Background: an optimization exercise with open tools, aiming at small area, a short achievable clock period and few clock cycles. Do not read the settings as production practice.
Only simulation tests tie the RTL to the original design; equivalence was not proved.
Some runs may be left out. An edit can pass the tests and still lose a function that they never use.

$ cat flow/config.mk
export PLATFORM = sky130hd
export DESIGN_NAME = control
export DESIGN_NICKNAME = control
export VERILOG_FILES = /design/flow/design.v
export SDC_FILE = /design/flow/constraint.sdc
export NUM_CORES = 8
export LEC_CHECK = 0
export CAP_MARGIN = 20
export CORE_MARGIN = 2
export CORE_UTILIZATION = 40
export SLEW_MARGIN = 20
$ cat flow/run.sh
#!/bin/bash
# synth_recipe.tcl (not shown) runs the flow's synth.tcl, then flattens the netlist and writes it again
# the make line also repeats each setting of config.mk as NAME=value (left out here)
make -C /OpenROAD-flow-scripts/flow DESIGN_CONFIG=/design/flow/config.mk WORK_HOME=/design/flow/orfs CLKGATE_MAP_FILE= SYNTH_SCRIPT=/design/flow/synth_recipe.tcl finish
$ cat flow/constraint.sdc
create_clock -name core_clock -period 32.0 [get_ports {i_clk}]
set_input_delay 6.4000 -clock core_clock [delete_from_list [all_inputs] [get_ports {i_clk}]]
set_output_delay 6.4000 -clock core_clock [all_outputs]
set_load 0.01 [all_outputs]
$ cat flow/design.v
module cla_nbit #(
  parameter n = 4
) (
  input   [n-1:0] a,
  input   [n-1:0] b,
  input           ci,
  output  [n-1:0] s,
  output          co
);
  wire [n-1:0] g;
  wire [n-1:0] p;
  /*verilator lint_off UNOPTFLAT*/
  wire [  n:0] c;
  /*verilator lint_on UNOPTFLAT*/
  assign c[0] = ci;
  assign co   = c[n];
  genvar i;   
  generate
    for (i = 0; i < n; i = i + 1) begin : addbit
      assign s[i] = a[i] ^ b[i] ^ c[i];
      assign g[i] = a[i] & b[i];
      assign p[i] = a[i] | b[i];
      assign c[i + 1] = g[i] | (p[i] & c[i]);
    end
  endgenerate
endmodule
module mul2x2(
  input  [1:0] a,
  input  [1:0] b,
  output [3:0] c
);
  wire [3:0] tmp;
  assign tmp[0] = a[0] & b[0];
  assign tmp[1] = (a[1]&b[0]) ^ (a[0]&b[1]);
  assign tmp[2] = (a[0]&b[1]) & (a[1]&b[0]) ^ (a[1]&b[1]);
  assign tmp[3] = (a[0]&b[1]) & (a[1]&b[0]) & (a[1]&b[1]);
  assign c 	= {tmp[3],tmp[2],tmp[1],tmp[0]};
endmodule
module mul4x4(
  input  [3:0] a,
  input  [3:0] b,
  output [7:0] c
);
  wire [15:0] tmp1;
  wire [ 5:0] result1;
  wire [ 5:0] result2;
  wire 	      co1,co2,co3;
  mul2x2 u1(a[3:2],b[3:2],tmp1[15:12]);
  mul2x2 u2(a[1:0],b[3:2],tmp1[11:8]);
  mul2x2 u3(a[3:2],b[1:0],tmp1[7:4]);
  mul2x2 u4(a[1:0],b[1:0],tmp1[3:0]);
  cla_nbit #(.n(6)) u5({tmp1[15:12],2'b0},{2'b0,tmp1[11:8]},1'b0	,result1	,co1);
  cla_nbit #(.n(6)) u6({2'b0,tmp1[7:4]}  ,{4'b0,tmp1[3:2]} ,co1 	,result2	,co2);
  cla_nbit #(.n(6)) u7(result1           ,result2	   ,co2 	,c[7:2] 	,co3);
  assign c[1:0] = tmp1[1:0];
endmodule
module mul8x8(
  input  [ 7:0] a,
  input  [ 7:0] b,
  output [15:0] c
);
  wire [31:0] tmp1;
  wire [11:0] result1;
  wire [11:0] result2;
  wire        co1,co2,co3;
  mul4x4 u1(a[7:4],b[7:4],tmp1[31:24]);
  mul4x4 u2(a[3:0],b[7:4],tmp1[23:16]);
  mul4x4 u3(a[7:4],b[3:0],tmp1[15:8]);
  mul4x4 u4(a[3:0],b[3:0],tmp1[7:0]);
  cla_nbit #(.n(12)) u5({tmp1[31:24],4'b0} ,{4'b0,tmp1[23:16]} ,1'b0 ,result1 ,co1);
  cla_nbit #(.n(12)) u6({4'b0,tmp1[15:8]}  ,{8'b0,tmp1[7:4]}   ,co1  ,result2 ,co2);
  cla_nbit #(.n(12)) u7(result1		   ,result2	       ,co2  ,c[15:4] ,co3);
  assign c[3:0] = tmp1[3:0];
endmodule
module mul16x16(
  input  [15:0] a,
  input  [15:0] b,
  output [31:0] c);
  wire [63:0] tmp1,tmp2;
  wire [23:0] result1;
  wire [23:0] result2;
  wire co1,co2,co3;
  assign tmp2 = tmp1;
  mul8x8 u1(a[15:8],b[15:8],tmp1[63:48]);
  mul8x8 u2(a[7:0] ,b[15:8],tmp1[47:32]);
  mul8x8 u3(a[15:8],b[ 7:0],tmp1[31:16]);
  mul8x8 u4(a[7:0] ,b[ 7:0],tmp1[15:0]);
  cla_nbit #(.n(24)) u5({tmp2[63:48],8'b0} ,{8'b0,tmp2[47:32]} ,1'b0 ,result1 ,co1);
  cla_nbit #(.n(24)) u6({8'b0,tmp2[31:16]} ,{16'b0,tmp2[15:8]} ,co1  ,result2 ,co2);
  cla_nbit #(.n(24)) u7(result1            ,result2            ,co2  ,c[31:8] ,co3);
  assign c[7:0] = tmp2[7:0];
endmodule
module mul_normalizer (
  input  [ 4:0] exponent,
  input  [21:0] mantissa_prod,
  output [14:0] result
);
  wire [4:0] result_exponent;
  wire [9:0] result_mantissa;
  assign result_exponent = (mantissa_prod[21]) ? (exponent + 1'b1): exponent;
  assign result_mantissa = (mantissa_prod[21]) ? mantissa_prod[20:11]:mantissa_prod[19:10];
  assign result          = {result_exponent,result_mantissa};
endmodule
module int_fp_mul (
  input         mode,
  input  [15:0] a,
  input  [15:0] b,
  output [15:0] c,
  output        error  
);
  wire [15:0] c_tmp;
  wire        c_sign,a_zero,b_zero;
  wire [ 4:0] sum_exponent, biased_sum_exponent;
  wire [15:0] multiplier_input1,multiplier_input2;
  wire [31:0] multiplier_output;
  wire [14:0] normalized_out;
  wire [21:0] mantissa_prod;
  wire c1,c2,underflow,overflow;
  assign overflow = (c1 && c2 && ~biased_sum_exponent[4]) ? 1'b1 :1'b0;
  assign underflow = (~c1 && ~c2 && biased_sum_exponent[4]) ? 1'b1:1'b0;
  assign a_zero = ~(|a);
  assign b_zero = ~(|b);
  assign c_sign = a[15] ^ b[15];
  assign multiplier_input1 = mode ? {5'b0,1'b1,a[9:0]} : ((a[7]==1'b0) ? {9'b0,a[6:0]} : {9'b0,~a[6:0]+1'b1});
  assign multiplier_input2 = mode ? {5'b0,1'b1,b[9:0]} : ((b[7]==1'b0) ? {9'b0,b[6:0]} : {9'b0,~b[6:0]+1'b1});
  assign c = mode ? ((a_zero | b_zero) ? 16'b0 : c_tmp) : ((a[7]^b[7] == 1'b0) ? multiplier_output[15:0] : {1'b1,~multiplier_output[14:0]+1'b1});
  assign c_tmp = (~error) ? {c_sign,normalized_out} : (underflow ? {c_sign,15'b0000_0000_0000_000} : {c_sign,5'b1111_1,10'b0000_0000_00});
  assign error = overflow | underflow; 
  assign mantissa_prod = multiplier_output[21:0];
  mul16x16 u1(multiplier_input1,multiplier_input2,multiplier_output);
  cla_nbit #(.n(5)) u2(a[14:10],b[14:10],1'b0,sum_exponent,c1);  
  cla_nbit #(.n(5)) u3(sum_exponent, 5'b10001,1'b0,biased_sum_exponent,c2);  
  mul_normalizer u4(biased_sum_exponent,mantissa_prod,normalized_out);
endmodule
module alignment (
  input  [14:0] bigger, 
  input  [14:0] smaller,
  output [10:0] aligned_small
);
  wire c1;
  wire [4:0] bigger_exponent, smaller_exponent, shift_bits;
  assign bigger_exponent  = bigger  [14:10];
  assign smaller_exponent = smaller [14:10];
  assign aligned_small    = ({1'b1,smaller[9:0]} >> shift_bits);
  cla_nbit #(.n(5)) u1(bigger_exponent,~smaller_exponent+1'b1,1'b0,shift_bits,c1);
endmodule
module add_normalizer (
  input             sign,
  input      [ 4:0] exponent,
  input      [10:0] mantissa_add,
  output reg [15:0] result,
  input             if_carray,
  input             if_sub
);
  reg [4:0] number_of_zero_lead;
  reg [10:0] norm_mantissa_add;
  reg [9:0] mantissa_tmp;
  wire [4:0] shift_left_exp;
  wire c1;
  always @ (*) begin
    if (mantissa_add[10:4] == 7'b0000_001) begin
      number_of_zero_lead = 5'd6;
      norm_mantissa_add   = (mantissa_add << 4'd6);
    end else if (mantissa_add[10:5] == 6'b0000_01) begin 
      number_of_zero_lead = 5'd5;
      norm_mantissa_add   = (mantissa_add << 4'd5);
    end else if (mantissa_add[10:6] == 5'b0000_1) begin
      number_of_zero_lead = 5'd4;
      norm_mantissa_add   = (mantissa_add << 4'd4);
    end else if (mantissa_add[10:7] == 4'b0001) begin
      number_of_zero_lead = 5'd3;
      norm_mantissa_add   = (mantissa_add << 4'd3);
    end else if (mantissa_add[10:8] == 3'b001) begin
      number_of_zero_lead = 5'd2;
      norm_mantissa_add   = (mantissa_add << 4'd2);
    end else if (mantissa_add[10:9] == 2'b01) begin
      number_of_zero_lead = 5'd1;
      norm_mantissa_add   = (mantissa_add << 4'd1);
    end else begin 
      number_of_zero_lead = 5'd0;
      norm_mantissa_add   = mantissa_add[10:0];
    end 
  end
  always @(*) begin
    result[15]      = sign;
    if (!if_sub) begin 
      result[14:10] = if_carray ? exponent + 1'b1 : exponent;
      result[9:0]   = if_carray ? mantissa_add[10:1] : mantissa_add[9:0];
    end else begin 
      result[14:10] = shift_left_exp;
      result[9:0]   = norm_mantissa_add[9:0];
    end 
  end
  cla_nbit #(.n(5)) u1(exponent,~number_of_zero_lead+1'b1,1'b0,shift_left_exp,c1);
endmodule
module int_fp_add (
  input         mode,
  input  [15:0] a,
  input  [15:0] b,
  output [15:0] c
);
  wire [10:0] adder_input_1,adder_input_2,aligned_small,adder_output;
  wire if_sub,a_sign, b_sign, c_sign,c1, c2;
  wire [15:0] normalized_out;
  wire [4:0] higher_add,higher_a,higher_b;
  wire [15:0] result;
  reg [14:0] bigger, smaller;
  reg a_larger_b;
  assign a_sign        = a[15];
  assign b_sign        = b[15];
  assign if_sub        = (a_sign == b_sign) ? 1'b0 : 1'b1;
  assign c_sign        = a_larger_b ? a_sign : b_sign;
  assign higher_a      = (mode == 1'b0) ? a[15:11] : 5'b0;
  assign higher_b      = (mode == 1'b0) ? b[15:11] : 5'b0;
  assign adder_input_1 = (mode==1'b0) ? a[10:0] :{1'b1,bigger[9:0]};
  assign adder_input_2 = (mode==1'b0) ? b[10:0] : (if_sub ? ~aligned_small + 1'b1 : aligned_small);
  assign c             = (mode == 1'b0) ? {higher_add,adder_output} :
                         (a[14:0] == 15'b0) ? b :
                         (b[14:0] == 15'b0) ? a : result;
  always @(*) begin
    if (a[14:0] > b[14:0]) begin
      bigger = a[14:0];
      smaller = b[14:0];
      a_larger_b = 1'b1;
    end else begin 
      bigger = b[14:0];
      smaller = a[14:0];
      a_larger_b = 1'b0;
    end 
  end
  alignment u1(bigger,smaller,aligned_small);
  cla_nbit #(.n(11)) u2(adder_input_1,adder_input_2,1'b0,adder_output,c1);
  cla_nbit #(.n(5)) u3(higher_a,higher_b,c1,higher_add,c2);
  add_normalizer u4(c_sign,bigger[14:10],adder_output,result,c1,if_sub);
endmodule
module mac_unit
(
  input     [15:0] in_a,  
  input     [15:0] in_b,  
  input     [15:0] in_c,  
  input 	   mode,
  output    [15:0] mac_out,
  output 	   error
);
  wire [15:0] mul_out;
  int_fp_add add(
    .mode  (mode   ),
    .a     (mul_out),
    .b     (in_c   ),
    .c     (mac_out)
  );
  int_fp_mul mul(
    .mode  (mode   ),
    .a     (in_a   ),
    .b     (in_b   ),
    .c     (mul_out),
    .error (error  )
  );
endmodule
`default_nettype none
module delay2 #(
  parameter WIDTH = 16,
  parameter DEPTH = 3
) (
  input  wire                 clk,
  input  wire                 reset,
  input  wire [WIDTH - 1 : 0] data_in,
  output wire [WIDTH - 1 : 0] data_out
);
  wire [WIDTH - 1 : 0] connect_wire [DEPTH : 0];
  assign data_out        = connect_wire[DEPTH];
  assign connect_wire[0] = data_in;
  genvar i;
  generate
    for (i = 1; i <= DEPTH; i = i + 1) begin
      dff #(.WIDTH(WIDTH)) DFF(
        .clk(clk),
        .rst(reset),
        .inp(connect_wire[i-1]),
        .outp(connect_wire[i]));
    end
  endgenerate
endmodule
module dff#(
    parameter WIDTH = 1
  ) (
    input wire clk,
    input wire rst,
    input wire [WIDTH-1:0] inp,
    output reg [WIDTH-1:0] outp
  );
  always @(posedge clk) begin
    outp <= rst ? {WIDTH{1'b0}} : inp;
  end
endmodule
`default_nettype wire
`default_nettype none
module PE #(
  parameter W = 16
) (
  input  wire                 i_clk,
  input  wire                 i_rst,
  input  wire                 i_en,
  input  wire                 i_mode,
  input  wire [    W - 1 : 0] i_A,
  input  wire [    W - 1 : 0] i_B,
  output wire [    W - 1 : 0] o_A,
  output wire [    W - 1 : 0] o_B,
  output reg  [    W - 1 : 0] o_C,
  output wire                 o_error
);
  wire sync_load;
  assign o_A = i_A_buffered;
  assign o_B = i_B_buffered;
  assign sync_load = i_rst | ~i_en;
  wire [W - 1 : 0] i_A_buffered;
  wire [W - 1 : 0] i_B_buffered;
  reg  [15 : 0] accu;
  wire [15 : 0] mac_out;
  delay2 #(.WIDTH(W), .DEPTH(1)) delayA(.clk(i_clk), .reset(i_rst), .data_in(i_A), .data_out(i_A_buffered));
  delay2 #(.WIDTH(W), .DEPTH(1)) delayB(.clk(i_clk), .reset(i_rst), .data_in(i_B), .data_out(i_B_buffered));
  always @(posedge i_clk) begin
    if (sync_load) begin
      accu <= 0;
      o_C  <= 0;
    end
    else begin
      accu <= mac_out;
      o_C  <= mac_out;
    end
  end
  mac_unit u0_mac(
    .in_a    (i_A_buffered),
    .in_b    (i_B_buffered),
    .in_c    (accu),
    .mode    (i_mode),
    .mac_out (mac_out),
    .error   (o_error)
  );
endmodule
`default_nettype wire
`default_nettype none
module systolic #(
  parameter W = 16,
  parameter N = 3
) (
  input  wire                         i_clk,
  input  wire                         i_rst,
  input  wire                         i_en,
  input  wire                         i_mode,
  input  wire [        W * N - 1 : 0] i_A,
  input  wire [        W * N - 1 : 0] i_B,
  output wire [    W * N * N - 1 : 0] o_C
);
  localparam O_VEC_WIDTH = W;
  wire [W - 1 : 0] a00, a01, a02, b00, b01, b02;
  wire [W - 1 : 0] pe_a_00_01, pe_a_01_02, pe_a_10_11, pe_a_11_12, pe_a_20_21, pe_a_21_22;
  wire [W - 1 : 0] pe_b_00_10, pe_b_01_11, pe_b_02_12, pe_b_10_20, pe_b_11_21, pe_b_12_22;
  wire pe00_err, pe01_err, pe02_err, pe10_err, pe11_err, pe12_err, pe20_err, pe21_err, pe22_err;
  wire [O_VEC_WIDTH - 1 : 0] c00, c01, c02, c10, c11, c12, c20, c21, c22;
  assign a00 = i_A[0 * W +: W];
  assign a01 = i_A[1 * W +: W];
  assign a02 = i_A[2 * W +: W];
  assign b00 = i_B[0 * W +: W];
  assign b01 = i_B[1 * W +: W];
  assign b02 = i_B[2 * W +: W];
  PE #(.W(W)) PE00(.i_clk(i_clk),.i_rst(i_rst),.i_en(i_en), .i_mode(i_mode), .i_A(a00),        .i_B(b00),      .o_A(pe_a_00_01),.o_B(pe_b_00_10),.o_C(c00), .o_error(pe00_err));
  PE #(.W(W)) PE01(.i_clk(i_clk),.i_rst(i_rst),.i_en(i_en), .i_mode(i_mode), .i_A(pe_a_00_01), .i_B(b01),      .o_A(pe_a_01_02),.o_B(pe_b_01_11),.o_C(c01), .o_error(pe01_err));
  PE #(.W(W)) PE02(.i_clk(i_clk),.i_rst(i_rst),.i_en(i_en), .i_mode(i_mode), .i_A(pe_a_01_02), .i_B(b02),      .o_A(),          .o_B(pe_b_02_12),.o_C(c02), .o_error(pe02_err));
  PE #(.W(W)) PE10(.i_clk(i_clk),.i_rst(i_rst),.i_en(i_en), .i_mode(i_mode), .i_A(a01),       .i_B(pe_b_00_10),.o_A(pe_a_10_11),.o_B(pe_b_10_20),.o_C(c10), .o_error(pe10_err));
  PE #(.W(W)) PE11(.i_clk(i_clk),.i_rst(i_rst),.i_en(i_en), .i_mode(i_mode), .i_A(pe_a_10_11),.i_B(pe_b_01_11),.o_A(pe_a_11_12),.o_B(pe_b_11_21),.o_C(c11), .o_error(pe11_err));
  PE #(.W(W)) PE12(.i_clk(i_clk),.i_rst(i_rst),.i_en(i_en), .i_mode(i_mode), .i_A(pe_a_11_12),.i_B(pe_b_02_12),.o_A(),          .o_B(pe_b_12_22),.o_C(c12), .o_error(pe12_err));
  PE #(.W(W)) PE20(.i_clk(i_clk),.i_rst(i_rst),.i_en(i_en), .i_mode(i_mode), .i_A(a02),       .i_B(pe_b_10_20),.o_A(pe_a_20_21),.o_B(),          .o_C(c20), .o_error(pe20_err));
  PE #(.W(W)) PE21(.i_clk(i_clk),.i_rst(i_rst),.i_en(i_en), .i_mode(i_mode), .i_A(pe_a_20_21),.i_B(pe_b_11_21),.o_A(pe_a_21_22),.o_B(),          .o_C(c21), .o_error(pe21_err));
  PE #(.W(W)) PE22(.i_clk(i_clk),.i_rst(i_rst),.i_en(i_en), .i_mode(i_mode), .i_A(pe_a_21_22),.i_B(pe_b_12_22),.o_A(),          .o_B(),          .o_C(c22), .o_error(pe22_err));
  assign o_C[0 * O_VEC_WIDTH +: O_VEC_WIDTH] = c00;
  assign o_C[1 * O_VEC_WIDTH +: O_VEC_WIDTH] = c01;
  assign o_C[2 * O_VEC_WIDTH +: O_VEC_WIDTH] = c02;
  assign o_C[3 * O_VEC_WIDTH +: O_VEC_WIDTH] = c10;
  assign o_C[4 * O_VEC_WIDTH +: O_VEC_WIDTH] = c11;
  assign o_C[5 * O_VEC_WIDTH +: O_VEC_WIDTH] = c12;
  assign o_C[6 * O_VEC_WIDTH +: O_VEC_WIDTH] = c20;
  assign o_C[7 * O_VEC_WIDTH +: O_VEC_WIDTH] = c21;
  assign o_C[8 * O_VEC_WIDTH +: O_VEC_WIDTH] = c22;
endmodule
`default_nettype none
module control #(
  parameter W = 16,
  parameter N = 3
) (
  input  wire                         i_clk,
  input  wire                         i_rst,
  input  wire                         i_en,
  input  wire                         i_mode,
  input  wire [    W * N * N - 1 : 0] i_A,
  input  wire [    W * N * N - 1 : 0] i_B,
  output wire [    W * N * N - 1 : 0] o_C,
  output wire                         o_done
);
  reg [3 : 0] states, next_states;
  reg  [W - 1 : 0] a00, a01, a02;
  wire [W - 1 : 0] a01_q, a02_q;
  reg  [W - 1 : 0] b00, b01, b02;
  wire [W - 1 : 0] b01_q, b02_q;
  wire [W * N - 1 : 0] A_in;
  wire [W * N - 1 : 0] B_in;
  assign A_in = {a02_q, a01_q, a00};
  assign B_in = {b02_q, b01_q, b00};  
  always @(posedge i_clk) begin
    if (i_rst | ~i_en) begin
      states <= 4'b0000;
    end
    else if (i_en) begin
      states <= next_states;
    end
  end
  always @(*) begin
    if (states == 4'b1001) begin
      next_states = 4'b1001;
    end else begin
      next_states = states + 4'b0001;
    end
  end
  assign o_done = (states == 4'b1001);	
  always @(*) begin
    case (states)
      4'b0001: begin
        a00 = i_A[    W - 1 : 0 * W];
        a01 = i_A[2 * W - 1 : 1 * W];
        a02 = i_A[3 * W - 1 : 2 * W];
        b00 = i_B[    W - 1 : 0 * W];
        b01 = i_B[2 * W - 1 : 1 * W];
        b02 = i_B[3 * W - 1 : 2 * W];
      end
      4'b0010: begin
        a00 = i_A[4 * W - 1 : 3 * W];
        a01 = i_A[5 * W - 1 : 4 * W];
        a02 = i_A[6 * W - 1 : 5 * W];
        b00 = i_B[4 * W - 1 : 3 * W];
        b01 = i_B[5 * W - 1 : 4 * W];
        b02 = i_B[6 * W - 1 : 5 * W];
      end
      4'b0011: begin
        a00 = i_A[7 * W - 1 : 6 * W];
        a01 = i_A[8 * W - 1 : 7 * W];
        a02 = i_A[9 * W - 1 : 8 * W];
        b00 = i_B[7 * W - 1 : 6 * W];
        b01 = i_B[8 * W - 1 : 7 * W];
        b02 = i_B[9 * W - 1 : 8 * W];
      end
      default: begin
	a00 = 0;
	a01 = 0;
	a02 = 0;
	b00 = 0;
	b01 = 0;
	b02 = 0;
      end
    endcase
  end
  systolic #(.W(W), .N(N)) sys(.i_clk(i_clk), .i_rst(i_rst), .i_en(i_en), .i_mode(i_mode), .i_A(A_in), .i_B(B_in), .o_C(o_C));
  delay2 #(.WIDTH(W), .DEPTH(1)) delayA1(.clk(i_clk), .reset(i_rst), .data_in(a01), .data_out(a01_q));
  delay2 #(.WIDTH(W), .DEPTH(2)) delayA2(.clk(i_clk), .reset(i_rst), .data_in(a02), .data_out(a02_q));
  delay2 #(.WIDTH(W), .DEPTH(1)) delayB1(.clk(i_clk), .reset(i_rst), .data_in(b01), .data_out(b01_q));
  delay2 #(.WIDTH(W), .DEPTH(2)) delayB2(.clk(i_clk), .reset(i_rst), .data_in(b02), .data_out(b02_q));
endmodule
`default_nettype wire
Run 1, metal 1:
(1 px per um)
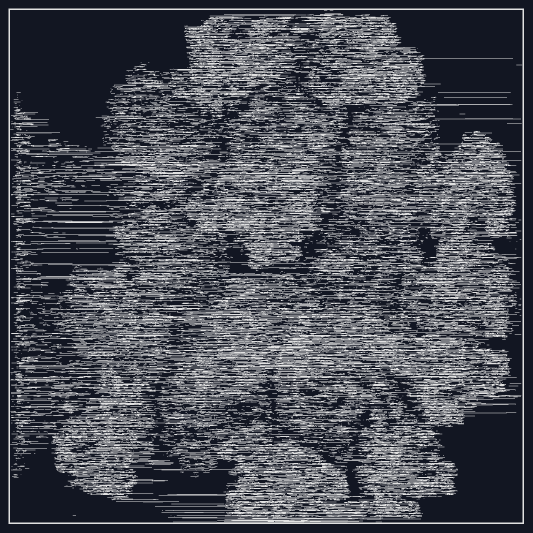
- nets with wire on the layer: 15,161
- share of all routed wire: 46%

Run 1, M2 wires:
(1 px per um)
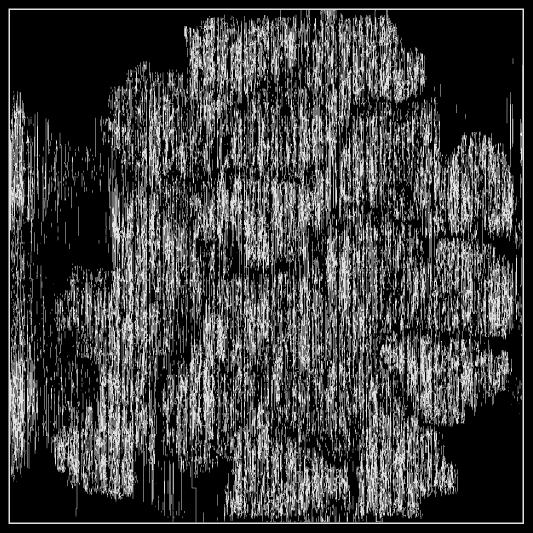
- share of all routed wire: 44%
- nets with wire on the layer: 12,912
- longest straight run: 118 um
- wire length on this layer: 157 mm

Run 1, met3 routing:
(1 px per um)
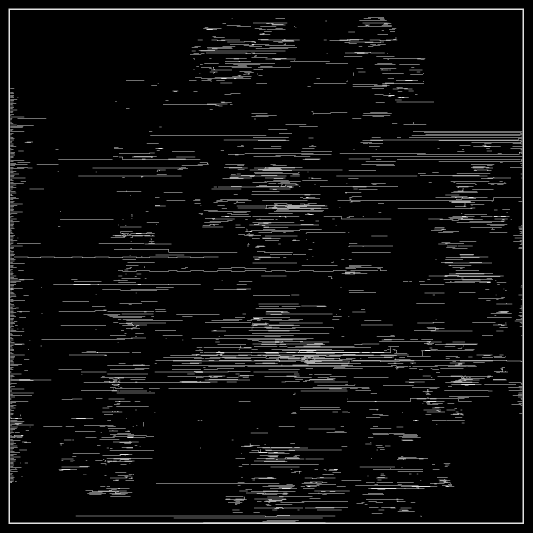
- main direction: horizontal
- nets with wire on the layer: 1,502
- wire length on this layer: 29.0 mm
- longest straight run: 189 um
- share of all routed wire: 8.1%

-- run 1: repair_timing --
item / CTS / global route
endpoints found under the setup margin: 0 / 29
resized for setup: 0 / 305
buffers inserted: 0 / 69
-- run 1: worst max-delay path: cells and delay by family --
| family | cells | cell delay (ns) |
|---|---|---|
| adders and majority gates | 56 | 17.70 |
| AOI/OAI and AO/OA | 13 | 2.60 |
| buffers and inverters | 23 | 1.95 |
| and+or+nand+nor | 11 | 1.80 |
| muxes | 3 | 0.75 |
| xor gates and xnor gates | 3 | 0.49 |
-- run 1: final cells by class --
| cell class | instances | area share (%) |
|---|---|---|
| multi-input combinational | 9607 | 70.9 |
| sequential | 532 | 8.85 |
| timing repair buffer | 1123 | 7.99 |
| inverter | 2104 | 6.58 |
| tap | 3384 | 3.52 |
| clock buffer | 93 | 1.70 |
| clock inverter | 45 | 0.427 |
| timing repair inverter | 1 | 0.00935 |
| antenna | 4 | 0.00831 |
-- run 1: cells in the mapped netlist (120+ instances only) --
cell type	number
fa_1	1089
ha_1	1413
nor3_1	142
clkbuf_1	515
dfxtp_1	532
and2_1	120
xnor2_1	326
nor2_1	1645
nor2b_1	287
a31oi_1	123
mux2i_1	257
a211oi_1	169
and3_1	176
a21oi_1	576
xor2_1	205
nand3_1	221
nand2_1	777
o21ai_0	451
inv_1	2083
-- run 1: worst min-delay path by stage --
stage	start	endpoint	slack (ns)	depth (start not counted)
after floorplan	delayA2.genblk1[1].DFF.outp[0]$_SDFF_PP0_	delayA2.genblk1[2].DFF.outp[0]$_SDFF_PP0_	0.41	1
after global placement	delayB2.genblk1[1].DFF.outp[5]$_SDFF_PP0_	delayB2.genblk1[2].DFF.outp[5]$_SDFF_PP0_	0.42	1
after detailed placement	delayA1.genblk1[1].DFF.outp[7]$_SDFF_PP0_	sys.PE10.delayA.genblk1[1].DFF.outp[7]$_SDFF_PP0_	0.42	1
after CTS	delayB2.genblk1[1].DFF.outp[1]$_SDFF_PP0_	delayB2.genblk1[2].DFF.outp[1]$_SDFF_PP0_	0.44	1
after global routing	delayB2.genblk1[1].DFF.outp[1]$_SDFF_PP0_	delayB2.genblk1[2].DFF.outp[1]$_SDFF_PP0_	0.46	1
final	delayB2.genblk1[1].DFF.outp[1]$_SDFF_PP0_	delayB2.genblk1[2].DFF.outp[1]$_SDFF_PP0_	0.43	1
-- run 1: metrics by stage --
| stage | std cells | cell area (sq um) | util, % |
|---|---|---|---|
| 6_report | 16900 | 120000 | 46.9 |
| 5_1_grt | 16900 | 120000 | 46.9 |
| 4_1_cts | 16800 | 119000 | 46.2 |
| 3_5_place_dp | 16700 | 116000 | 45.2 |
| 3_3_place_gp | 16700 | 116000 | 45.2 |
| 2_1_floorplan | 12900 | 106000 | - |
-- run 1: cell usage in the layout, fill, tap and decap left out, types with 96 or more instances in the layout --
| master | synthesis | routed |
|---|---|---|
| inv_1 | 2083 | 2062 |
| nor2_1 | 1645 | 1625 |
| ha_1 | 1413 | 1403 |
| fa_1 | 1089 | 812 |
| nand2_1 | 777 | 746 |
| buf_4 | 9 | 667 |
| a21oi_1 | 576 | 552 |
| dfxtp_1 | 532 | 532 |
| clkdlybuf4s50_1 | 0 | 434 |
| o21ai_0 | 451 | 405 |
| xnor2_1 | 326 | 292 |
| nor2b_1 | 287 | 281 |
| fa_2 | 0 | 277 |
| mux2i_1 | 257 | 232 |
| nand3_1 | 221 | 220 |
| xor2_1 | 205 | 196 |
| and3_1 | 176 | 171 |
| a211oi_1 | 169 | 155 |
| nor3_1 | 142 | 117 |
| a31oi_1 | 123 | 116 |
| and2_1 | 120 | 115 |
| nor4_1 | 111 | 99 |
| a222oi_1 | 99 | 99 |
| mux2_2 | 98 | 96 |
-- run 1: kinds of logic (layout without fill, tap and decap cells) --
logic type	Yosys count	count (layout)
buffers and inverters	2716	3366
xor gates and xnor gates	535	536
DFF	532	532
adders and majority gates	2540	2540
other	0	4
muxes	404	404
AOI/OAI and AO/OA	2244	2244
and+or+nand+nor	3883	3883
==> summary.md, run 1 <==
| Metric | Value |
|---|---|
| Post-synthesis adder-cell area fraction | 38.5% |
| Worst EP required | 32.60 ns |
| Clk_skew | around 0.040 ns |
| Slew HR | between 20 and 30% |
| Final WS setup | about 0.79 ns |
| DR pass1 iterations | 9 |
| Worst slew pin tran | 1.07 ns |
| FF/Latch Area | between 10,000 and 15,000 sq um |
| Setup TNS Final | 0 ns |
| Multi-input gate area | around 85,000 sq um |
| Cells after Synth | 12,900 |
| Final Setup Violations | 0 |
| CP endpoint kind | flop |
| M3 GR Usage | 4.16% |
| Reg2Reg Depth | between 100 and 150 |
| Syn_nets | approximately 16,000 |
| Worst hold slack | roughly 0.43 ns |
| Slowest-stage cell, CP | fa_1 |
| Io pins | approximately 440 |
| Max_cap viols | 0 |
| Cell row count | 186 |
| Mapped cell area | 103,000 sq um |
| DRT met1 WL | between 150 and 200 mm |
| RR Startpoint | sys.PE01.delayB.genblk1[1].DFF.outp[0]$_SDFF_PP0_ |
| Status | timing/DRC/antenna clean |
| Final net count | roughly 16,000 |
| Synth unique cells | around 110 |
| Pre-CTS WS | -0.243 ns |
| Critical path class | primary input to flop |
| Metal3 WL | 29.0 mm |
| Met1 Usage GRT | between 30 and 40% |
| PortBufs | roughly 440 |
| Die area | 263,000 sq um |
| Prevailing post-synth register cell | dfxtp_1 |
| CTS Buf Count | between 70 and 80 |
| Largest family of logic cells by synthesized area | adder cells |
| Ys Warns | 7 |
| Yosys top cell by area | fa_1 |
| Detailed router's first-iteration violation count | 8,717 |
| Compound-cell area share of the yosys netlist | about 15% |
| Most frequent CP cell | fa_2 |
| DRT antenna net count | 0 |
| GR peak layer | met2 |
| RSZ-0062 raised after global routing | yes |
| CP peak stage delay | around 0.49 ns |
| Critical Path End | sys.PE01.o_C[14]$_SDFFE_PP0P_ |
| EDFF count, synth | 0 |
| DRC | 0 |
| Initial antenna violation count | 11 |
| Sink Count | between 500 and 600 |
| Final period util | between 90% and 100% |
| WL final | roughly 360 mm |
| CTS H-tree depth | 3 |
| Largest net degree at the start of global routing | between 90 and 100 |
| Async set-reset flop share out of synthesis | 0% |
| First-pass GRT wire length | 550 mm |
| Area growth from synthesis to layout | 16.4% |
| Post-synthesis simple-gate area fraction | around 18% |
| Met2 routed WL | around 160 mm |
| GRT overflow | 0 |
| Crit path from | i_mode |
| Fill count | about 25,000 |
| WL/cell | 21.3 um |
| Worst-path clk slew | about 0.06 ns |
| Root Buffer | clkbuf_16 |
| Core area | between 200,000 and 300,000 sq um |
| Crit path DAT | roughly 32 ns |
| Fin crit period | about 31 ns |
| Gr usage total | between 20% and 30% |
| Multiplexer share of the synthesized area | ~4.6% |
| Vias in the first global route | ~91,000 |
| Gpl congestion | a little under 1 |
| Clock latency (worst-skew pair) | between 0.7 and 0.8 ns |
| Worst r2r dst | sys.PE01.o_C[14]$_SDFFE_PP0P_ |
| Largest cells by area after synthesis | fa_1 (21%), ha_1 (17%), dfxtp_1 (10%) |
| Met2 usage | about two fifths |
| Top layer in use | met5 |
| Worst hold-check path type | flop to flop |
| Setup crit start kind | primary input |
| Via count | around 94,000 |
| Die span in x | slightly above 500 um |
| Synthesized flop and latch total | about 530 |
| Hold Fails Final Rpt | 0 |
| Slew Limit Fails | 0 |
| Layout cells sized above 1 | between 10% and 20% |
| F_max | ~32 MHz |
| Register area share after synthesis | 10.3% |
| Post-DR vias/cell | around 5.6 |
| Synth Area per Inst | between 8 and 9 sq um |
| Post-synthesis xor/xnor area fraction | 4.57% |
| R2R Setup Slk | approximately 5 ns |
| Synth top area share | about a fifth |
| CP Max Fanout | 9 |
| CTS tree | built |
| Hold-fix buffers, CTS | 0 |
| Top Registers | delayA2.genblk1.DFF.outp (32), delayB2.genblk1.DFF.outp (32) |
| Initial Util | about two fifths |
| DP HPWL | approximately 290 mm |
| Die Span Y | approximately 510 um |
| Clock Path Buffers | 3 |
Testbench counts for the RTL of run 1, summed over its fixed seeds: cycles 32,000.
--- run 2 (changed files replaced; the others as in run 1) ---
==> flow/design.v <==
`default_nettype none
module control #(
  parameter W = 16,
  parameter N = 3
) (
  input  wire                         i_clk,
  input  wire                         i_rst,
  input  wire                         i_en,
  input  wire                         i_mode,
  input  wire [    W * N * N - 1 : 0] i_A,
  input  wire [    W * N * N - 1 : 0] i_B,
  output wire [    W * N * N - 1 : 0] o_C,
  output wire                         o_done
);
  localparam [3:0] LAST = 4'd12;
  reg [3:0] cnt;
  always @(posedge i_clk) begin
    if (i_rst | ~i_en) cnt <= 4'd0;
    else if (cnt != LAST) cnt <= cnt + 4'd1;
  end
  assign o_done = (cnt == LAST);
  reg mode;
  always @(posedge i_clk) mode <= i_mode;
  reg [15:0] a_op;
  reg [15:0] b_op0, b_op1, b_op2;
  always @(posedge i_clk) begin
    case (cnt)
      4'd0: a_op <= i_A[0*16 +: 16];
      4'd1: a_op <= i_A[1*16 +: 16];
      4'd2: a_op <= i_A[2*16 +: 16];
      4'd3: a_op <= i_A[3*16 +: 16];
      4'd4: a_op <= i_A[4*16 +: 16];
      4'd5: a_op <= i_A[5*16 +: 16];
      4'd6: a_op <= i_A[6*16 +: 16];
      4'd7: a_op <= i_A[7*16 +: 16];
      default: a_op <= i_A[8*16 +: 16];
    endcase
    if (cnt < 4'd3) begin
      b_op0 <= i_B[0*16 +: 16]; b_op1 <= i_B[1*16 +: 16]; b_op2 <= i_B[2*16 +: 16];
    end else if (cnt < 4'd6) begin
      b_op0 <= i_B[3*16 +: 16]; b_op1 <= i_B[4*16 +: 16]; b_op2 <= i_B[5*16 +: 16];
    end else begin
      b_op0 <= i_B[6*16 +: 16]; b_op1 <= i_B[7*16 +: 16]; b_op2 <= i_B[8*16 +: 16];
    end
  end
  wire first = (cnt >= 4'd2) & (cnt <= 4'd4);
  wire [47:0] c0, c1, c2;
  mac_lane lane0(.clk(i_clk), .mode(mode), .first(first), .a(a_op), .b(b_op0), .r0(c0[32 +: 16]), .r1(c0[16 +: 16]), .r2(c0[0 +: 16]));
  mac_lane lane1(.clk(i_clk), .mode(mode), .first(first), .a(a_op), .b(b_op1), .r0(c1[32 +: 16]), .r1(c1[16 +: 16]), .r2(c1[0 +: 16]));
  mac_lane lane2(.clk(i_clk), .mode(mode), .first(first), .a(a_op), .b(b_op2), .r0(c2[32 +: 16]), .r1(c2[16 +: 16]), .r2(c2[0 +: 16]));
  assign o_C[0*16 +: 16] = c0[0 +: 16];
  assign o_C[1*16 +: 16] = c1[0 +: 16];
  assign o_C[2*16 +: 16] = c2[0 +: 16];
  assign o_C[3*16 +: 16] = c0[16 +: 16];
  assign o_C[4*16 +: 16] = c1[16 +: 16];
  assign o_C[5*16 +: 16] = c2[16 +: 16];
  assign o_C[6*16 +: 16] = c0[32 +: 16];
  assign o_C[7*16 +: 16] = c1[32 +: 16];
  assign o_C[8*16 +: 16] = c2[32 +: 16];
endmodule
module mac_lane (
  input  wire        clk,
  input  wire        mode,
  input  wire        first,
  input  wire [15:0] a,
  input  wire [15:0] b,
  output reg  [15:0] r0,
  output reg  [15:0] r1,
  output reg  [15:0] r2
);
  wire [15:0] p;
  fmul u_mul(.mode(mode), .a(a), .b(b), .c(p));
  reg [15:0] p_q;
  always @(posedge clk) p_q <= p;
  wire [15:0] acc = first ? 16'h0000 : r1;
  wire [27:0] s1;
  fadd_s1 u_s1(.mode(mode), .a(p_q), .b(acc), .s(s1));
  reg [27:0] s1_q;
  always @(posedge clk) s1_q <= s1;
  wire [15:0] sum;
  fadd_s2 u_s2(.mode(mode), .s(s1_q), .c(sum));
  always @(posedge clk) begin
    r0 <= sum;
    r1 <= r0;
    r2 <= r1;
  end
endmodule
module fmul (
  input  wire        mode,
  input  wire [15:0] a,
  input  wire [15:0] b,
  output wire [15:0] c
);
  wire [6:0] ma7 = a[7] ? -a[6:0] : a[6:0];
  wire [6:0] mb7 = b[7] ? -b[6:0] : b[6:0];
  wire [10:0] x = mode ? {1'b1, a[9:0]} : {4'b0, ma7};
  wire [10:0] y = mode ? {1'b1, b[9:0]} : {4'b0, mb7};
  wire [21:0] p = x * y;
  wire [5:0] s = a[14:10] + b[14:10];
  wire ovf = s >= 6'd47;
  wire unf = s < 6'd15;
  wire [4:0] e = s[4:0] - 5'd15;
  wire [4:0] ex = p[21] ? e + 5'd1 : e;
  wire [9:0] mt = p[21] ? p[20:11] : p[19:10];
  wire sg = a[15] ^ b[15];
  wire zero = ~|a | ~|b;
  wire [15:0] fp = zero ? 16'h0000 : unf ? {sg, 15'b0} : ovf ? {sg, 5'b11111, 10'b0} : {sg, ex, mt};
  wire neg = a[7] ^ b[7];
  wire [14:0] np = -p[14:0];
  wire [15:0] it = neg ? {1'b1, np} : {2'b0, p[13:0]};
  assign c = mode ? fp : it;
endmodule
module fadd_s1 (
  input  wire        mode,
  input  wire [15:0] a,
  input  wire [15:0] b,
  output wire [27:0] s
);
  wire agb = a[14:0] > b[14:0];
  wire [14:0] big = agb ? a[14:0] : b[14:0];
  wire [14:0] sml = agb ? b[14:0] : a[14:0];
  wire sg = agb ? a[15] : b[15];
  wire byp = (a[14:0] == 15'b0) | (b[14:0] == 15'b0);
  wire sub = (a[15] ^ b[15]) & ~byp;
  wire [4:0] sh = big[14:10] - sml[14:10];
  wire [10:0] al = byp ? 11'b0 : ({1'b1, sml[9:0]} >> sh);
  wire [15:0] isum = a + b;
  assign s = mode ? {sub, sg, big, al} : {1'b0, isum, 11'b0};
endmodule
module fadd_s2 (
  input  wire        mode,
  input  wire [27:0] s,
  output wire [15:0] c
);
  wire sub = s[27];
  wire sg = s[26];
  wire [14:0] big = s[25:11];
  wire [10:0] al = s[10:0];
  wire [10:0] op2 = sub ? -al : al;
  wire [11:0] sum = {1'b1, big[9:0]} + op2;
  wire [10:0] m = sum[10:0];
  wire cy = sum[11];
  reg [2:0] nz;
  always @(*) begin
    if (m[10:4] == 7'b0000001) nz = 3'd6;
    else if (m[10:5] == 6'b000001) nz = 3'd5;
    else if (m[10:6] == 5'b00001) nz = 3'd4;
    else if (m[10:7] == 4'b0001) nz = 3'd3;
    else if (m[10:8] == 3'b001) nz = 3'd2;
    else if (m[10:9] == 2'b01) nz = 3'd1;
    else nz = 3'd0;
  end
  wire [10:0] mn = m << nz;
  wire [14:0] rfp = sub ? {big[14:10] - {2'b0, nz}, mn[9:0]} :
                    cy  ? {big[14:10] + 5'd1, m[10:1]} : {big[14:10], m[9:0]};
  assign c = mode ? {sg, rfp} : {s[26:11]};
endmodule
`default_nettype wire
Run 2, metal 1:
(1 px per um)
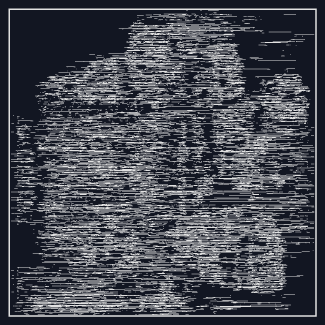
- wire length on this layer: 53.2 mm
- share of all routed wire: 46%
- nets with wire on the layer: 5,167
- main direction: horizontal

==> run 2 against run 1 <==
Compared with the run above:
- sequential cell count down 187
- synthesized area down 65%
- final cell count down 65%
- clock skew down 0.026 ns
- die area down 65%
- first-iteration DRC count down 76%
- worst setup slack better by 23 ns
- register-to-register slack better by 19 ns
- global-route usage down 2.5 points
==> summary.md, run 2 <==
| Metric | Value |
|---|---|
| # resized after CTS | 0 |
| Met2 routed WL | 52.8 mm |
| Yosys top cell by area | dfxtp_1 |
| Crit path DAT | around 2.3 ns |
| Synthesized flop and latch total | roughly 350 |
| Setup crit start kind | flop |
| Register area share after synthesis | a little under a fifth |
| Critical path class | flop to primary output |
| F_max | around 120 MHz |
| DRT met1 WL | 53.2 mm |
| Post-placement cell count | ~5,900 |
| Fill count | a little under 9,000 |
| Clock Path Buffers | 3 |
| DRT antenna net count | 0 |
| CTS tree | built |
| Slowest-stage cell, CP | dfxtp_1 |
| Root Buffer | clkbuf_16 |
| CTS H-tree depth | 2 |
| Ys Warns | 3 |
| Post-DR vias/cell | roughly 5.5 |
| DRC | 0 |
| R2R Setup Slk | between 20 and 25 ns |
| Final period util | 27.0% |
| Worst hold slack | ~0.33 ns |
| RR Startpoint | a_op[0]$_DFF_P_ |
| Clk_skew | 0.0142 ns |
| Final Setup Violations | 0 |
| PortBufs | about 440 |
| Via count | around 33,000 |
| Metal3 WL | between 6 and 7 mm |
| Die area | just over 90,000 sq um |
| Worst-path clk slew | ~0.06 ns |
| Setup TNS Final | 0 ns |
| Worst r2r dst | lane0.p_q[12]$_DFF_P_ |
| Post-CTS Setup Repair Bufs | 0 |
| Hold-fix buffers, CTS | 0 |
| WL final | ~120 mm |
| Multi-input gate area | around 27,000 sq um |
| Status | timing/DRC/antenna clean |
| Mapped cell area | between 30,000 and 40,000 sq um |
| Top-count cell post-synth | inv_1 |
| Io pins | between 400 and 500 |
| Worst hold-check path type | flop to flop |
| DP HPWL | between 90 and 100 mm |
| Slew HR | 30.2% |
Testbench counts for the RTL of run 2, summed over its fixed seeds: cycles 41,600.
Run 2, signal wires on met4:
(2 px per um)
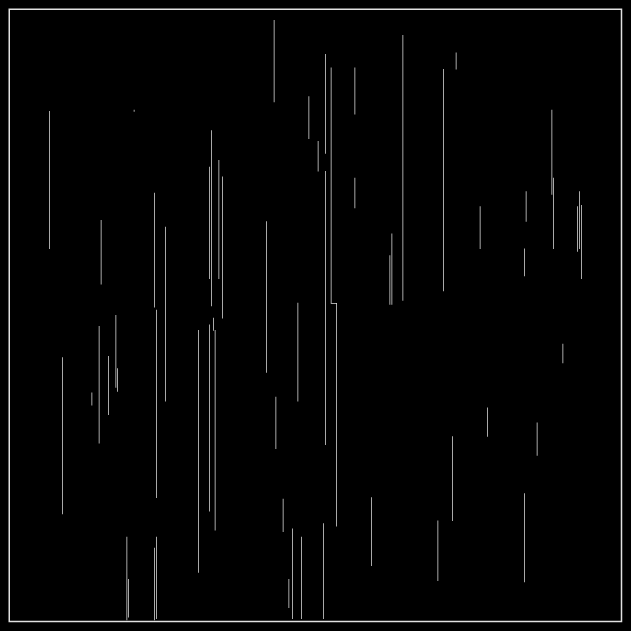
- share of all routed wire: 2.5%
- main direction: vertical

run 2: cells by family after synthesis:
logic type / after synthesis / synth area share (%)
buf+inv: 668 / 7.00
xor+xnor: 232 / 5.59
simple gates: 1385 / 18.1
flops: 345 / 19.0
mux: 196 / 5.97
fa+ha+maj: 623 / 26.7
compound gates: 950 / 17.6
run 2: cell type report:
type	count	share of cell area, %
Clock buffer	53	2.69
Inverter	488	4.23
Antenna cell	1	0.00578
Sequential cell	345	16.0
Timing Repair Buffer	470	10.7
Tap cell	1176	3.40
Clock inverter	27	0.737
Multi-Input combinational cell	3386	62.3
run 2: through the flow:
stage	instance area, sq um	util (%)
2_1_floorplan	36300	-
3_3_place_gp	41800	46.5
3_5_place_dp	41800	46.5
4_1_cts	43300	48.1
5_1_grt	43300	48.1
6_report	43300	48.1
run 2: metal layers:
layer  GRT usage (%)  vias to the layer above
met3            2.97                      138
met5               0                        -
met4            6.40                        0
li1                -                    15900
met1            33.3                    15600
met2            39.8                      965
run 2: worst min path at each step:
stage	startpoint	cells after the start	slack, ns	end
floorplan	lane0.s1_q[26]$_DFF_P_	0	0.31	lane0.r0[15]$_DFF_P_
global placement	lane1.s1_q[26]$_DFF_P_	0	0.31	lane1.r0[15]$_DFF_P_
detailed placement	lane2.s1_q[26]$_DFF_P_	0	0.31	lane2.r0[15]$_DFF_P_
CTS	lane0.s1_q[26]$_DFF_P_	0	0.33	lane0.r0[15]$_DFF_P_
global route	lane0.s1_q[26]$_DFF_P_	0	0.33	lane0.r0[15]$_DFF_P_
finish	lane2.s1_q[26]$_DFF_P_	0	0.33	lane2.r0[15]$_DFF_P_
run 2: critical path, delay by kind of cell (launching register included):
family        cells  cell delay (ns)
buf+inv           3             0.69
flops             1             0.54
fa+ha+maj         1             0.25
simple gates      1             0.19
==> run 3: a larger rewrite; changed files in full <==
==> flow/design.v <==
`default_nettype none
module control #(
  parameter W = 16,
  parameter N = 3
) (
  input  wire                         i_clk,
  input  wire                         i_rst,
  input  wire                         i_en,
  input  wire                         i_mode,
  input  wire [    W * N * N - 1 : 0] i_A,
  input  wire [    W * N * N - 1 : 0] i_B,
  output wire [    W * N * N - 1 : 0] o_C,
  output wire                         o_done
);
  localparam [3:0] LAST = 4'd11;
  reg [3:0] cnt;
  always @(posedge i_clk) begin
    if (i_rst | ~i_en) cnt <= 4'd0;
    else if (cnt != LAST) cnt <= cnt + 4'd1;
  end
  assign o_done = (cnt == LAST);
  reg mode;
  always @(posedge i_clk) mode <= i_mode;
  reg [15:0] a_op;
  reg [15:0] b_op0, b_op1, b_op2;
  always @(posedge i_clk) begin
    case (cnt)
      4'd0: a_op <= i_A[0*16 +: 16];
      4'd1: a_op <= i_A[1*16 +: 16];
      4'd2: a_op <= i_A[2*16 +: 16];
      4'd3: a_op <= i_A[3*16 +: 16];
      4'd4: a_op <= i_A[4*16 +: 16];
      4'd5: a_op <= i_A[5*16 +: 16];
      4'd6: a_op <= i_A[6*16 +: 16];
      4'd7: a_op <= i_A[7*16 +: 16];
      default: a_op <= i_A[8*16 +: 16];
    endcase
    if (cnt < 4'd3) begin
      b_op0 <= i_B[0*16 +: 16]; b_op1 <= i_B[1*16 +: 16]; b_op2 <= i_B[2*16 +: 16];
    end else if (cnt < 4'd6) begin
      b_op0 <= i_B[3*16 +: 16]; b_op1 <= i_B[4*16 +: 16]; b_op2 <= i_B[5*16 +: 16];
    end else begin
      b_op0 <= i_B[6*16 +: 16]; b_op1 <= i_B[7*16 +: 16]; b_op2 <= i_B[8*16 +: 16];
    end
  end
  reg clr;
  always @(posedge i_clk) clr <= (cnt <= 4'd2);
  wire [47:0] c0, c1, c2;
  mac_lane lane0(.clk(i_clk), .mode(mode), .clr(clr), .a(a_op), .b(b_op0), .r0(c0[32 +: 16]), .r1(c0[16 +: 16]), .r2(c0[0 +: 16]));
  mac_lane lane1(.clk(i_clk), .mode(mode), .clr(clr), .a(a_op), .b(b_op1), .r0(c1[32 +: 16]), .r1(c1[16 +: 16]), .r2(c1[0 +: 16]));
  mac_lane lane2(.clk(i_clk), .mode(mode), .clr(clr), .a(a_op), .b(b_op2), .r0(c2[32 +: 16]), .r1(c2[16 +: 16]), .r2(c2[0 +: 16]));
  assign o_C[0*16 +: 16] = c0[0 +: 16];
  assign o_C[1*16 +: 16] = c1[0 +: 16];
  assign o_C[2*16 +: 16] = c2[0 +: 16];
  assign o_C[3*16 +: 16] = c0[16 +: 16];
  assign o_C[4*16 +: 16] = c1[16 +: 16];
  assign o_C[5*16 +: 16] = c2[16 +: 16];
  assign o_C[6*16 +: 16] = c0[32 +: 16];
  assign o_C[7*16 +: 16] = c1[32 +: 16];
  assign o_C[8*16 +: 16] = c2[32 +: 16];
endmodule
module mac_lane (
  input  wire        clk,
  input  wire        mode,
  input  wire        clr,
  input  wire [15:0] a,
  input  wire [15:0] b,
  output reg  [15:0] r0,
  output reg  [15:0] r1,
  output reg  [15:0] r2
);
  wire [15:0] p;
  fmul u_mul(.mode(mode), .a(a), .b(b), .c(p));
  reg [15:0] p_q;
  always @(posedge clk) p_q <= p;
  wire [15:0] sum;
  fadd u_add(.mode(mode), .x(p_q), .y(r2), .c(sum));
  always @(posedge clk) begin
    r0 <= sum;
    r1 <= r0;
    r2 <= clr ? 16'h0000 : r1;
  end
endmodule
module fmul (
  input  wire        mode,
  input  wire [15:0] a,
  input  wire [15:0] b,
  output wire [15:0] c
);
  wire [6:0] ma7 = a[7] ? -a[6:0] : a[6:0];
  wire [6:0] mb7 = b[7] ? -b[6:0] : b[6:0];
  wire [10:0] x = mode ? {1'b1, a[9:0]} : {4'b0, ma7};
  wire [10:0] y = mode ? {1'b1, b[9:0]} : {4'b0, mb7};
  wire [21:0] p = x * y;
  wire [5:0] s = a[14:10] + b[14:10];
  wire ovf = s >= 6'd47;
  wire unf = s < 6'd15;
  wire [4:0] e = s[4:0] - 5'd15;
  wire [4:0] ex = p[21] ? e + 5'd1 : e;
  wire [9:0] mt = p[21] ? p[20:11] : p[19:10];
  wire sg = a[15] ^ b[15];
  wire zero = ~|a | ~|b;
  wire [15:0] fp = zero ? 16'h0000 : unf ? {sg, 15'b0} : ovf ? {sg, 5'b11111, 10'b0} : {sg, ex, mt};
  wire neg = a[7] ^ b[7];
  assign c = mode ? fp : {neg, 1'b0, p[13:0]};
endmodule
module fadd (
  input  wire        mode,
  input  wire [15:0] x,
  input  wire [15:0] y,
  output wire [15:0] c
);
  wire [14:0] negp = -{1'b0, x[13:0]};
  wire [15:0] pint = x[15] ? {1'b1, negp} : {2'b0, x[13:0]};
  wire [15:0] isum = pint + y;
  wire [4:0] ex = x[14:10], ey = y[14:10];
  wire [9:0] mx = x[9:0], my = y[9:0];
  wire sub = x[15] ^ y[15];
  wire [5:0] dxy = {1'b0, ex} - {1'b0, ey};
  wire [5:0] dyx = {1'b0, ey} - {1'b0, ex};
  wire xe_gt = dyx[5];    
  wire [4:0] d = xe_gt ? dxy[4:0] : dyx[4:0];
  wire [4:0] eb = xe_gt ? ex : ey;
  wire [9:0] fmb = xe_gt ? mx : my;
  wire [9:0] fms = xe_gt ? my : mx;
  wire [10:0] al = {1'b1, fms} >> d;
  wire [11:0] fsum = {1'b1, fmb} + (sub ? {1'b1, ~al} + 12'd1 : {1'b0, al});
  wire [14:0] rfar = sub ? (fsum[10] ? {eb, fsum[9:0]} : {eb - 5'd1, fsum[8:0], 1'b0}) :
                           (fsum[11] ? {eb + 5'd1, fsum[10:1]} : {eb, fsum[9:0]});
  wire fsg = xe_gt ? x[15] : y[15];
  wire eq = (d == 5'd0);
  wire [10:0] dm_xy = {1'b0, mx} - {1'b0, my};
  wire [10:0] dm_yx = {1'b0, my} - {1'b0, mx};
  wire mx_gt = dm_yx[10];
  wire [10:0] n1 = {1'b1, fmb} - {1'b0, 1'b1, fms[9:1]};
  wire [10:0] m = eq ? (mx_gt ? dm_xy : dm_yx) : n1;
  wire nsg = eq ? (mx_gt ? x[15] : y[15]) : fsg;
  reg [2:0] nz;
  always @(*) begin
    if (m[10:4] == 7'b0000001) nz = 3'd6;
    else if (m[10:5] == 6'b000001) nz = 3'd5;
    else if (m[10:6] == 5'b00001) nz = 3'd4;
    else if (m[10:7] == 4'b0001) nz = 3'd3;
    else if (m[10:8] == 3'b001) nz = 3'd2;
    else if (m[10:9] == 2'b01) nz = 3'd1;
    else nz = 3'd0;
  end
  wire [10:0] mn = m << nz;
  wire [14:0] rnear = {eb - {2'b0, nz}, mn[9:0]};
  wire near = sub & (d[4:1] == 4'd0);
  wire [15:0] fp = (x[14:0] == 15'b0) ? y :
                   (y[14:0] == 15'b0) ? x :
                   near ? {nsg, rnear} : {fsg, rfar};
  assign c = mode ? fp : isum;
endmodule
`default_nettype wire
Run 3, metal 1:
(1 px per um)
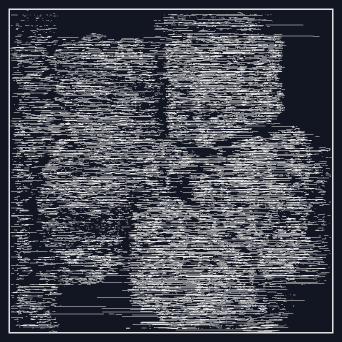
via count: 39,600
WL final: 154 mm
met1 Usage GRT: 36.9%

==> run 3 against run 2 <==
Compared with the run above:
- register-to-register slack worse by 0.97 ns
- synthesized area rose by 11%
- worst hold slack better by 0.019 ns
- global-route usage increased by 4.8 points
- clock skew grew 0.021 ns
- critical path depth fell by 1
- die area is 11% higher
- maximum frequency fell by 0.60%
- worst setup slack worse by 0.052 ns
- largest cell class unchanged
==> summary.md, run 3 <==
| Metric | Value |
|---|---|
| Hold Fails Final Rpt | 0 |
| Max_cap viols | 0 |
| Multi-input gate area | 32,200 sq um |
| Multiplexer share of the synthesized area | a little under 7% |
| Cell row count | roughly 120 |
| FF/Latch Area | roughly 5300 sq um |
| Gpl congestion | between 0.9 and 1 |
| First-pass GRT wire length | 231 mm |
| Synth top area share | between 10% and 20% |
| DP HPWL | ~120 mm |
| GRT overflow | 0 |
| Clk_skew | 0.0354 ns |
| Syn_nets | between 6,000 and 7,000 |
| Slew HR | about 29% |
| CTS tree | built |
| Post-synthesis xor/xnor area fraction | 5.86% |
| Final period util | roughly 27% |
| Fin crit period | 8.70 ns |
| Critical path class | flop to primary output |
| Setup crit start kind | flop |
| Crit path DAT | approximately 2.3 ns |
| Status | timing/DRC/antenna clean |
| Worst EP required | 25.60 ns |
| Largest family of logic cells by synthesized area | adder cells |
| WL/cell | 22.7 um |
| Largest net degree at the start of global routing | between 150 and 200 |
| Setup TNS Final | 0 ns |
| Post-synthesis adder-cell area fraction | about a quarter |
| Synth unique cells | around 100 |
| # resized after CTS | 0 |
| Root Buffer | clkbuf_16 |
| Synthesized flop and latch total | roughly 260 |
| Worst slew pin tran | roughly 1.1 ns |
| Top-count cell post-synth | inv_1 |
| Synth Area per Inst | between 7 and 8 sq um |
| WHS Path Cells | 0 |
| Final Setup Violations | 0 |
| Ys Warns | 3 |
| Detailed router's first-iteration violation count | ~3,400 |
| Final net count | 6,431 |
| Post-CTS Setup Repair Bufs | 0 |
| Initial antenna violation count | 5 |
| Initial Util | a little over 40% |
| Slew Limit Fails | 0 |
| Commonest non-fill, non-tap cell in the layout | inv_1 |
| Gr usage total | between 20% and 30% |
| Sink Count | around 260 |
| PortBufs | 436 |
| Async set-reset flop share out of synthesis | 0% |
| DRT antenna net count | 0 |
| EDFF count, synth | 0 |
| Area growth from synthesis to layout | 16.5% |
| CTS H-tree depth | 2 |
| CP Max Fanout | 8 |
| Prevailing post-synth register cell | dfxtp_1 |
| DR pass1 iterations | 6 |
| Io pins | between 400 and 500 |
| Reg2Reg Depth | 25 |
| Post-DR vias/cell | roughly 5.8 |
| CTS Buf Count | 36 |
| Pre-CTS WS | around 23 ns |
| Mapped cell area | 40,400 sq um |
| Final WS setup | 23.30 ns |
| Worst-path clk slew | ~0.060 ns |
| Die Span Y | 322 um |
| CP endpoint kind | primary output |
| Core area | about 100,000 sq um |
| DRC | 0 |
| Vias in the first global route | between 30,000 and 40,000 |
| RSZ-0062 raised after global routing | no |
| Yosys top cell by area | fa_1 |
| Compound-cell area share of the yosys netlist | about a fifth |
| Register area share after synthesis | 13.0% |
| Largest cells by area after synthesis | fa_1 (13%), dfxtp_1 (13%), ha_1 (13%) |
| Clock Path Buffers | 3 |
| Clock latency (worst-skew pair) | 0.61 ns |
| Post-synthesis simple-gate area fraction | a little under a fifth |
| Die span in x | about 320 um |
| Cells after Synth | between 5,000 and 6,000 |
| Fill count | a little over 10,000 |
| Layout cells sized above 1 | around 4.6% |
Testbench counts for the RTL of run 3, summed over its fixed seeds: cycles 38,400.
Run 3, signal wires on met4:
(2 px per um)
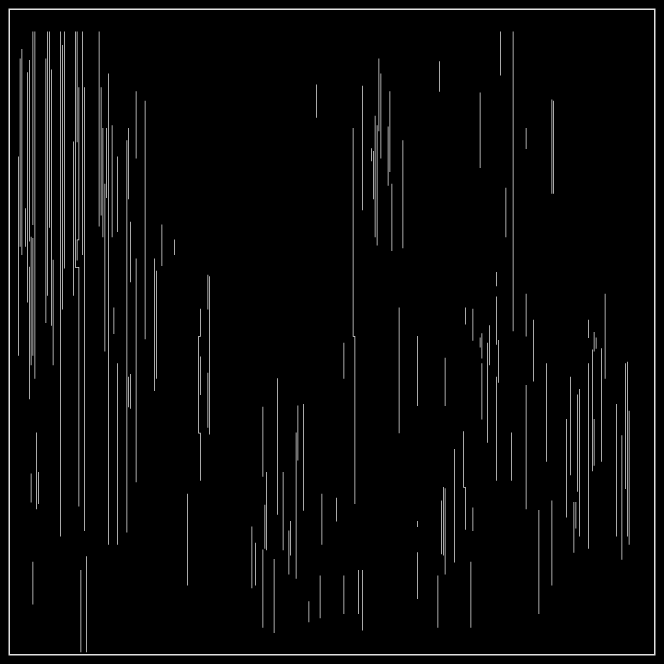
- main direction: vertical
- wire length on this layer: 8,270 um
- longest straight run: 252 um
- share of all routed wire: 5.4%

==> run 3: changes by cell type after synthesis, sizes merged, moves of 43 or more <==
cell	delta
o21ai	+104
mux2i	+43
nand3	+58
nor2b	+69
a31oi	+49
clkbuf	+74
nor2	+51
a22oi	-61
inv	+56
a21oi	+97
ha	+48
dfxtp	-83
==> run 3: cell type report <==
cell class	count	area share, %
flip-flops and latches	262	11.1
multi-input cells	4108	68.3
well taps	1298	3.45
inverters	544	4.33
diodes	2	0.0106
repair buffers	501	10.3
clock inverters	15	0.284
clock buffers	49	2.12
==> run 3: metrics by stage <==
step	hold slack, ns	cell area, sq um	util [%]	instances
5_1_grt	0.350	47100	47.0	6779
3_3_place_gp	0.333	46000	45.9	6713
6_report	0.345	47100	47.0	6779
2_1_floorplan	0.382	40400	-	5179
3_5_place_dp	0.338	46000	45.9	6713
4_1_cts	0.349	47100	47.0	6777
==> run 3: routing by layer <==
layer	vias to the layer above	GRT usage, %	routed length (um)
li1	18800	-	-
met1	18800	36.9	63800
met2	1699	47.5	70400
met3	332	4.39	11100
met4	2	14.3	8270
met5	-	0	13
==> run 3: logic make-up after synthesis <==
| family | after synthesis |
|---|---|
| XOR/XNOR | 268 |
| AND/OR/NAND/NOR | 1610 |
| AO/OA/AOI/OAI | 1295 |
| multiplexers | 249 |
| adder cells (fa/ha/maj) | 686 |
| buffers and inverters | 809 |
| flip-flops | 262 |
==> run 3: worst max-delay path: stages (launching register included) <==
cell             delay (ns)
dfxtp_1                0.52
ha_1                   0.27
nand2_1                0.07
nor2_1                 0.24
clkdlybuf4s50_1        0.60
==> run 3: path summary, 6_finish.rpt <==
check | to | slack, ns | from
worst max register to register | lane0.r0[0]$_DFF_P_ | 23.32 | lane0.r2[13]$_SDFF_PP0_
worst min register to register | lane1.r1[12]$_DFF_P_ | 0.34 | lane1.r0[12]$_DFF_P_
worst max-delay path | o_done | 23.30 | cnt[1]$_SDFFE_PP0N_
worst min-delay path | lane1.r1[12]$_DFF_P_ | 0.34 | lane1.r0[12]$_DFF_P_
==> inputs of run 4 (changes only) <==
--- a/flow/design.v
+++ b/flow/design.v
@@ -16,7 +16,13 @@
   reg [3:0] cnt;
+  reg       done;
   always @(posedge i_clk) begin
-    if (i_rst | ~i_en) cnt <= 4'd0;
-    else if (cnt != LAST) cnt <= cnt + 4'd1;
+    if (i_rst | ~i_en) begin
+      cnt  <= 4'd0;
+      done <= 1'b0;
+    end else begin
+      if (cnt != LAST) cnt <= cnt + 4'd1;
+      done <= (cnt >= LAST - 4'd1);
+    end
   end
-  assign o_done = (cnt == LAST);
+  assign o_done = done;
   reg mode;
@@ -104,3 +110,4 @@
   wire neg = a[7] ^ b[7];
-  assign c = mode ? fp : {neg, 1'b0, p[13:0]};
+  wire pz = (a[6:0] == 7'd0) | (b[6:0] == 7'd0);
+  assign c = mode ? fp : {neg, neg & pz, p[13:0]};
 endmodule
@@ -112,16 +119,19 @@
 );
-  wire [14:0] negp = -{1'b0, x[13:0]};
-  wire [15:0] pint = x[15] ? {1'b1, negp} : {2'b0, x[13:0]};
-  wire [15:0] isum = pint + y;
+  wire neg = x[15];
+  wire [15:0] isum0 = y + {neg, neg, x[13:0] ^ {14{neg}}} + {15'd0, neg};
+  wire [15:0] isum = {isum0[15] ^ x[14], isum0[14:0]};
   wire [4:0] ex = x[14:10], ey = y[14:10];
   wire [9:0] mx = x[9:0], my = y[9:0];
-  wire sub = x[15] ^ y[15];
+  wire xz = (x[14:0] == 15'd0);
+  wire yz = (y[14:0] == 15'd0);
+  wire byp = xz | yz;
+  wire sub = (x[15] ^ y[15]) & ~byp;
   wire [5:0] dxy = {1'b0, ex} - {1'b0, ey};
   wire [5:0] dyx = {1'b0, ey} - {1'b0, ex};
-  wire xe_gt = dyx[5];    
-  wire [4:0] d = xe_gt ? dxy[4:0] : dyx[4:0];
-  wire [4:0] eb = xe_gt ? ex : ey;
-  wire [9:0] fmb = xe_gt ? mx : my;
-  wire [9:0] fms = xe_gt ? my : mx;
-  wire [10:0] al = {1'b1, fms} >> d;
+  wire xbig = ~xz & (yz | dyx[5]);    
+  wire [4:0] d = xbig ? dxy[4:0] : dyx[4:0];
+  wire [4:0] eb = xbig ? ex : ey;
+  wire [9:0] fmb = xbig ? mx : my;
+  wire [9:0] fms = xbig ? my : mx;
+  wire [10:0] al = {~byp, fms & {10{~byp}}} >> d;
   wire [11:0] fsum = {1'b1, fmb} + (sub ? {1'b1, ~al} + 12'd1 : {1'b0, al});
@@ -129,3 +139,3 @@
                            (fsum[11] ? {eb + 5'd1, fsum[10:1]} : {eb, fsum[9:0]});
-  wire fsg = xe_gt ? x[15] : y[15];
+  wire fsg = xbig ? x[15] : y[15];
   wire eq = (d == 5'd0);
@@ -150,5 +160,3 @@
   wire near = sub & (d[4:1] == 4'd0);
-  wire [15:0] fp = (x[14:0] == 15'b0) ? y :
-                   (y[14:0] == 15'b0) ? x :
-                   near ? {nsg, rnear} : {fsg, rfar};
+  wire [15:0] fp = near ? {nsg, rnear} : {fsg, rfar};
   assign c = mode ? fp : isum;
==> flow/flow/run.sh (new file) <==
#!/bin/bash
# The standard flow, with plain buffers (buf_2) on the ports
bash standard.sh BUFFER_PORTS_ARGS="-buffer_cell sky130_fd_sc_hd__buf_2" finish > standard.log 2>&1
==> flow/standard.sh (new file) <==
#!/bin/bash
# synth_recipe.tcl (not shown) runs the flow's synth.tcl, then flattens the netlist and writes it again
# the make line also repeats each setting of config.mk as NAME=value (left out here)
make -C /OpenROAD-flow-scripts/flow DESIGN_CONFIG=/design/flow/config.mk WORK_HOME=/design/flow/orfs CLKGATE_MAP_FILE= SYNTH_SCRIPT=/design/flow/synth_recipe.tcl "${@:-finish}"
removed: flow/run.sh
Run 4, met3 routing:
(2 px per um)
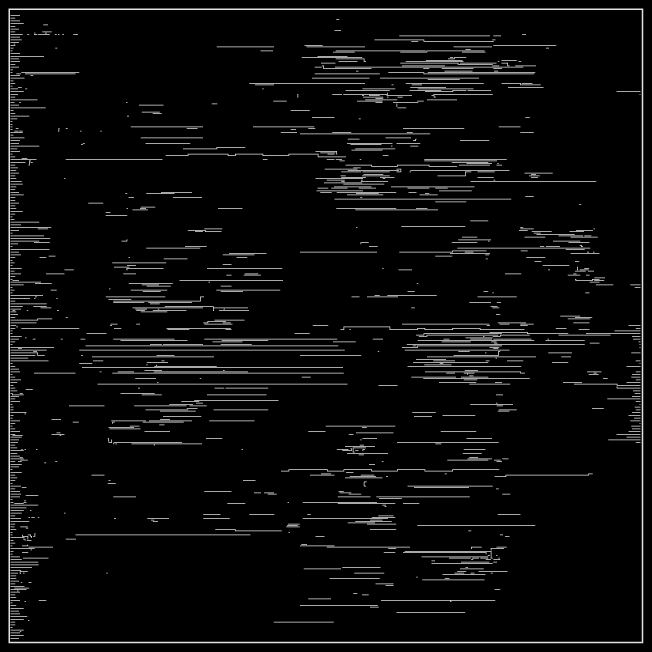
- main direction: horizontal
- longest straight run: 133 um

==> run 4 against run 3 <==
Compared with the run above:
- via count shrank 3.9%
- utilization is 2.0 points lower
==> summary.md, run 4 <==
| Metric | Value |
|---|---|
| CP peak stage delay | 0.83 ns |
| Clk_skew | 0.0362 ns |
| First-pass GRT wire length | 212 mm |
| Die span in x | 316 um |
| Core area | 96,600 sq um |
| GRT overflow | 0 |
| Slew Limit Fails | 0 |
| PortBufs | around 440 |
| Cell row count | approximately 110 |
| Worst r2r dst | lane1.p_q[14]$_DFF_P_ |
| Gpl congestion | 0.989 |
| Synth Area per Inst | just under 8 sq um |
| Syn_nets | roughly 5,900 |
| DR pass1 iterations | 6 |
| Reg2Reg Depth | 30 |
| Setup crit start kind | flop |
| CP endpoint kind | flop |
| Synth top area share | between 10% and 20% |
| Sink Count | roughly 260 |
| Detailed router's first-iteration violation count | about 3,300 |
| R2R Setup Slk | around 24 ns |
| Synth top cells by count | inv_1 (543), nor2_1 (441), nand2_1 (426), ha_1 (416), a21oi_1 (330) |
| Root Buffer | clkbuf_16 |
| WL/cell | approximately 21 um |
| F_max | ~120 MHz |
| Critical Path End | lane1.p_q[14]$_DFF_P_ |
| Worst EP required | around 32 ns |
| Final period util | between 20% and 30% |
| Area growth from synthesis to layout | 11.9% |
| RR Startpoint | mode$_DFF_P_ |
| Register area share after synthesis | 13.5% |
| # resized after CTS | 0 |
| Synthesized flop and latch total | roughly 260 |
| Post-CTS Setup Repair Bufs | 0 |
| Post-placement cell count | 6,534 |
| Yosys top cell by area | fa_1 |
| Via count | 38,000 |
| Worst slew pin tran | 1.17 ns |
| RSZ-0062 raised after global routing | no |
| Slowest-stage cell, CP | xnor2_2 |
| Commonest non-fill, non-tap cell in the layout | inv_1 |
| Worst hold-check path type | flop to flop |
| DRC | 0 |
| Ys Warns | 3 |
| Final Cell Area | around 44,000 sq um |
| CTS Buf Count | 36 |
| Initial Util | 40.3% |
| CTS H-tree depth | 2 |
| Synth unique cells | between 90 and 100 |
| Hold-fix buffers, CTS | 0 |
| Cells after Synth | between 4,000 and 5,000 |
| Vias in the first global route | 36,200 |
| Status | timing/DRC/antenna clean |
| Setup TNS Final | 0 ns |
| Cell area after placement | 42,400 sq um |
| Layout Cells excl Fill | 6,601 |
| Commonest cells after routing, fill and taps aside | inv_1 (542), nor2_1 (441), buf_2 (436), nand2_1 (425), ha_1 (416) |
Testbench counts for the RTL of run 4, summed over its fixed seeds: cycles 38,400.
Run 4, critical path on the layout:
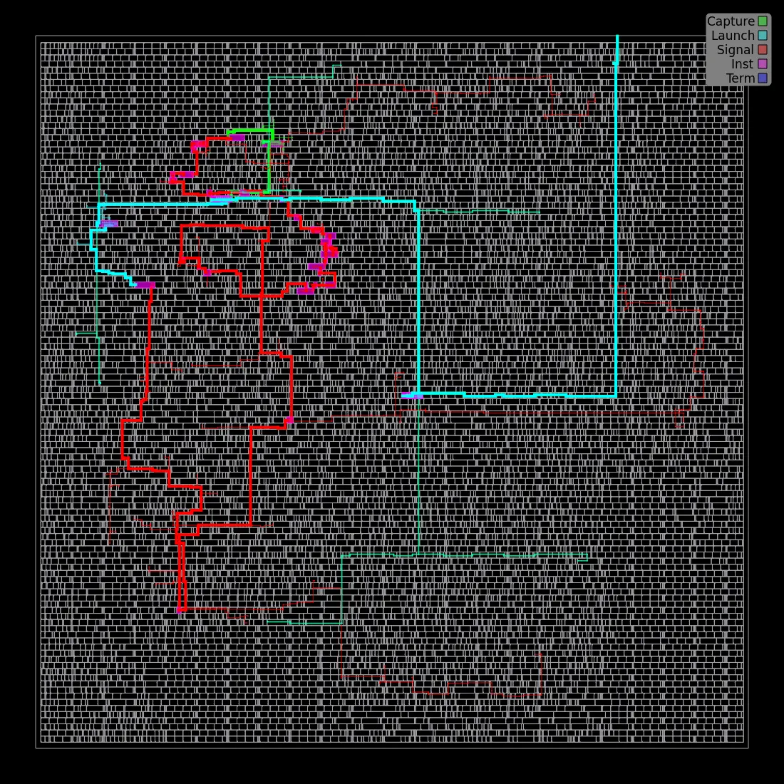
fin crit period: 8.44 ns
post-layout util: 45.1%
Final WS setup: 23.56 ns

## run 4: area by class of cell
cell class,instances,area (sq um),share of cell area [%]
diodes,6,15.0,0.0345
clock buffers,48,1020,2.34
clock inverters,13,125,0.287
inverters,546,2050,4.71
multi-input cells,3954,30800,70.8
flip-flops and latches,263,5270,12.1
well taps,1276,1600,3.67
repair buffers,495,2630,6.03
## run 4: cells by family after synthesis
| logic type | share of synthesized area (%) |
|---|---|
| XOR/XNOR | 6.28 |
| AO/OA/AOI/OAI | 19.9 |
| adder cells (fa/ha/maj) | 27.1 |
| buffers and inverters | 7.39 |
| flip-flops | 13.5 |
| AND/OR/NAND/NOR | 20.0 |
| multiplexers | 5.83 |
## run 4: worst min path at each step
stage | startpoint | slack, ns | end | cells after the start
3_5_place_dp | lane1.r0[4]$_DFF_P_ | 0.34 | lane1.r1[4]$_DFF_P_ | 0
5_1_grt | lane0.r0[13]$_DFF_P_ | 0.33 | lane0.r1[13]$_DFF_P_ | 0
2_1_floorplan | lane0.r0[0]$_DFF_P_ | 0.38 | lane0.r1[0]$_DFF_P_ | 0
6_report | lane0.r0[13]$_DFF_P_ | 0.32 | lane0.r1[13]$_DFF_P_ | 0
3_3_place_gp | lane1.r0[11]$_DFF_P_ | 0.33 | lane1.r1[11]$_DFF_P_ | 0
4_1_cts | lane0.r0[13]$_DFF_P_ | 0.33 | lane0.r1[13]$_DFF_P_ | 0
## run 4: through the flow
step	util, %	hold slack, ns	worst slack, ns
5_1_grt	45.1	0.325	22.87
3_5_place_dp	43.9	0.337	23.67
4_1_cts	45.1	0.325	23.67
6_report	45.1	0.316	23.56
2_1_floorplan	-	0.382	24.78
3_3_place_gp	43.9	0.332	23.83
## run 4: worst max-delay path: cells and delay by family (launching register included)
| family | cells | cell delay (ns) |
|---|---|---|
| compound gates | 8 | 1.66 |
| flops | 1 | 0.47 |
| simple gates | 6 | 1.10 |
| buf+inv | 7 | 1.35 |
| xor+xnor | 3 | 1.55 |
| fa+ha+maj | 6 | 2.15 |
## run 4: routing by layer
metal | track usage, % | routed length, um | vias to the layer above
li1 | - | - | 18000
met1 | 36.9 | 60600 | 18100
met2 | 42.5 | 61000 | 1637
met3 | 4.36 | 11000 | 279
met4 | 13.7 | 7620 | 0
met5 | 0 | 0 | -
==> inputs of run 5 (changes only) <==
==> flow/flow/run.sh (replaced) <==
#!/bin/bash
# The standard flow, with plain buffers (buf_2) on the ports, and timing
# repair asked to leave 24.5 ns of setup slack
bash standard.sh BUFFER_PORTS_ARGS="-buffer_cell sky130_fd_sc_hd__buf_2" SETUP_SLACK_MARGIN=24.5 finish > standard.log 2>&1
Run 5, critical path on the layout:
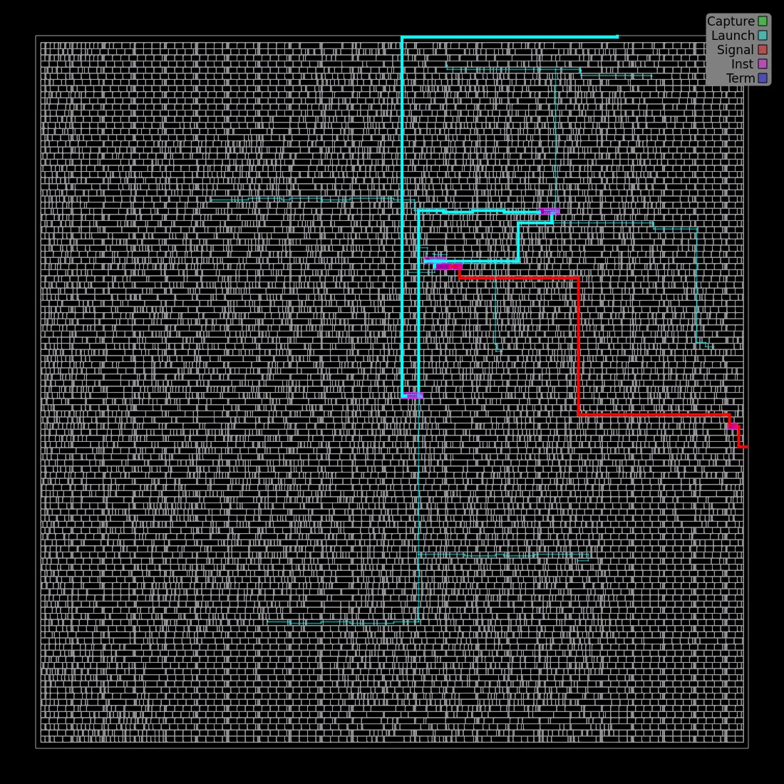
fin crit period: 7.55 ns
post-layout util: 47.3%
Final WS setup: 24.45 ns

==> run 5 against run 4 <==
Compared with the run above:
- still clean
- worst setup slack improved by 0.89 ns
- clock-buffer cell count unchanged
- synthesized area unchanged
- register-to-register slack improved by 1.2 ns
- sequential share of layout area about the same
- synthesized cell count unchanged
==> summary.md, run 5 <==
| Metric | Value |
|---|---|
| Synth Area per Inst | around 7.8 sq um |
| CTS H-tree depth | 2 |
| Async set-reset flop share out of synthesis | 0% |
| Layout Cells excl Fill | ~6,700 |
| Io pins | 437 |
| CP peak stage delay | 0.31 ns |
| CTS Buf Count | 36 |
| Initial antenna violation count | 10 |
| Prevailing post-synth register cell | dfxtp_1 |
| Worst EP required | between 20 and 30 ns |
| Root Buffer | clkbuf_16 |
| PortBufs | 436 |
| Core area | just under 100,000 sq um |
| CTS tree | built |
| Yosys top cell by area | fa_1 |
| Critical path class | flop to primary output |
| Worst hold slack | roughly 0.32 ns |
| Worst hold-check path type | flop to flop |
| Cells along the critical path | buf_6 -> buf_6 |
| Layout cells sized above 1 | 17.1% |
| CP endpoint kind | primary output |
| Sink Count | ~260 |
| Final net count | between 6,000 and 7,000 |
| Gpl congestion | 0.989 |
| DP HPWL | ~110 mm |
| DRC | 0 |
| Final Setup Violations | 0 |
| Gr usage total | between 20% and 30% |
| Status | timing/DRC/antenna clean |
| EDFF count, synth | 0 |
| Final period util | between 20% and 30% |
| Post-placement cell count | 6,534 |
| Die span in x | between 300 and 400 um |
| Slew Limit Fails | 0 |
| Synthesized flop and latch total | approximately 260 |
| Worst Min Path Start | lane0.r0[13]$_DFF_P_ |
| WL/cell | 21.5 um |
| RSZ-0062 raised after global routing | yes |
| Detailed router's first-iteration violation count | around 3,300 |
| Synth unique cells | 93 |
| DRT antenna net count | 0 |
| Slew HR | a little under a fifth |
Run 5, met3 routing:
(2 px per um)
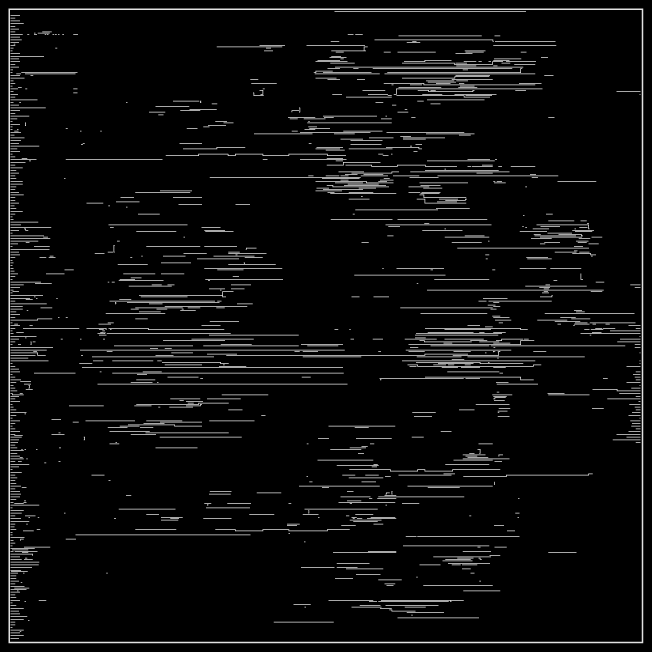
M3 GR Usage: 4.62%
via count: 38,700
WL final: 144 mm

-- run 5: changes by cell type in the layout (fill, tap and decap cells not counted), sizes merged --
cell,delta
xnor2,+1
clkbuf,+3
buf,+106
-- run 5: cells by family after synthesis --
| family | count (synthesis) | synth area share (%) |
|---|---|---|
| AO/OA/AOI/OAI | 1169 | 19.9 |
| XOR/XNOR | 279 | 6.28 |
| adder cells (fa/ha/maj) | 683 | 27.1 |
| buffers and inverters | 757 | 7.39 |
| flip-flops | 263 | 13.5 |
| multiplexers | 204 | 5.83 |
| AND/OR/NAND/NOR | 1619 | 20.0 |
-- run 5: worst paths after layout --
| path | end | slack (ns) | cells past startpoint |
|---|---|---|---|
| setup reg to reg | lane0.p_q[13]$_DFF_P_ | 24.73 | 27 |
| hold / removal | lane0.r1[13]$_DFF_P_ | 0.32 | 0 |
| setup / recovery | o_C[37] | 24.45 | 2 |
| hold reg to reg | lane0.r1[13]$_DFF_P_ | 0.32 | 0 |
-- run 5: stage by stage --
step / utilization [%] / setup slack, ns
after global placement: 43.9 / 23.83
final: 47.3 / 24.45
after CTS: 46.4 / 24.41
after global routing: 47.3 / 24.39
after detailed placement: 43.9 / 23.67
after floorplan: - / 24.78
-- run 5: repair_timing --
action / in CTS / in global routing
cloned: 0 / 4
setup buffers: 68 / 38
pin swaps: 1 / 13
endpoints found under the setup margin: 162 / 123
hold buffers: 0 / 0
gates resized for setup: 235 / 111
-- run 5: per-layer routing --
metal	part of all wire, %	vias to the layer above	global-route usage, %
met5	0	-	0
met4	5.6	0	14.1
met2	44	1807	43.3
met1	42	18300	37.3
li1	-	18200	-
met3	8.4	302	4.62
-- run 5: layout make-up --
cell class	instances	area, sq um	share of cell area (%)
multi-input cells	3955	31400	68.7
flip-flops and latches	263	5520	12.1
repair buffers	604	3980	8.70
inverters	546	2070	4.52
well taps	1276	1600	3.49
clock buffers	48	1020	2.23
clock inverters	13	125	0.274
diodes	6	15.0	0.0328
==> inputs of run 6 (changes only) <==
--- a/flow/design.v
+++ b/flow/design.v
@@ -123,3 +123,2 @@
   wire [4:0] ex = x[14:10], ey = y[14:10];
-  wire [9:0] mx = x[9:0], my = y[9:0];
   wire xz = (x[14:0] == 15'd0);
@@ -128,21 +127,16 @@
   wire sub = (x[15] ^ y[15]) & ~byp;
-  wire [5:0] dxy = {1'b0, ex} - {1'b0, ey};
-  wire [5:0] dyx = {1'b0, ey} - {1'b0, ex};
-  wire xbig = ~xz & (yz | dyx[5]);    
-  wire [4:0] d = xbig ? dxy[4:0] : dyx[4:0];
+  wire xgt = x[14:0] > y[14:0];
+  wire xbig = ~xz & (yz | xgt);
+  wire [4:0] dxy = ex - ey;
+  wire [4:0] dyx = ey - ex;
+  wire [4:0] d = xbig ? dxy : dyx;
   wire [4:0] eb = xbig ? ex : ey;
-  wire [9:0] fmb = xbig ? mx : my;
-  wire [9:0] fms = xbig ? my : mx;
-  wire [10:0] al = {~byp, fms & {10{~byp}}} >> d;
-  wire [11:0] fsum = {1'b1, fmb} + (sub ? {1'b1, ~al} + 12'd1 : {1'b0, al});
-  wire [14:0] rfar = sub ? (fsum[10] ? {eb, fsum[9:0]} : {eb - 5'd1, fsum[8:0], 1'b0}) :
-                           (fsum[11] ? {eb + 5'd1, fsum[10:1]} : {eb, fsum[9:0]});
-  wire fsg = xbig ? x[15] : y[15];
-  wire eq = (d == 5'd0);
-  wire [10:0] dm_xy = {1'b0, mx} - {1'b0, my};
-  wire [10:0] dm_yx = {1'b0, my} - {1'b0, mx};
-  wire mx_gt = dm_yx[10];
-  wire [10:0] n1 = {1'b1, fmb} - {1'b0, 1'b1, fms[9:1]};
-  wire [10:0] m = eq ? (mx_gt ? dm_xy : dm_yx) : n1;
-  wire nsg = eq ? (mx_gt ? x[15] : y[15]) : fsg;
+  wire [9:0] mb = xbig ? x[9:0] : y[9:0];
+  wire [9:0] ms = xbig ? y[9:0] : x[9:0];
+  wire sg = xbig ? x[15] : y[15];
+  wire [10:0] alx = {~byp, x[9:0] & {10{~byp}}} >> dyx;
+  wire [10:0] aly = {~byp, y[9:0] & {10{~byp}}} >> dxy;
+  wire [10:0] al = xbig ? aly : alx;
+  wire [11:0] sum = {1'b0, 1'b1, mb} + {1'b0, al ^ {11{sub}}} + {11'd0, sub};
+  wire [10:0] m = sum[10:0];
   reg [2:0] nz;
@@ -158,6 +152,5 @@
   wire [10:0] mn = m << nz;
-  wire [14:0] rnear = {eb - {2'b0, nz}, mn[9:0]};
-  wire near = sub & (d[4:1] == 4'd0);
-  wire [15:0] fp = near ? {nsg, rnear} : {fsg, rfar};
-  assign c = mode ? fp : isum;
+  wire [14:0] r = sub ? {eb - {2'b0, nz}, mn[9:0]} :
+                  sum[11] ? {eb + 5'd1, m[10:1]} : {eb, m[9:0]};
+  assign c = mode ? {sg, r} : isum;
 endmodule
==> flow/flow/run.sh (replaced) <==
#!/bin/bash
# The standard flow, with plain buffers (buf_1) on the ports, and timing
# repair asked to leave 24.5 ns of setup slack
bash standard.sh BUFFER_PORTS_ARGS="-buffer_cell sky130_fd_sc_hd__buf_1" SETUP_SLACK_MARGIN=24.5 finish > standard.log 2>&1
Run 6, M2 wires:
(1.5 px per um)
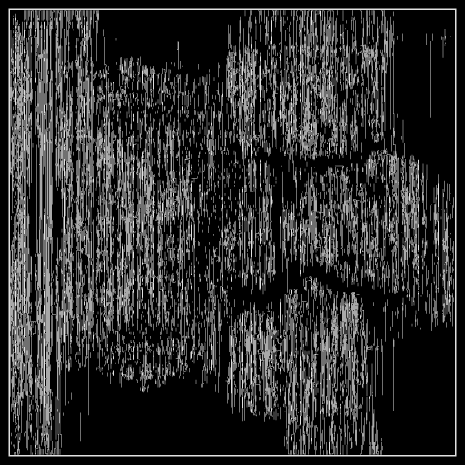
met2 usage: 43.1%
via count: 32,700
WL final: 120 mm

==> run 6 against run 5 <==
Compared with the run above:
- maximum frequency grew 0.12%
- non-clock buffer count shrank 31
- highest routed layer unchanged
- utilization is essentially flat
- global-route usage shrank 1.4 points
- wire length shrank 17%
- sequential share of layout area grew 1.8 points
- die area shrank 12%
- final cell count shrank 13%
==> summary.md, run 6 <==
| Metric | Value |
|---|---|
| Layout cells sized above 1 | around 14% |
| Register area share after synthesis | roughly 15% |
| Top-count cell post-synth | inv_1 |
| Hold Fails Final Rpt | 0 |
| Cell area after placement | 37,000 sq um |
| Largest net degree at the start of global routing | 70 |
| CTS tree | built |
| Sink Count | ~260 |
| Die Span Y | slightly below 300 um |
| Setup crit start kind | flop |
| Prevailing post-synth register cell | dfxtp_1 |
| CTS Buf Count | 31 |
| EDFF count, synth | 0 |
| GRT overflow | 0 |
| Io pins | about 440 |
| Setup TNS Final | 0 ns |
| Synth top cells by count | inv_1 (463), nand2_1 (400), nor2_1 (397), ha_1 (353), dfxtp_1 (263) |
| Worst slew pin tran | approximately 1.1 ns |
| Max_cap viols | 0 |
| CP Max Fanout | 2 |
| Worst EP required | approximately 26 ns |
| Final Cell Area | slightly above 40,000 sq um |
| PortBufs | between 400 and 500 |
| Initial Util | 40.3% |
| Slew Limit Fails | 0 |
| DP HPWL | 94.9 mm |
| R2R Setup Slk | 24.79 ns |
| DRT antenna net count | 0 |
| Post-placement cell count | approximately 5,700 |
| Hold Path End | lane0.r1[4]$_DFF_P_ |
| Status | timing/DRC/antenna clean |
| RR Startpoint | mode$_DFF_P_ |
| RSZ-0062 raised after global routing | yes |
| Vias in the first global route | roughly 32,000 |
| DRC | 0 |
| Gr usage total | 26.5% |
| Hold-fix buffers, CTS | 0 |
| Core area | ~85,000 sq um |
| Synth Area per Inst | approximately 8 sq um |
| Gpl congestion | slightly below 1 |
| Slew HR | between 20 and 30% |
| Worst Min Path Start | lane0.r0[4]$_DFF_P_ |
| Die area | slightly below 90,000 sq um |
| Reg2Reg Depth | 24 |
| Clock latency (worst-skew pair) | 0.62 ns |
| Cell row count | approximately 110 |
| Fin crit period | 7.54 ns |
| WL/cell | 20.6 um |
| Final Setup Violations | 0 |
| DR pass1 iterations | 6 |
| Area growth from synthesis to layout | 17.5% |
| Synth top area share | between 10% and 20% |
| Detailed router's first-iteration violation count | roughly 2,400 |
| First-pass GRT wire length | about 180 mm |
| Synth unique cells | slightly above 100 |
| WHS Path Cells | 0 |
| Post-DR vias/cell | approximately 5.6 |
| Initial antenna violation count | 8 |
| Syn_nets | around 5,200 |
| Commonest non-fill, non-tap cell in the layout | inv_1 |
| Final net count | roughly 5,600 |
| Worst hold slack | 0.343 ns |
| CTS H-tree depth | 1 |
| Layout Cells excl Fill | 5,847 |
| Cells after Synth | approximately 4,300 |
| Worst hold-check path type | flop to flop |
| Die span in x | roughly 300 um |
| Crit path DAT | 1.14 ns |
| Final period util | 23.6% |
| Root Buffer | clkbuf_16 |
| Worst r2r dst | lane0.p_q[12]$_DFF_P_ |
| Worst-path clk slew | ~0.060 ns |
| Ys Warns | 3 |
| Synthesized flop and latch total | around 260 |
| Critical path class | flop to primary output |
Testbench counts for the RTL of run 6, summed over its fixed seeds: cycles 38,400.
Run 6, met3 routing:
(2 px per um)
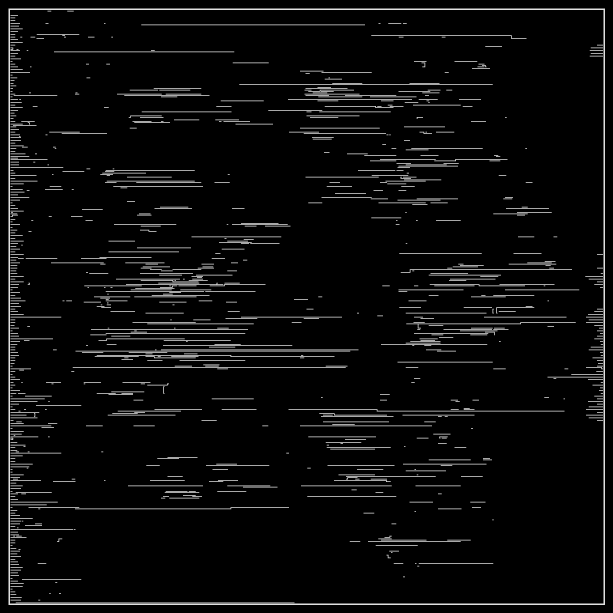
M3 GR Usage: 4.19%

==> run 6: cell type report <==
type | count | area, sq um
repair buffers | 573 | 3390
clock buffers | 39 | 836
clock inverters | 17 | 246
fillers | 8430 | 44700
diodes | 5 | 12.5
multi-input cells | 3338 | 27000
inverters | 468 | 1770
flip-flops and latches | 263 | 5580
well taps | 1144 | 1430
==> run 6: metrics by stage <==
stage	setup WS, ns
3_3_place_gp	23.54
5_1_grt	24.42
3_5_place_dp	23.55
6_report	24.46
4_1_cts	24.42
2_1_floorplan	24.99
==> run 6: worst max-delay path by stage <==
stage | slack [ns] | cells past startpoint | to | startpoint
finish | 24.46 | 2 | o_C[4] | lane0.r2[4]$_SDFF_PP0_
global route | 24.42 | 2 | o_C[4] | lane0.r2[4]$_SDFF_PP0_
CTS | 24.42 | 2 | o_C[4] | lane0.r2[4]$_SDFF_PP0_
detailed placement | 23.55 | 27 | lane1.p_q[10]$_DFF_P_ | mode$_DFF_P_
global placement | 23.54 | 25 | lane1.p_q[10]$_DFF_P_ | mode$_DFF_P_
floorplan | 24.99 | 3 | a_op[11]$_DFF_P_ | i_A[27]
==> run 6: logic make-up (layout without fill, tap and decap cells) <==
kind of cell               count (synthesis)  count (layout)  synth area share (%)
and+or+nand+nor                         1391            1391                  19.1
AOI/OAI and AO/OA                        876             876                  16.8
buffers and inverters                    654            1097                  7.35
adders and majority gates                611             611                  28.0
xor gates and xnor gates                 273             273                  7.00
DFF                                      263             263                  15.4
muxes                                    187             187                  6.37
other                                      0               5                     0
==> run 6: routing by layer <==
layer | global-route usage [%] | part of all wire (%) | vias up
li1 | - | - | 15500
met1 | 34.0 | 41 | 15500
met2 | 43.1 | 46 | 1415
met3 | 4.19 | 7.9 | 245
met4 | 13.3 | 5.4 | 0
met5 | 0 | 0 | -
==> run 6: worst max-delay path, stage by stage, from the launching register on <==
cell	delay, ns
dfxtp_2	0.32
buf_6	0.11
buf_6	0.11
==> run 6: repair_timing <==
item	in CTS	in global routing
gates resized for setup	422	101
setup buffers	55	30
pin swaps	1	8
endpoints found under the setup margin	194	125
==> inputs of run 7 (changes only) <==
--- a/flow/config.mk
+++ b/flow/config.mk
@@ -9,3 +9,4 @@
 export CORE_MARGIN = 2
-export CORE_UTILIZATION = 40
+export CORE_UTILIZATION = 65
+export PLACE_DENSITY = 0.75
 export SLEW_MARGIN = 20
Run 7, critical path on the layout:
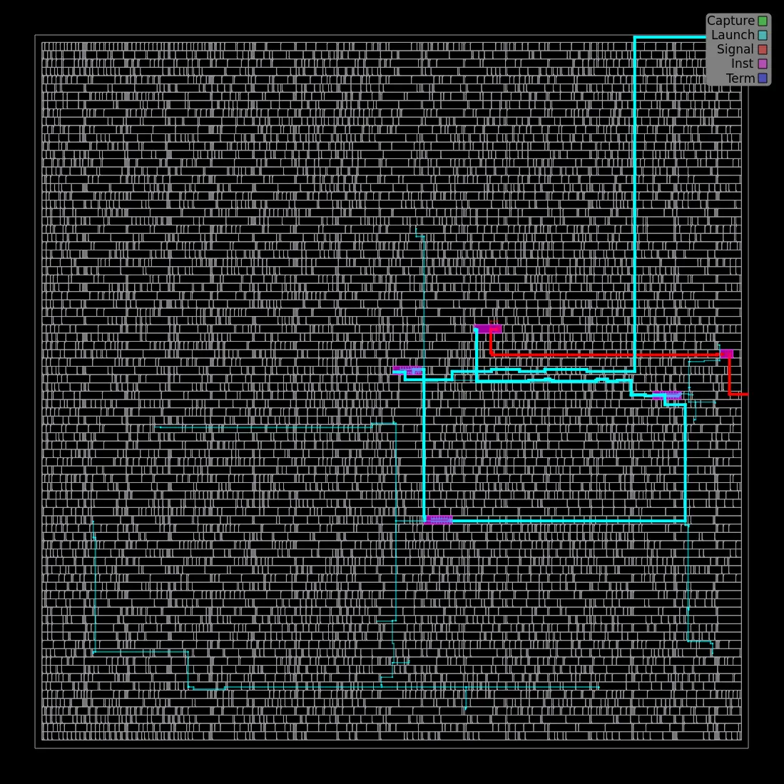
Setup TNS Final: 0 ns
Layout Cells excl Fill: 5,376
Final WS setup: 24.48 ns
fin crit period: 7.52 ns
post-layout util: 75.4%

==> run 7 against run 6 <==
Compared with the run above:
- still clean
- critical path type unchanged
- first-iteration DRC count grew 50%
- via count grew 3.5%
- final cell count shrank 8.1%
- utilization grew 28 points
- wire length shrank 2.2%
- worst setup slack gained 0.025 ns
- highest routed layer unchanged
==> summary.md, run 7 <==
| Metric | Value |
|---|---|
| Status | timing/DRC/antenna clean |
| Syn_nets | between 5,000 and 6,000 |
| Initial Util | 65.5% |
| F_max | roughly 130 MHz |
| Clock Path Buffers | 3 |
| Worst EP required | around 26 ns |
| Die Span Y | roughly 230 um |
| Commonest cells after routing, fill and taps aside | inv_1 (460), nand2_1 (398), nor2_1 (393), ha_1 (347), buf_1 (295) |
| Die span in x | roughly 230 um |
| CP Buf/Inv Count | 1 |
| Post-DR vias/cell | approximately 6.3 |
| Sink Count | 263 |
| GRT overflow | 0 |
| DP HPWL | 88.5 mm |
| Synthesized flop and latch total | 263 |
| First-pass GRT wire length | between 150 and 200 mm |
| Clock latency (worst-skew pair) | between 0.6 and 0.7 ns |
| DRC | 0 |
| Final Setup Violations | 0 |
| Synth unique cells | between 100 and 150 |
| Final period util | 23.5% |
| Vias in the first global route | approximately 32,000 |
| CTS tree | built |
| Critical path class | flop to primary output |
| Layout cells sized above 1 | 12.7% |
| Crit path depth | 1 |
| Yosys top cell by area | dfxtp_1 |
| Io pins | roughly 440 |
| Hold Fails Final Rpt | 0 |
| Synth Area per Inst | around 8.1 sq um |
| Slowest-stage cell, CP | dfxtp_4 |
| PortBufs | between 400 and 500 |
| Area growth from synthesis to layout | 15.1% |
| WL/cell | 21.9 um |
| Die area | 54,600 sq um |
| Worst hold slack | between 0.3 and 0.4 ns |
| WL final | 118 mm |
| Hold-fix buffers, CTS | 0 |
| Multi-input gate area | around 27,000 sq um |
| Synth top area share | about 15% |
| Cell family with most CP delay | flip-flops |
Run 7, met3 routing:
(3 px per um)
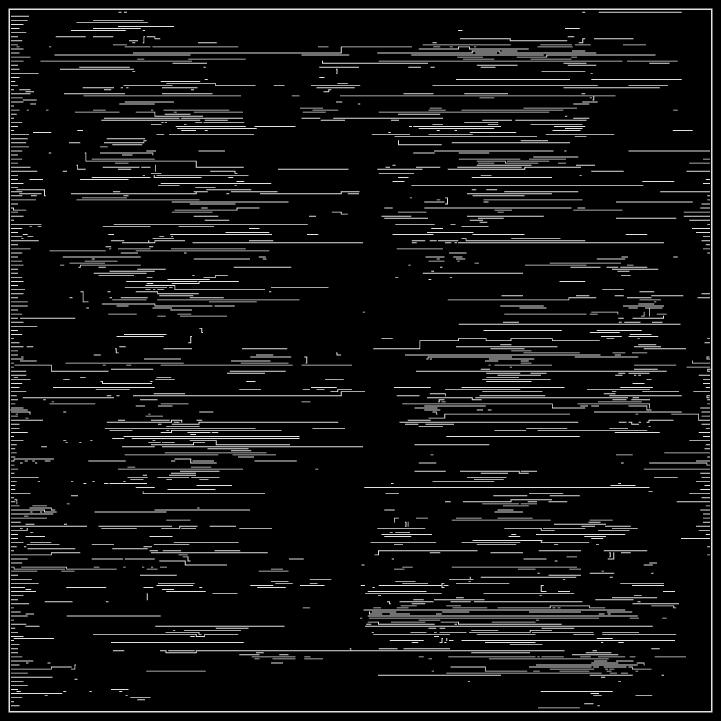
- main direction: horizontal
- nets with wire on the layer: 850
- share of all routed wire: 11%
- longest straight run: 123 um

run 7: cells by family (layout without fill, tap and decap cells):
group	after synthesis	count (layout)	synth area share (%)
AOI/OAI and AO/OA	876	876	16.8
xor gates and xnor gates	273	273	7.00
adders and majority gates	611	611	28.0
buffers and inverters	654	1085	7.35
DFF	263	263	15.4
muxes	187	187	6.37
other	0	2	0
and+or+nand+nor	1391	1391	19.1
run 7: routing by layer:
layer  up-vias  share of wire, %  track usage, %
li1      15500                 -               -
met1     15800                38            52.4
met2      2071                44            64.2
met3       428                11            9.30
met4         0               7.3            26.7
met5         -                 0               0
run 7: layout make-up:
cell class              instances  area share, %
diodes                          2         0.0127
clock buffers                  41           2.21
clock inverters                13          0.488
inverters                     468           4.48
multi-input cells            3338           68.4
flip-flops and latches        263           14.0
well taps                     688           2.18
repair buffers                563           8.16
run 7: final timing paths:
check	from	to	slack, ns
max	lane0.r2[6]$_SDFF_PP0_	o_C[6]	24.48
min reg2reg	lane1.r0[7]$_DFF_P_	lane1.r1[7]$_DFF_P_	0.34
min	lane1.r0[7]$_DFF_P_	lane1.r1[7]$_DFF_P_	0.34
max reg2reg	mode$_DFF_P_	lane0.p_q[12]$_DFF_P_	24.70
run 7: timing repair:
item	CTS	global route
endpoints found under the setup margin	169	165
pin swaps	0	7
gates resized for setup	304	169
endpoints found under the hold margin	0	0
buffers inserted	52	31
run 7: stage by stage:
stage	util (%)	instances	area [sq um]
2_1_floorplan	-	4255	34300
3_3_place_gp	69.6	5237	36400
5_1_grt	75.4	5376	39500
3_5_place_dp	69.6	5237	36400
6_report	75.4	5376	39500
4_1_cts	73.8	5343	38600
==> inputs of run 8 (changes only) <==
==> flow/flow/run.sh (replaced) <==
#!/bin/bash
# The standard flow, with plain buffers (buf_1) on the ports, timing
# repair asked to leave 24.5 ns of setup slack, larger clock-sink clusters
bash standard.sh BUFFER_PORTS_ARGS="-buffer_cell sky130_fd_sc_hd__buf_1" SETUP_SLACK_MARGIN=24.5 finish > standard.log 2>&1
--- a/flow/config.mk
+++ b/flow/config.mk
@@ -9,4 +9,5 @@
 export CORE_MARGIN = 2
-export CORE_UTILIZATION = 65
-export PLACE_DENSITY = 0.75
+export CORE_UTILIZATION = 40
+export CTS_CLUSTER_DIAMETER = 80
+export CTS_CLUSTER_SIZE = 24
 export SLEW_MARGIN = 20
Run 8, M2 wires:
(1.5 px per um)
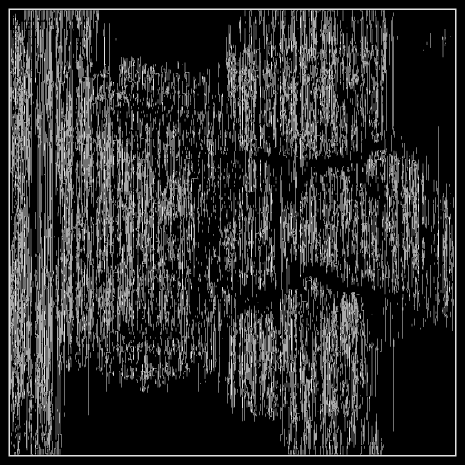
WL final: 121 mm
met2 usage: 43.3%
via count: 32,700

==> run 8 against run 7 <==
Compared with the run above:
- maximum frequency is 0.18% lower
- critical endpoint is now o_C[4]
- sequential share of layout area is 0.16 points lower
- design area is 1.4% higher
- critical path depth is 1 higher
- via count is 3.3% lower
- wire length is 2.4% higher
- sequential cell count stayed put
- critical path type unchanged
- global-route usage is 15 points lower
- clock-buffer cell count is 17 lower
- still clean
- worst hold slack better by 0.013 ns
- clock skew is 0.020 ns higher
==> summary.md, run 8 <==
| Metric | Value |
|---|---|
| Status | timing/DRC/antenna clean |
| Worst Min Path Start | lane1.r0[11]$_DFF_P_ |
| Die area | between 80,000 and 90,000 sq um |
| Root Buffer | clkbuf_16 |
| Slowest-stage cell, CP | dfxtp_2 |
| Final period util | a little under a quarter |
| Most frequent CP cell | buf_6 |
| Slew HR | roughly 29% |
| CTS Buf Count | 23 |
| Commonest non-fill, non-tap cell in the layout | inv_1 |
| Sink Count | 263 |
| Clock latency (worst-skew pair) | a little over 0.6 ns |
| Critical Path End | o_C[4] |
| CP endpoint kind | primary output |
| CTS H-tree depth | 1 |
| Synth top area share | roughly 15% |
| Setup TNS Final | 0 ns |
| Top-count cell post-synth | inv_1 |
| Final net count | roughly 5,600 |
| Detailed router's first-iteration violation count | around 2,500 |
| Area growth from synthesis to layout | 16.8% |
| Syn_nets | 5,158 |
| Max_cap viols | 0 |
| Synth top cells by count | inv_1 (463), nand2_1 (400), nor2_1 (397), ha_1 (353), dfxtp_1 (263) |
| DRT antenna net count | 0 |
| WL/cell | approximately 21 um |
| Layout cells sized above 1 | a little over an eighth |
| Commonest cells after routing, fill and taps aside | inv_1 (461), nand2_1 (396), nor2_1 (392), ha_1 (348), buf_1 (294) |
| CTS tree | built |
| F_max | between 100 and 150 MHz |
| RSZ-0062 raised after global routing | yes |
| Largest net degree at the start of global routing | 70 |
| Largest cells by area after synthesis | dfxtp_1 (15%), fa_1 (15%), ha_1 (13%) |
| DRC | 0 |
| Die Span Y | between 200 and 300 um |
| RR Startpoint | b_op0[0]$_DFF_P_ |
| CP Max Fanout | 2 |
| Ys Warns | 3 |
| Gpl congestion | between 0.9 and 1 |
| Cells after Synth | around 4,300 |
| Crit path depth | 2 |
| Pre-CTS WS | ~24 ns |
| Fin crit period | around 7.5 ns |
| Hold Fails Final Rpt | 0 |
| Yosys top cell by area | dfxtp_1 |
| Synth Area per Inst | 8.06 sq um |
| Worst hold-check path type | flop to flop |
| Reg2Reg Depth | 24 |
| EDFF count, synth | 0 |
| Final Setup Violations | 0 |
| DP HPWL | between 90 and 100 mm |
| Clk_skew | roughly 0.06 ns |
| GRT overflow | 0 |
| Cells along the critical path | buf_6 -> buf_6 |
| Clock Path Buffers | 3 |
| Worst EP required | approximately 26 ns |
| Register area share after synthesis | around 15% |
| Setup crit start kind | flop |
| Synth unique cells | slightly above 100 |
| Die span in x | between 200 and 300 um |
| CP peak stage delay | around 0.32 ns |
| Initial Util | 40.3% |
| Io pins | ~440 |
| Crit path DAT | approximately 1.1 ns |
| Worst r2r dst | lane0.p_q[12]$_DFF_P_ |
| DR pass1 iterations | 5 |
| Gr usage total | roughly a quarter |
| Initial antenna violation count | 11 |
| Critical path class | flop to primary output |
| PortBufs | 436 |
| Worst slew pin tran | 1.06 ns |
| Cell family with most CP delay | flip-flops |
| Core area | ~85,000 sq um |
| Crit path from | lane0.r2[4]$_SDFF_PP0_ |
| Vias in the first global route | 31,700 |
Run 8, critical path on the layout:
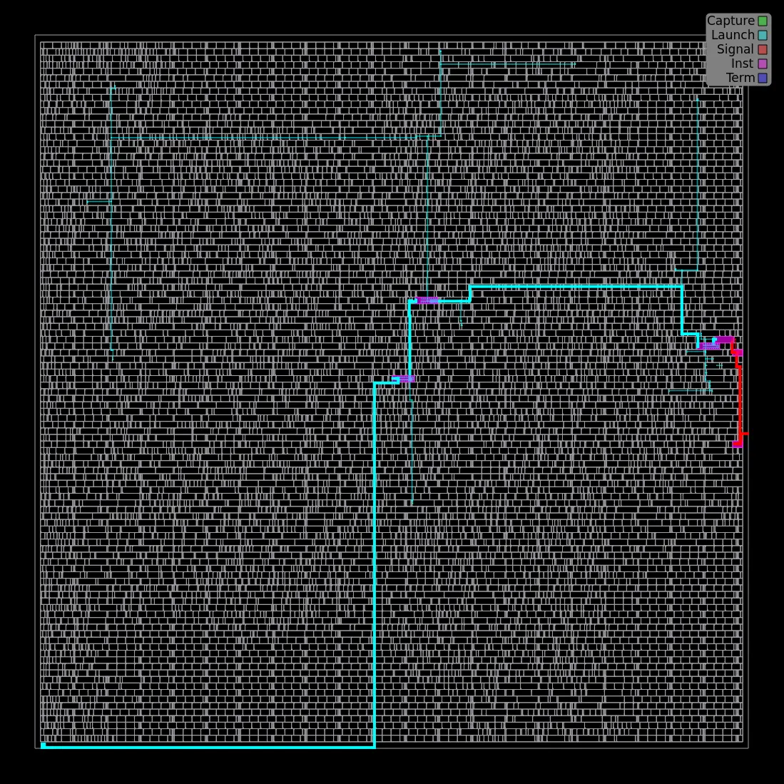
Layout Cells excl Fill: 5,837
post-layout util: 47.1%

-- run 8: cell count changes in the layout (fill, tap and decap cells not counted), sizes merged --
| cell | previous run | this run |
|---|---|---|
| buf | 540 | 556 |
| bufinv | 4 | 1 |
| clkbuf | 64 | 43 |
| clkinv | 6 | 5 |
| clkinvlp | 3 | 2 |
| diode | 2 | 8 |
| inv | 468 | 477 |
-- run 8: repair_timing --
action                     CTS  global route
pin swaps                    0             9
resized for setup          388           108
setup endpoints to repair  176           121
buffers inserted            56            30
cloned                       0             1
hold buffers                 0             0
hold endpoints to repair     0             0
-- run 8: kinds of logic (layout without fill, tap and decap cells) --
logic type / after synthesis / in the layout / share of synthesized area (%)
flip-flops: 263 / 263 / 15.4
adder cells (fa/ha/maj): 611 / 611 / 28.0
multiplexers: 187 / 187 / 6.37
other: 0 / 8 / 0
XOR/XNOR: 273 / 273 / 7.00
AO/OA/AOI/OAI: 876 / 876 / 16.8
AND/OR/NAND/NOR: 1391 / 1391 / 19.1
buffers and inverters: 654 / 1084 / 7.35
-- run 8: worst min path at each step --
| stage | to | slack (ns) | cells past startpoint |
|---|---|---|---|
| 2_1_floorplan | lane0.r1[0]$_DFF_P_ | 0.38 | 0 |
| 3_5_place_dp | lane1.r1[14]$_DFF_P_ | 0.34 | 0 |
| 4_1_cts | lane0.r1[4]$_DFF_P_ | 0.35 | 0 |
| 3_3_place_gp | lane2.r1[7]$_DFF_P_ | 0.33 | 0 |
| 6_report | lane1.r1[11]$_DFF_P_ | 0.35 | 0 |
| 5_1_grt | lane0.r1[2]$_DFF_P_ | 0.36 | 0 |
-- run 8: through the flow --
stage | utilization, % | cell area [sq um] | instances | hold slack (ns)
6_report | 47.1 | 40000 | 5837 | 0.350
5_1_grt | 47.1 | 40000 | 5836 | 0.359
4_1_cts | 46.3 | 39400 | 5798 | 0.353
3_5_place_dp | 43.6 | 37000 | 5701 | 0.338
3_3_place_gp | 43.6 | 37000 | 5701 | 0.334
2_1_floorplan | - | 34300 | 4255 | 0.382
-- run 8: area by class of cell --
cell class                      count  area, sq um
Antenna cell                        8         20.0
Clock buffer                       24          579
Clock inverter                     17          290
Fill cell                        8445        45000
Inverter                          468         1770
Multi-Input combinational cell   3338        27000
Sequential cell                   263         5560
Tap cell                         1144         1430
Timing Repair Buffer              575         3360
-- run 8: routing by layer --
layer  GRT usage [%]  vias up  wire length, um
met4            12.6        0             6300
met2            43.3     1409            55300
met1            34.0    15600            49600
li1                -    15500                -
met5               0        -                0
met3            3.72      245             9480
==> inputs of run 9 (changes only) <==
==> flow/flow/run.sh (replaced) <==
#!/bin/bash
# The standard flow, with plain buffers (buf_2) on the ports, ABC's area
# script, and timing repair asked to leave 24.5 ns of setup slack
bash standard.sh BUFFER_PORTS_ARGS="-buffer_cell sky130_fd_sc_hd__buf_2" SETUP_SLACK_MARGIN=24.5 ABC_AREA=1 finish > standard.log 2>&1
--- a/flow/config.mk
+++ b/flow/config.mk
@@ -10,4 +10,2 @@
 export CORE_UTILIZATION = 40
-export CTS_CLUSTER_DIAMETER = 80
-export CTS_CLUSTER_SIZE = 24
 export SLEW_MARGIN = 20
Run 9, M2 wires:
(1.5 px per um)
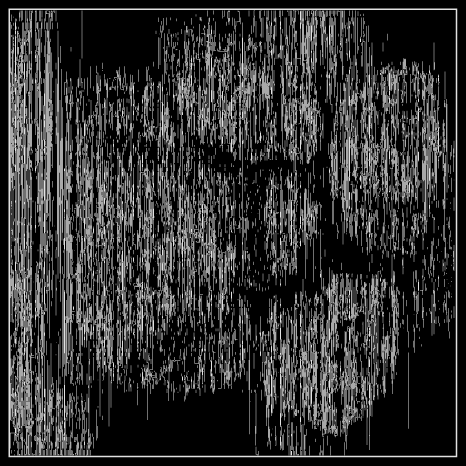
- longest straight run: 133 um
- nets with wire on the layer: 5,067
- main direction: vertical
- wire length on this layer: 58.2 mm
- share of all routed wire: 46%

==> run 9 against run 8 <==
Compared with the run above:
- via count rose by 5.8%
- maximum frequency increased by 0.33%
- first-iteration DRC count grew 5.2%
- critical path type unchanged
- highest routed layer is now met5
==> summary.md, run 9 <==
| Metric | Value |
|---|---|
| Synth Area per Inst | ~6.9 sq um |
| Post-layout util | a little under half |
| Slew Limit Fails | 0 |
| Clock Path Buffers | 3 |
| Max_cap viols | 0 |
| DRC | 0 |
| Gpl congestion | between 0.9 and 1 |
| Synth top cells by count | nand2_1 (1,055), inv_1 (811), nor2_1 (421), ha_1 (353), o21ai_0 (332) |
| GRT overflow | 0 |
| CP Max Fanout | 2 |
| Worst hold-check path type | flop to flop |
| Worst slew pin tran | 1.14 ns |
| DP HPWL | ~100 mm |
| Worst-path clk slew | ~0.060 ns |
| EDFF count, synth | 0 |
| Clock latency (worst-skew pair) | around 0.58 ns |
| PortBufs | 436 |
| Mapped cell area | 34,400 sq um |
| WHS Path Cells | 0 |
| Final net count | around 6,300 |
| FF/Latch Area | approximately 5500 sq um |
| Critical path class | flop to primary output |
| DR pass1 iterations | 6 |
| Die span in x | roughly 300 um |
| Worst EP required | roughly 26 ns |
| Reg2Reg Depth | 28 |
| Synthesized flop and latch total | approximately 260 |
| Final period util | about a quarter |
| CP Buf/Inv Count | 1 |
| Core area | approximately 85,000 sq um |
| Root Buffer | clkbuf_16 |
| Yosys top cell by area | dfxtp_1 |
| Worst r2r dst | lane2.p_q[14]$_DFF_P_ |
| Top-count cell post-synth | nand2_1 |
| First-pass GRT wire length | ~190 mm |
| Layout cells sized above 1 | between 15 and 20% |
| Slowest-stage cell, CP | dfxtp_4 |
| Fill count | 8,892 |
| Detailed router's first-iteration violation count | 2,670 |
| Prevailing post-synth register cell | dfxtp_1 |
| Worst Min Path Start | lane1.r0[1]$_DFF_P_ |
| Final Setup Violations | 0 |
| CTS H-tree depth | 2 |
| RR Startpoint | mode$_DFF_P_ |
| Syn_nets | roughly 5,900 |
| Multi-input gate area | around 25,000 sq um |
| Largest net degree at the start of global routing | a little over 50 |
| Slew HR | between 20% and 30% |
| Die Span Y | slightly below 300 um |
| Async set-reset flop share out of synthesis | 0% |
| Synth top area share | roughly 15% |
| Post-DR vias/cell | around 5.3 |
| Initial antenna violation count | 8 |
| WL/cell | 19.3 um |
| R2R Setup Slk | 24.87 ns |
| Initial Util | 40.4% |
| RSZ-0062 raised after global routing | yes |
| Cell family with most CP delay | flip-flops |
| Crit path DAT | 1.10 ns |
| Area growth from synthesis to layout | 16.7% |
| Largest cells by area after synthesis | dfxtp_1 (15%), fa_1 (15%), ha_1 (13%) |
| Hold-fix buffers, CTS | 0 |
| CP endpoint kind | primary output |
| Vias in the first global route | 33,500 |
| Fin crit period | roughly 7.5 ns |
| Commonest non-fill, non-tap cell in the layout | nand2_1 |
| F_max | 133 MHz |
| Clk_skew | around 0.026 ns |
| Status | timing/DRC/antenna clean |
| Synth unique cells | 70 |
| CP peak stage delay | 0.41 ns |
| Cells after Synth | 4,974 |
| Cells along the critical path | buf_6 |
| Commonest cells after routing, fill and taps aside | nand2_1 (1,050), inv_1 (802), nor2_1 (417), buf_2 (397), ha_1 (350) |
| CTS tree | built |
| CTS Buf Count | 35 |
| Setup crit start kind | flop |
| Register area share after synthesis | between 15 and 20% |
| Sink Count | roughly 260 |
| Cell row count | approximately 110 |
Run 9, signal wires on met4:
(2 px per um)
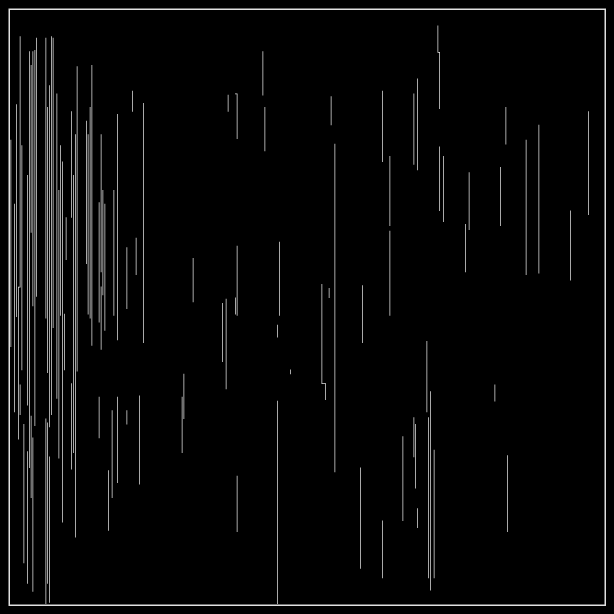
via count: 34,600
WL final: 127 mm

run 9: worst max-delay path by stage:
| stage | start | to | slack (ns) | depth (start not counted) |
|---|---|---|---|---|
| after global routing | a_op[7]$_DFF_P_ | lane0.p_q[7]$_DFF_P_ | 24.46 | 35 |
| after global placement | a_op[0]$_DFF_P_ | lane1.p_q[13]$_DFF_P_ | 23.63 | 36 |
| after detailed placement | a_op[0]$_DFF_P_ | lane1.p_q[12]$_DFF_P_ | 23.20 | 36 |
| after CTS | lane2.r2[9]$_SDFF_PP0_ | o_C[41] | 24.46 | 1 |
| after floorplan | i_A[50] | a_op[2]$_DFF_P_ | 24.95 | 3 |
| final | lane1.r2[3]$_SDFF_PP0_ | o_C[19] | 24.50 | 1 |
run 9: what timing repair did:
item / in CTS / in global routing
cloned: 4 / 3
buffers inserted: 52 / 20
pin swaps: 0 / 1
resized for setup: 162 / 77
setup endpoints to repair: 120 / 100
run 9: per-stage QoR:
stage / std cells / hold WS [ns] / area [sq um] / worst slack, ns
3_3_place_gp: 6424 / 0.329 / 37600 / 23.63
3_5_place_dp: 6424 / 0.334 / 37600 / 23.20
2_1_floorplan: 4974 / 0.382 / 34400 / 24.95
4_1_cts: 6543 / 0.337 / 39700 / 24.46
5_1_grt: 6570 / 0.341 / 40100 / 24.46
6_report: 6571 / 0.339 / 40100 / 24.50
run 9: logic make-up (layout without fill, tap and decap cells):
family	Yosys count	in the layout	synth area share, %
AO/OA/AOI/OAI	895	896	15.2
flip-flops	263	263	15.3
multiplexers	1	1	0.0291
AND/OR/NAND/NOR	1950	1950	24.1
buffers and inverters	1027	1474	11.5
XOR/XNOR	227	227	6.01
other	0	5	0
adder cells (fa/ha/maj)	611	611	27.9
run 9: area by class of cell:
| class | instances | area share (%) |
|---|---|---|
| Antenna cell | 5 | 0.0312 |
| Clock buffer | 43 | 2.41 |
| Clock inverter | 20 | 0.689 |
| Inverter | 870 | 8.26 |
| Multi-Input combinational cell | 3685 | 63.2 |
| Sequential cell | 263 | 13.7 |
| Tap cell | 1144 | 3.57 |
| Timing Repair Buffer | 535 | 8.01 |
| Timing Repair inverter | 6 | 0.0998 |
run 9: routing by layer:
layer  up-vias  wire length (um)  global-route usage, %
met3       221              8540                   4.29
met4         4              7030                   13.8
met1     16100             52700                   34.7
met5         -                31                      0
met2      1321             58200                   46.5
li1      16900                 -                      -

==> layout pictures side by side <==
M2 wires.
shot_01.png
(1.5 px per um)
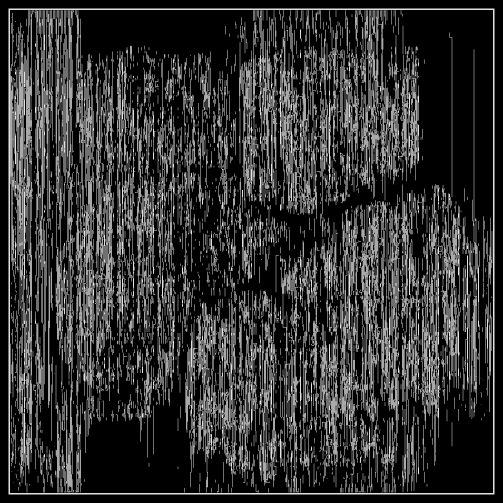
shot_02.png
(2 px per um)
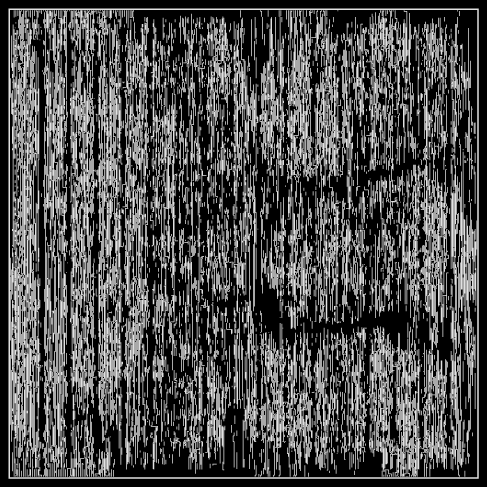
shot_03.png
(1.5 px per um)
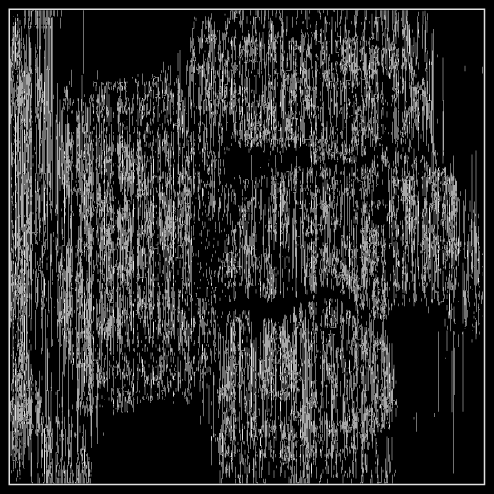
shot_04.png
(1.5 px per um)
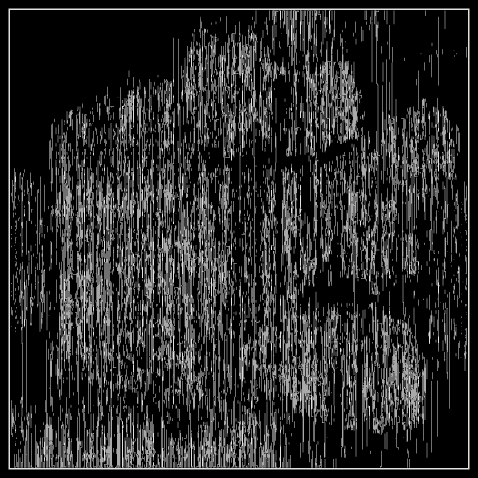
run 5 -> shot_03.png
run 2 -> shot_04.png
run 3 -> shot_01.png
run 7 -> shot_02.png
Of these, smallest die: shot_02.png


## Gallery

Signal wires on met4.
Plate I
(2 px per um)
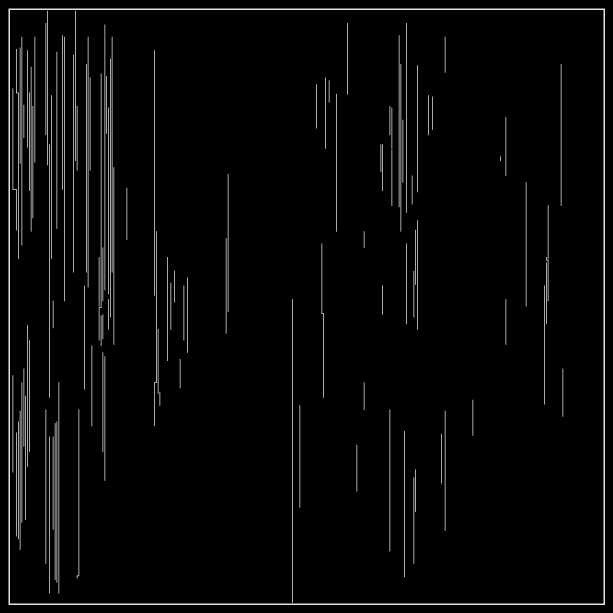
Plate II
(2 px per um)
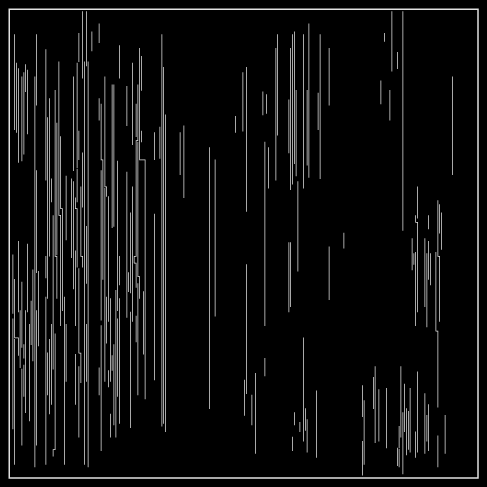
Plate III
(1 px per um)
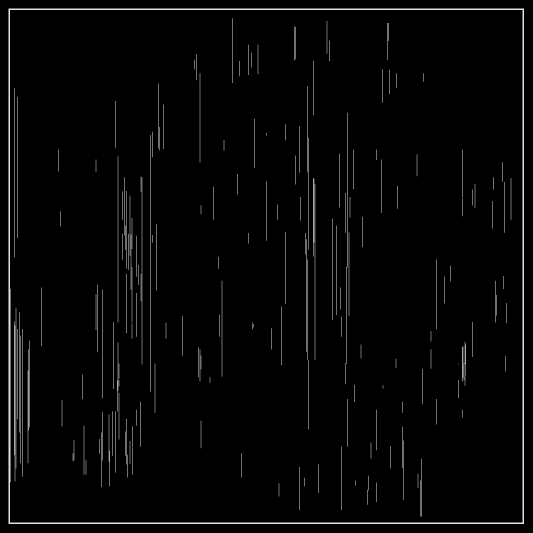
Plate III: run 1
Plate I: run 8
Plate II: run 7
The one with the smallest die is Plate II.
The one with the largest die is Plate III.

[static timing again, ports no longer ideal]
Ports are ideal in the flow. The routed layouts listed here were re-timed in OpenROAD. Step 1 assumes that a clkbuf_16 drives the clock port and a buf_2 every other input. Step 2 also shifts input and output timing later by t, the mid clock arrival at the registers, as if the neighbouring blocks saw the same clock. Slacks: no drivers / after step 1 / after step 2; pairs: no drivers / after step 1.
| run | shift t [ns] | slack for setup (ns) | cell pins on the clock port's net |
|---|---|---|---|
| run 1 | 0.797 | 0.792 / 0.716 / -0.082 | 1 |
| run 2 | 0.649 | 23.352 / 23.285 / 23.933 | 1 |
| run 3 | 0.664 | 23.300 / 23.232 / 23.322 | 1 |
| run 4 | 0.649 | 23.563 / 23.563 / 23.563 | 1 |
| run 5 | 0.646 | 24.451 / 24.386 / 24.054 | 1 |
| run 6 | 0.665 | 24.460 / 24.399 / 24.178 | 1 |
| run 7 | 0.669 | 24.485 / 24.420 / 24.271 | 1 |
| run 8 | 0.643 | 24.471 / 24.409 / 24.207 | 1 |
| run 9 | 0.640 | 24.496 / 24.427 / 24.199 | 1 |
Met with ideal ports but missed after step 2: setup timing in run 1. The setup slack of run 1, which loses most, moves by -0.076 ns with the drivers and by -0.874 ns with both steps.
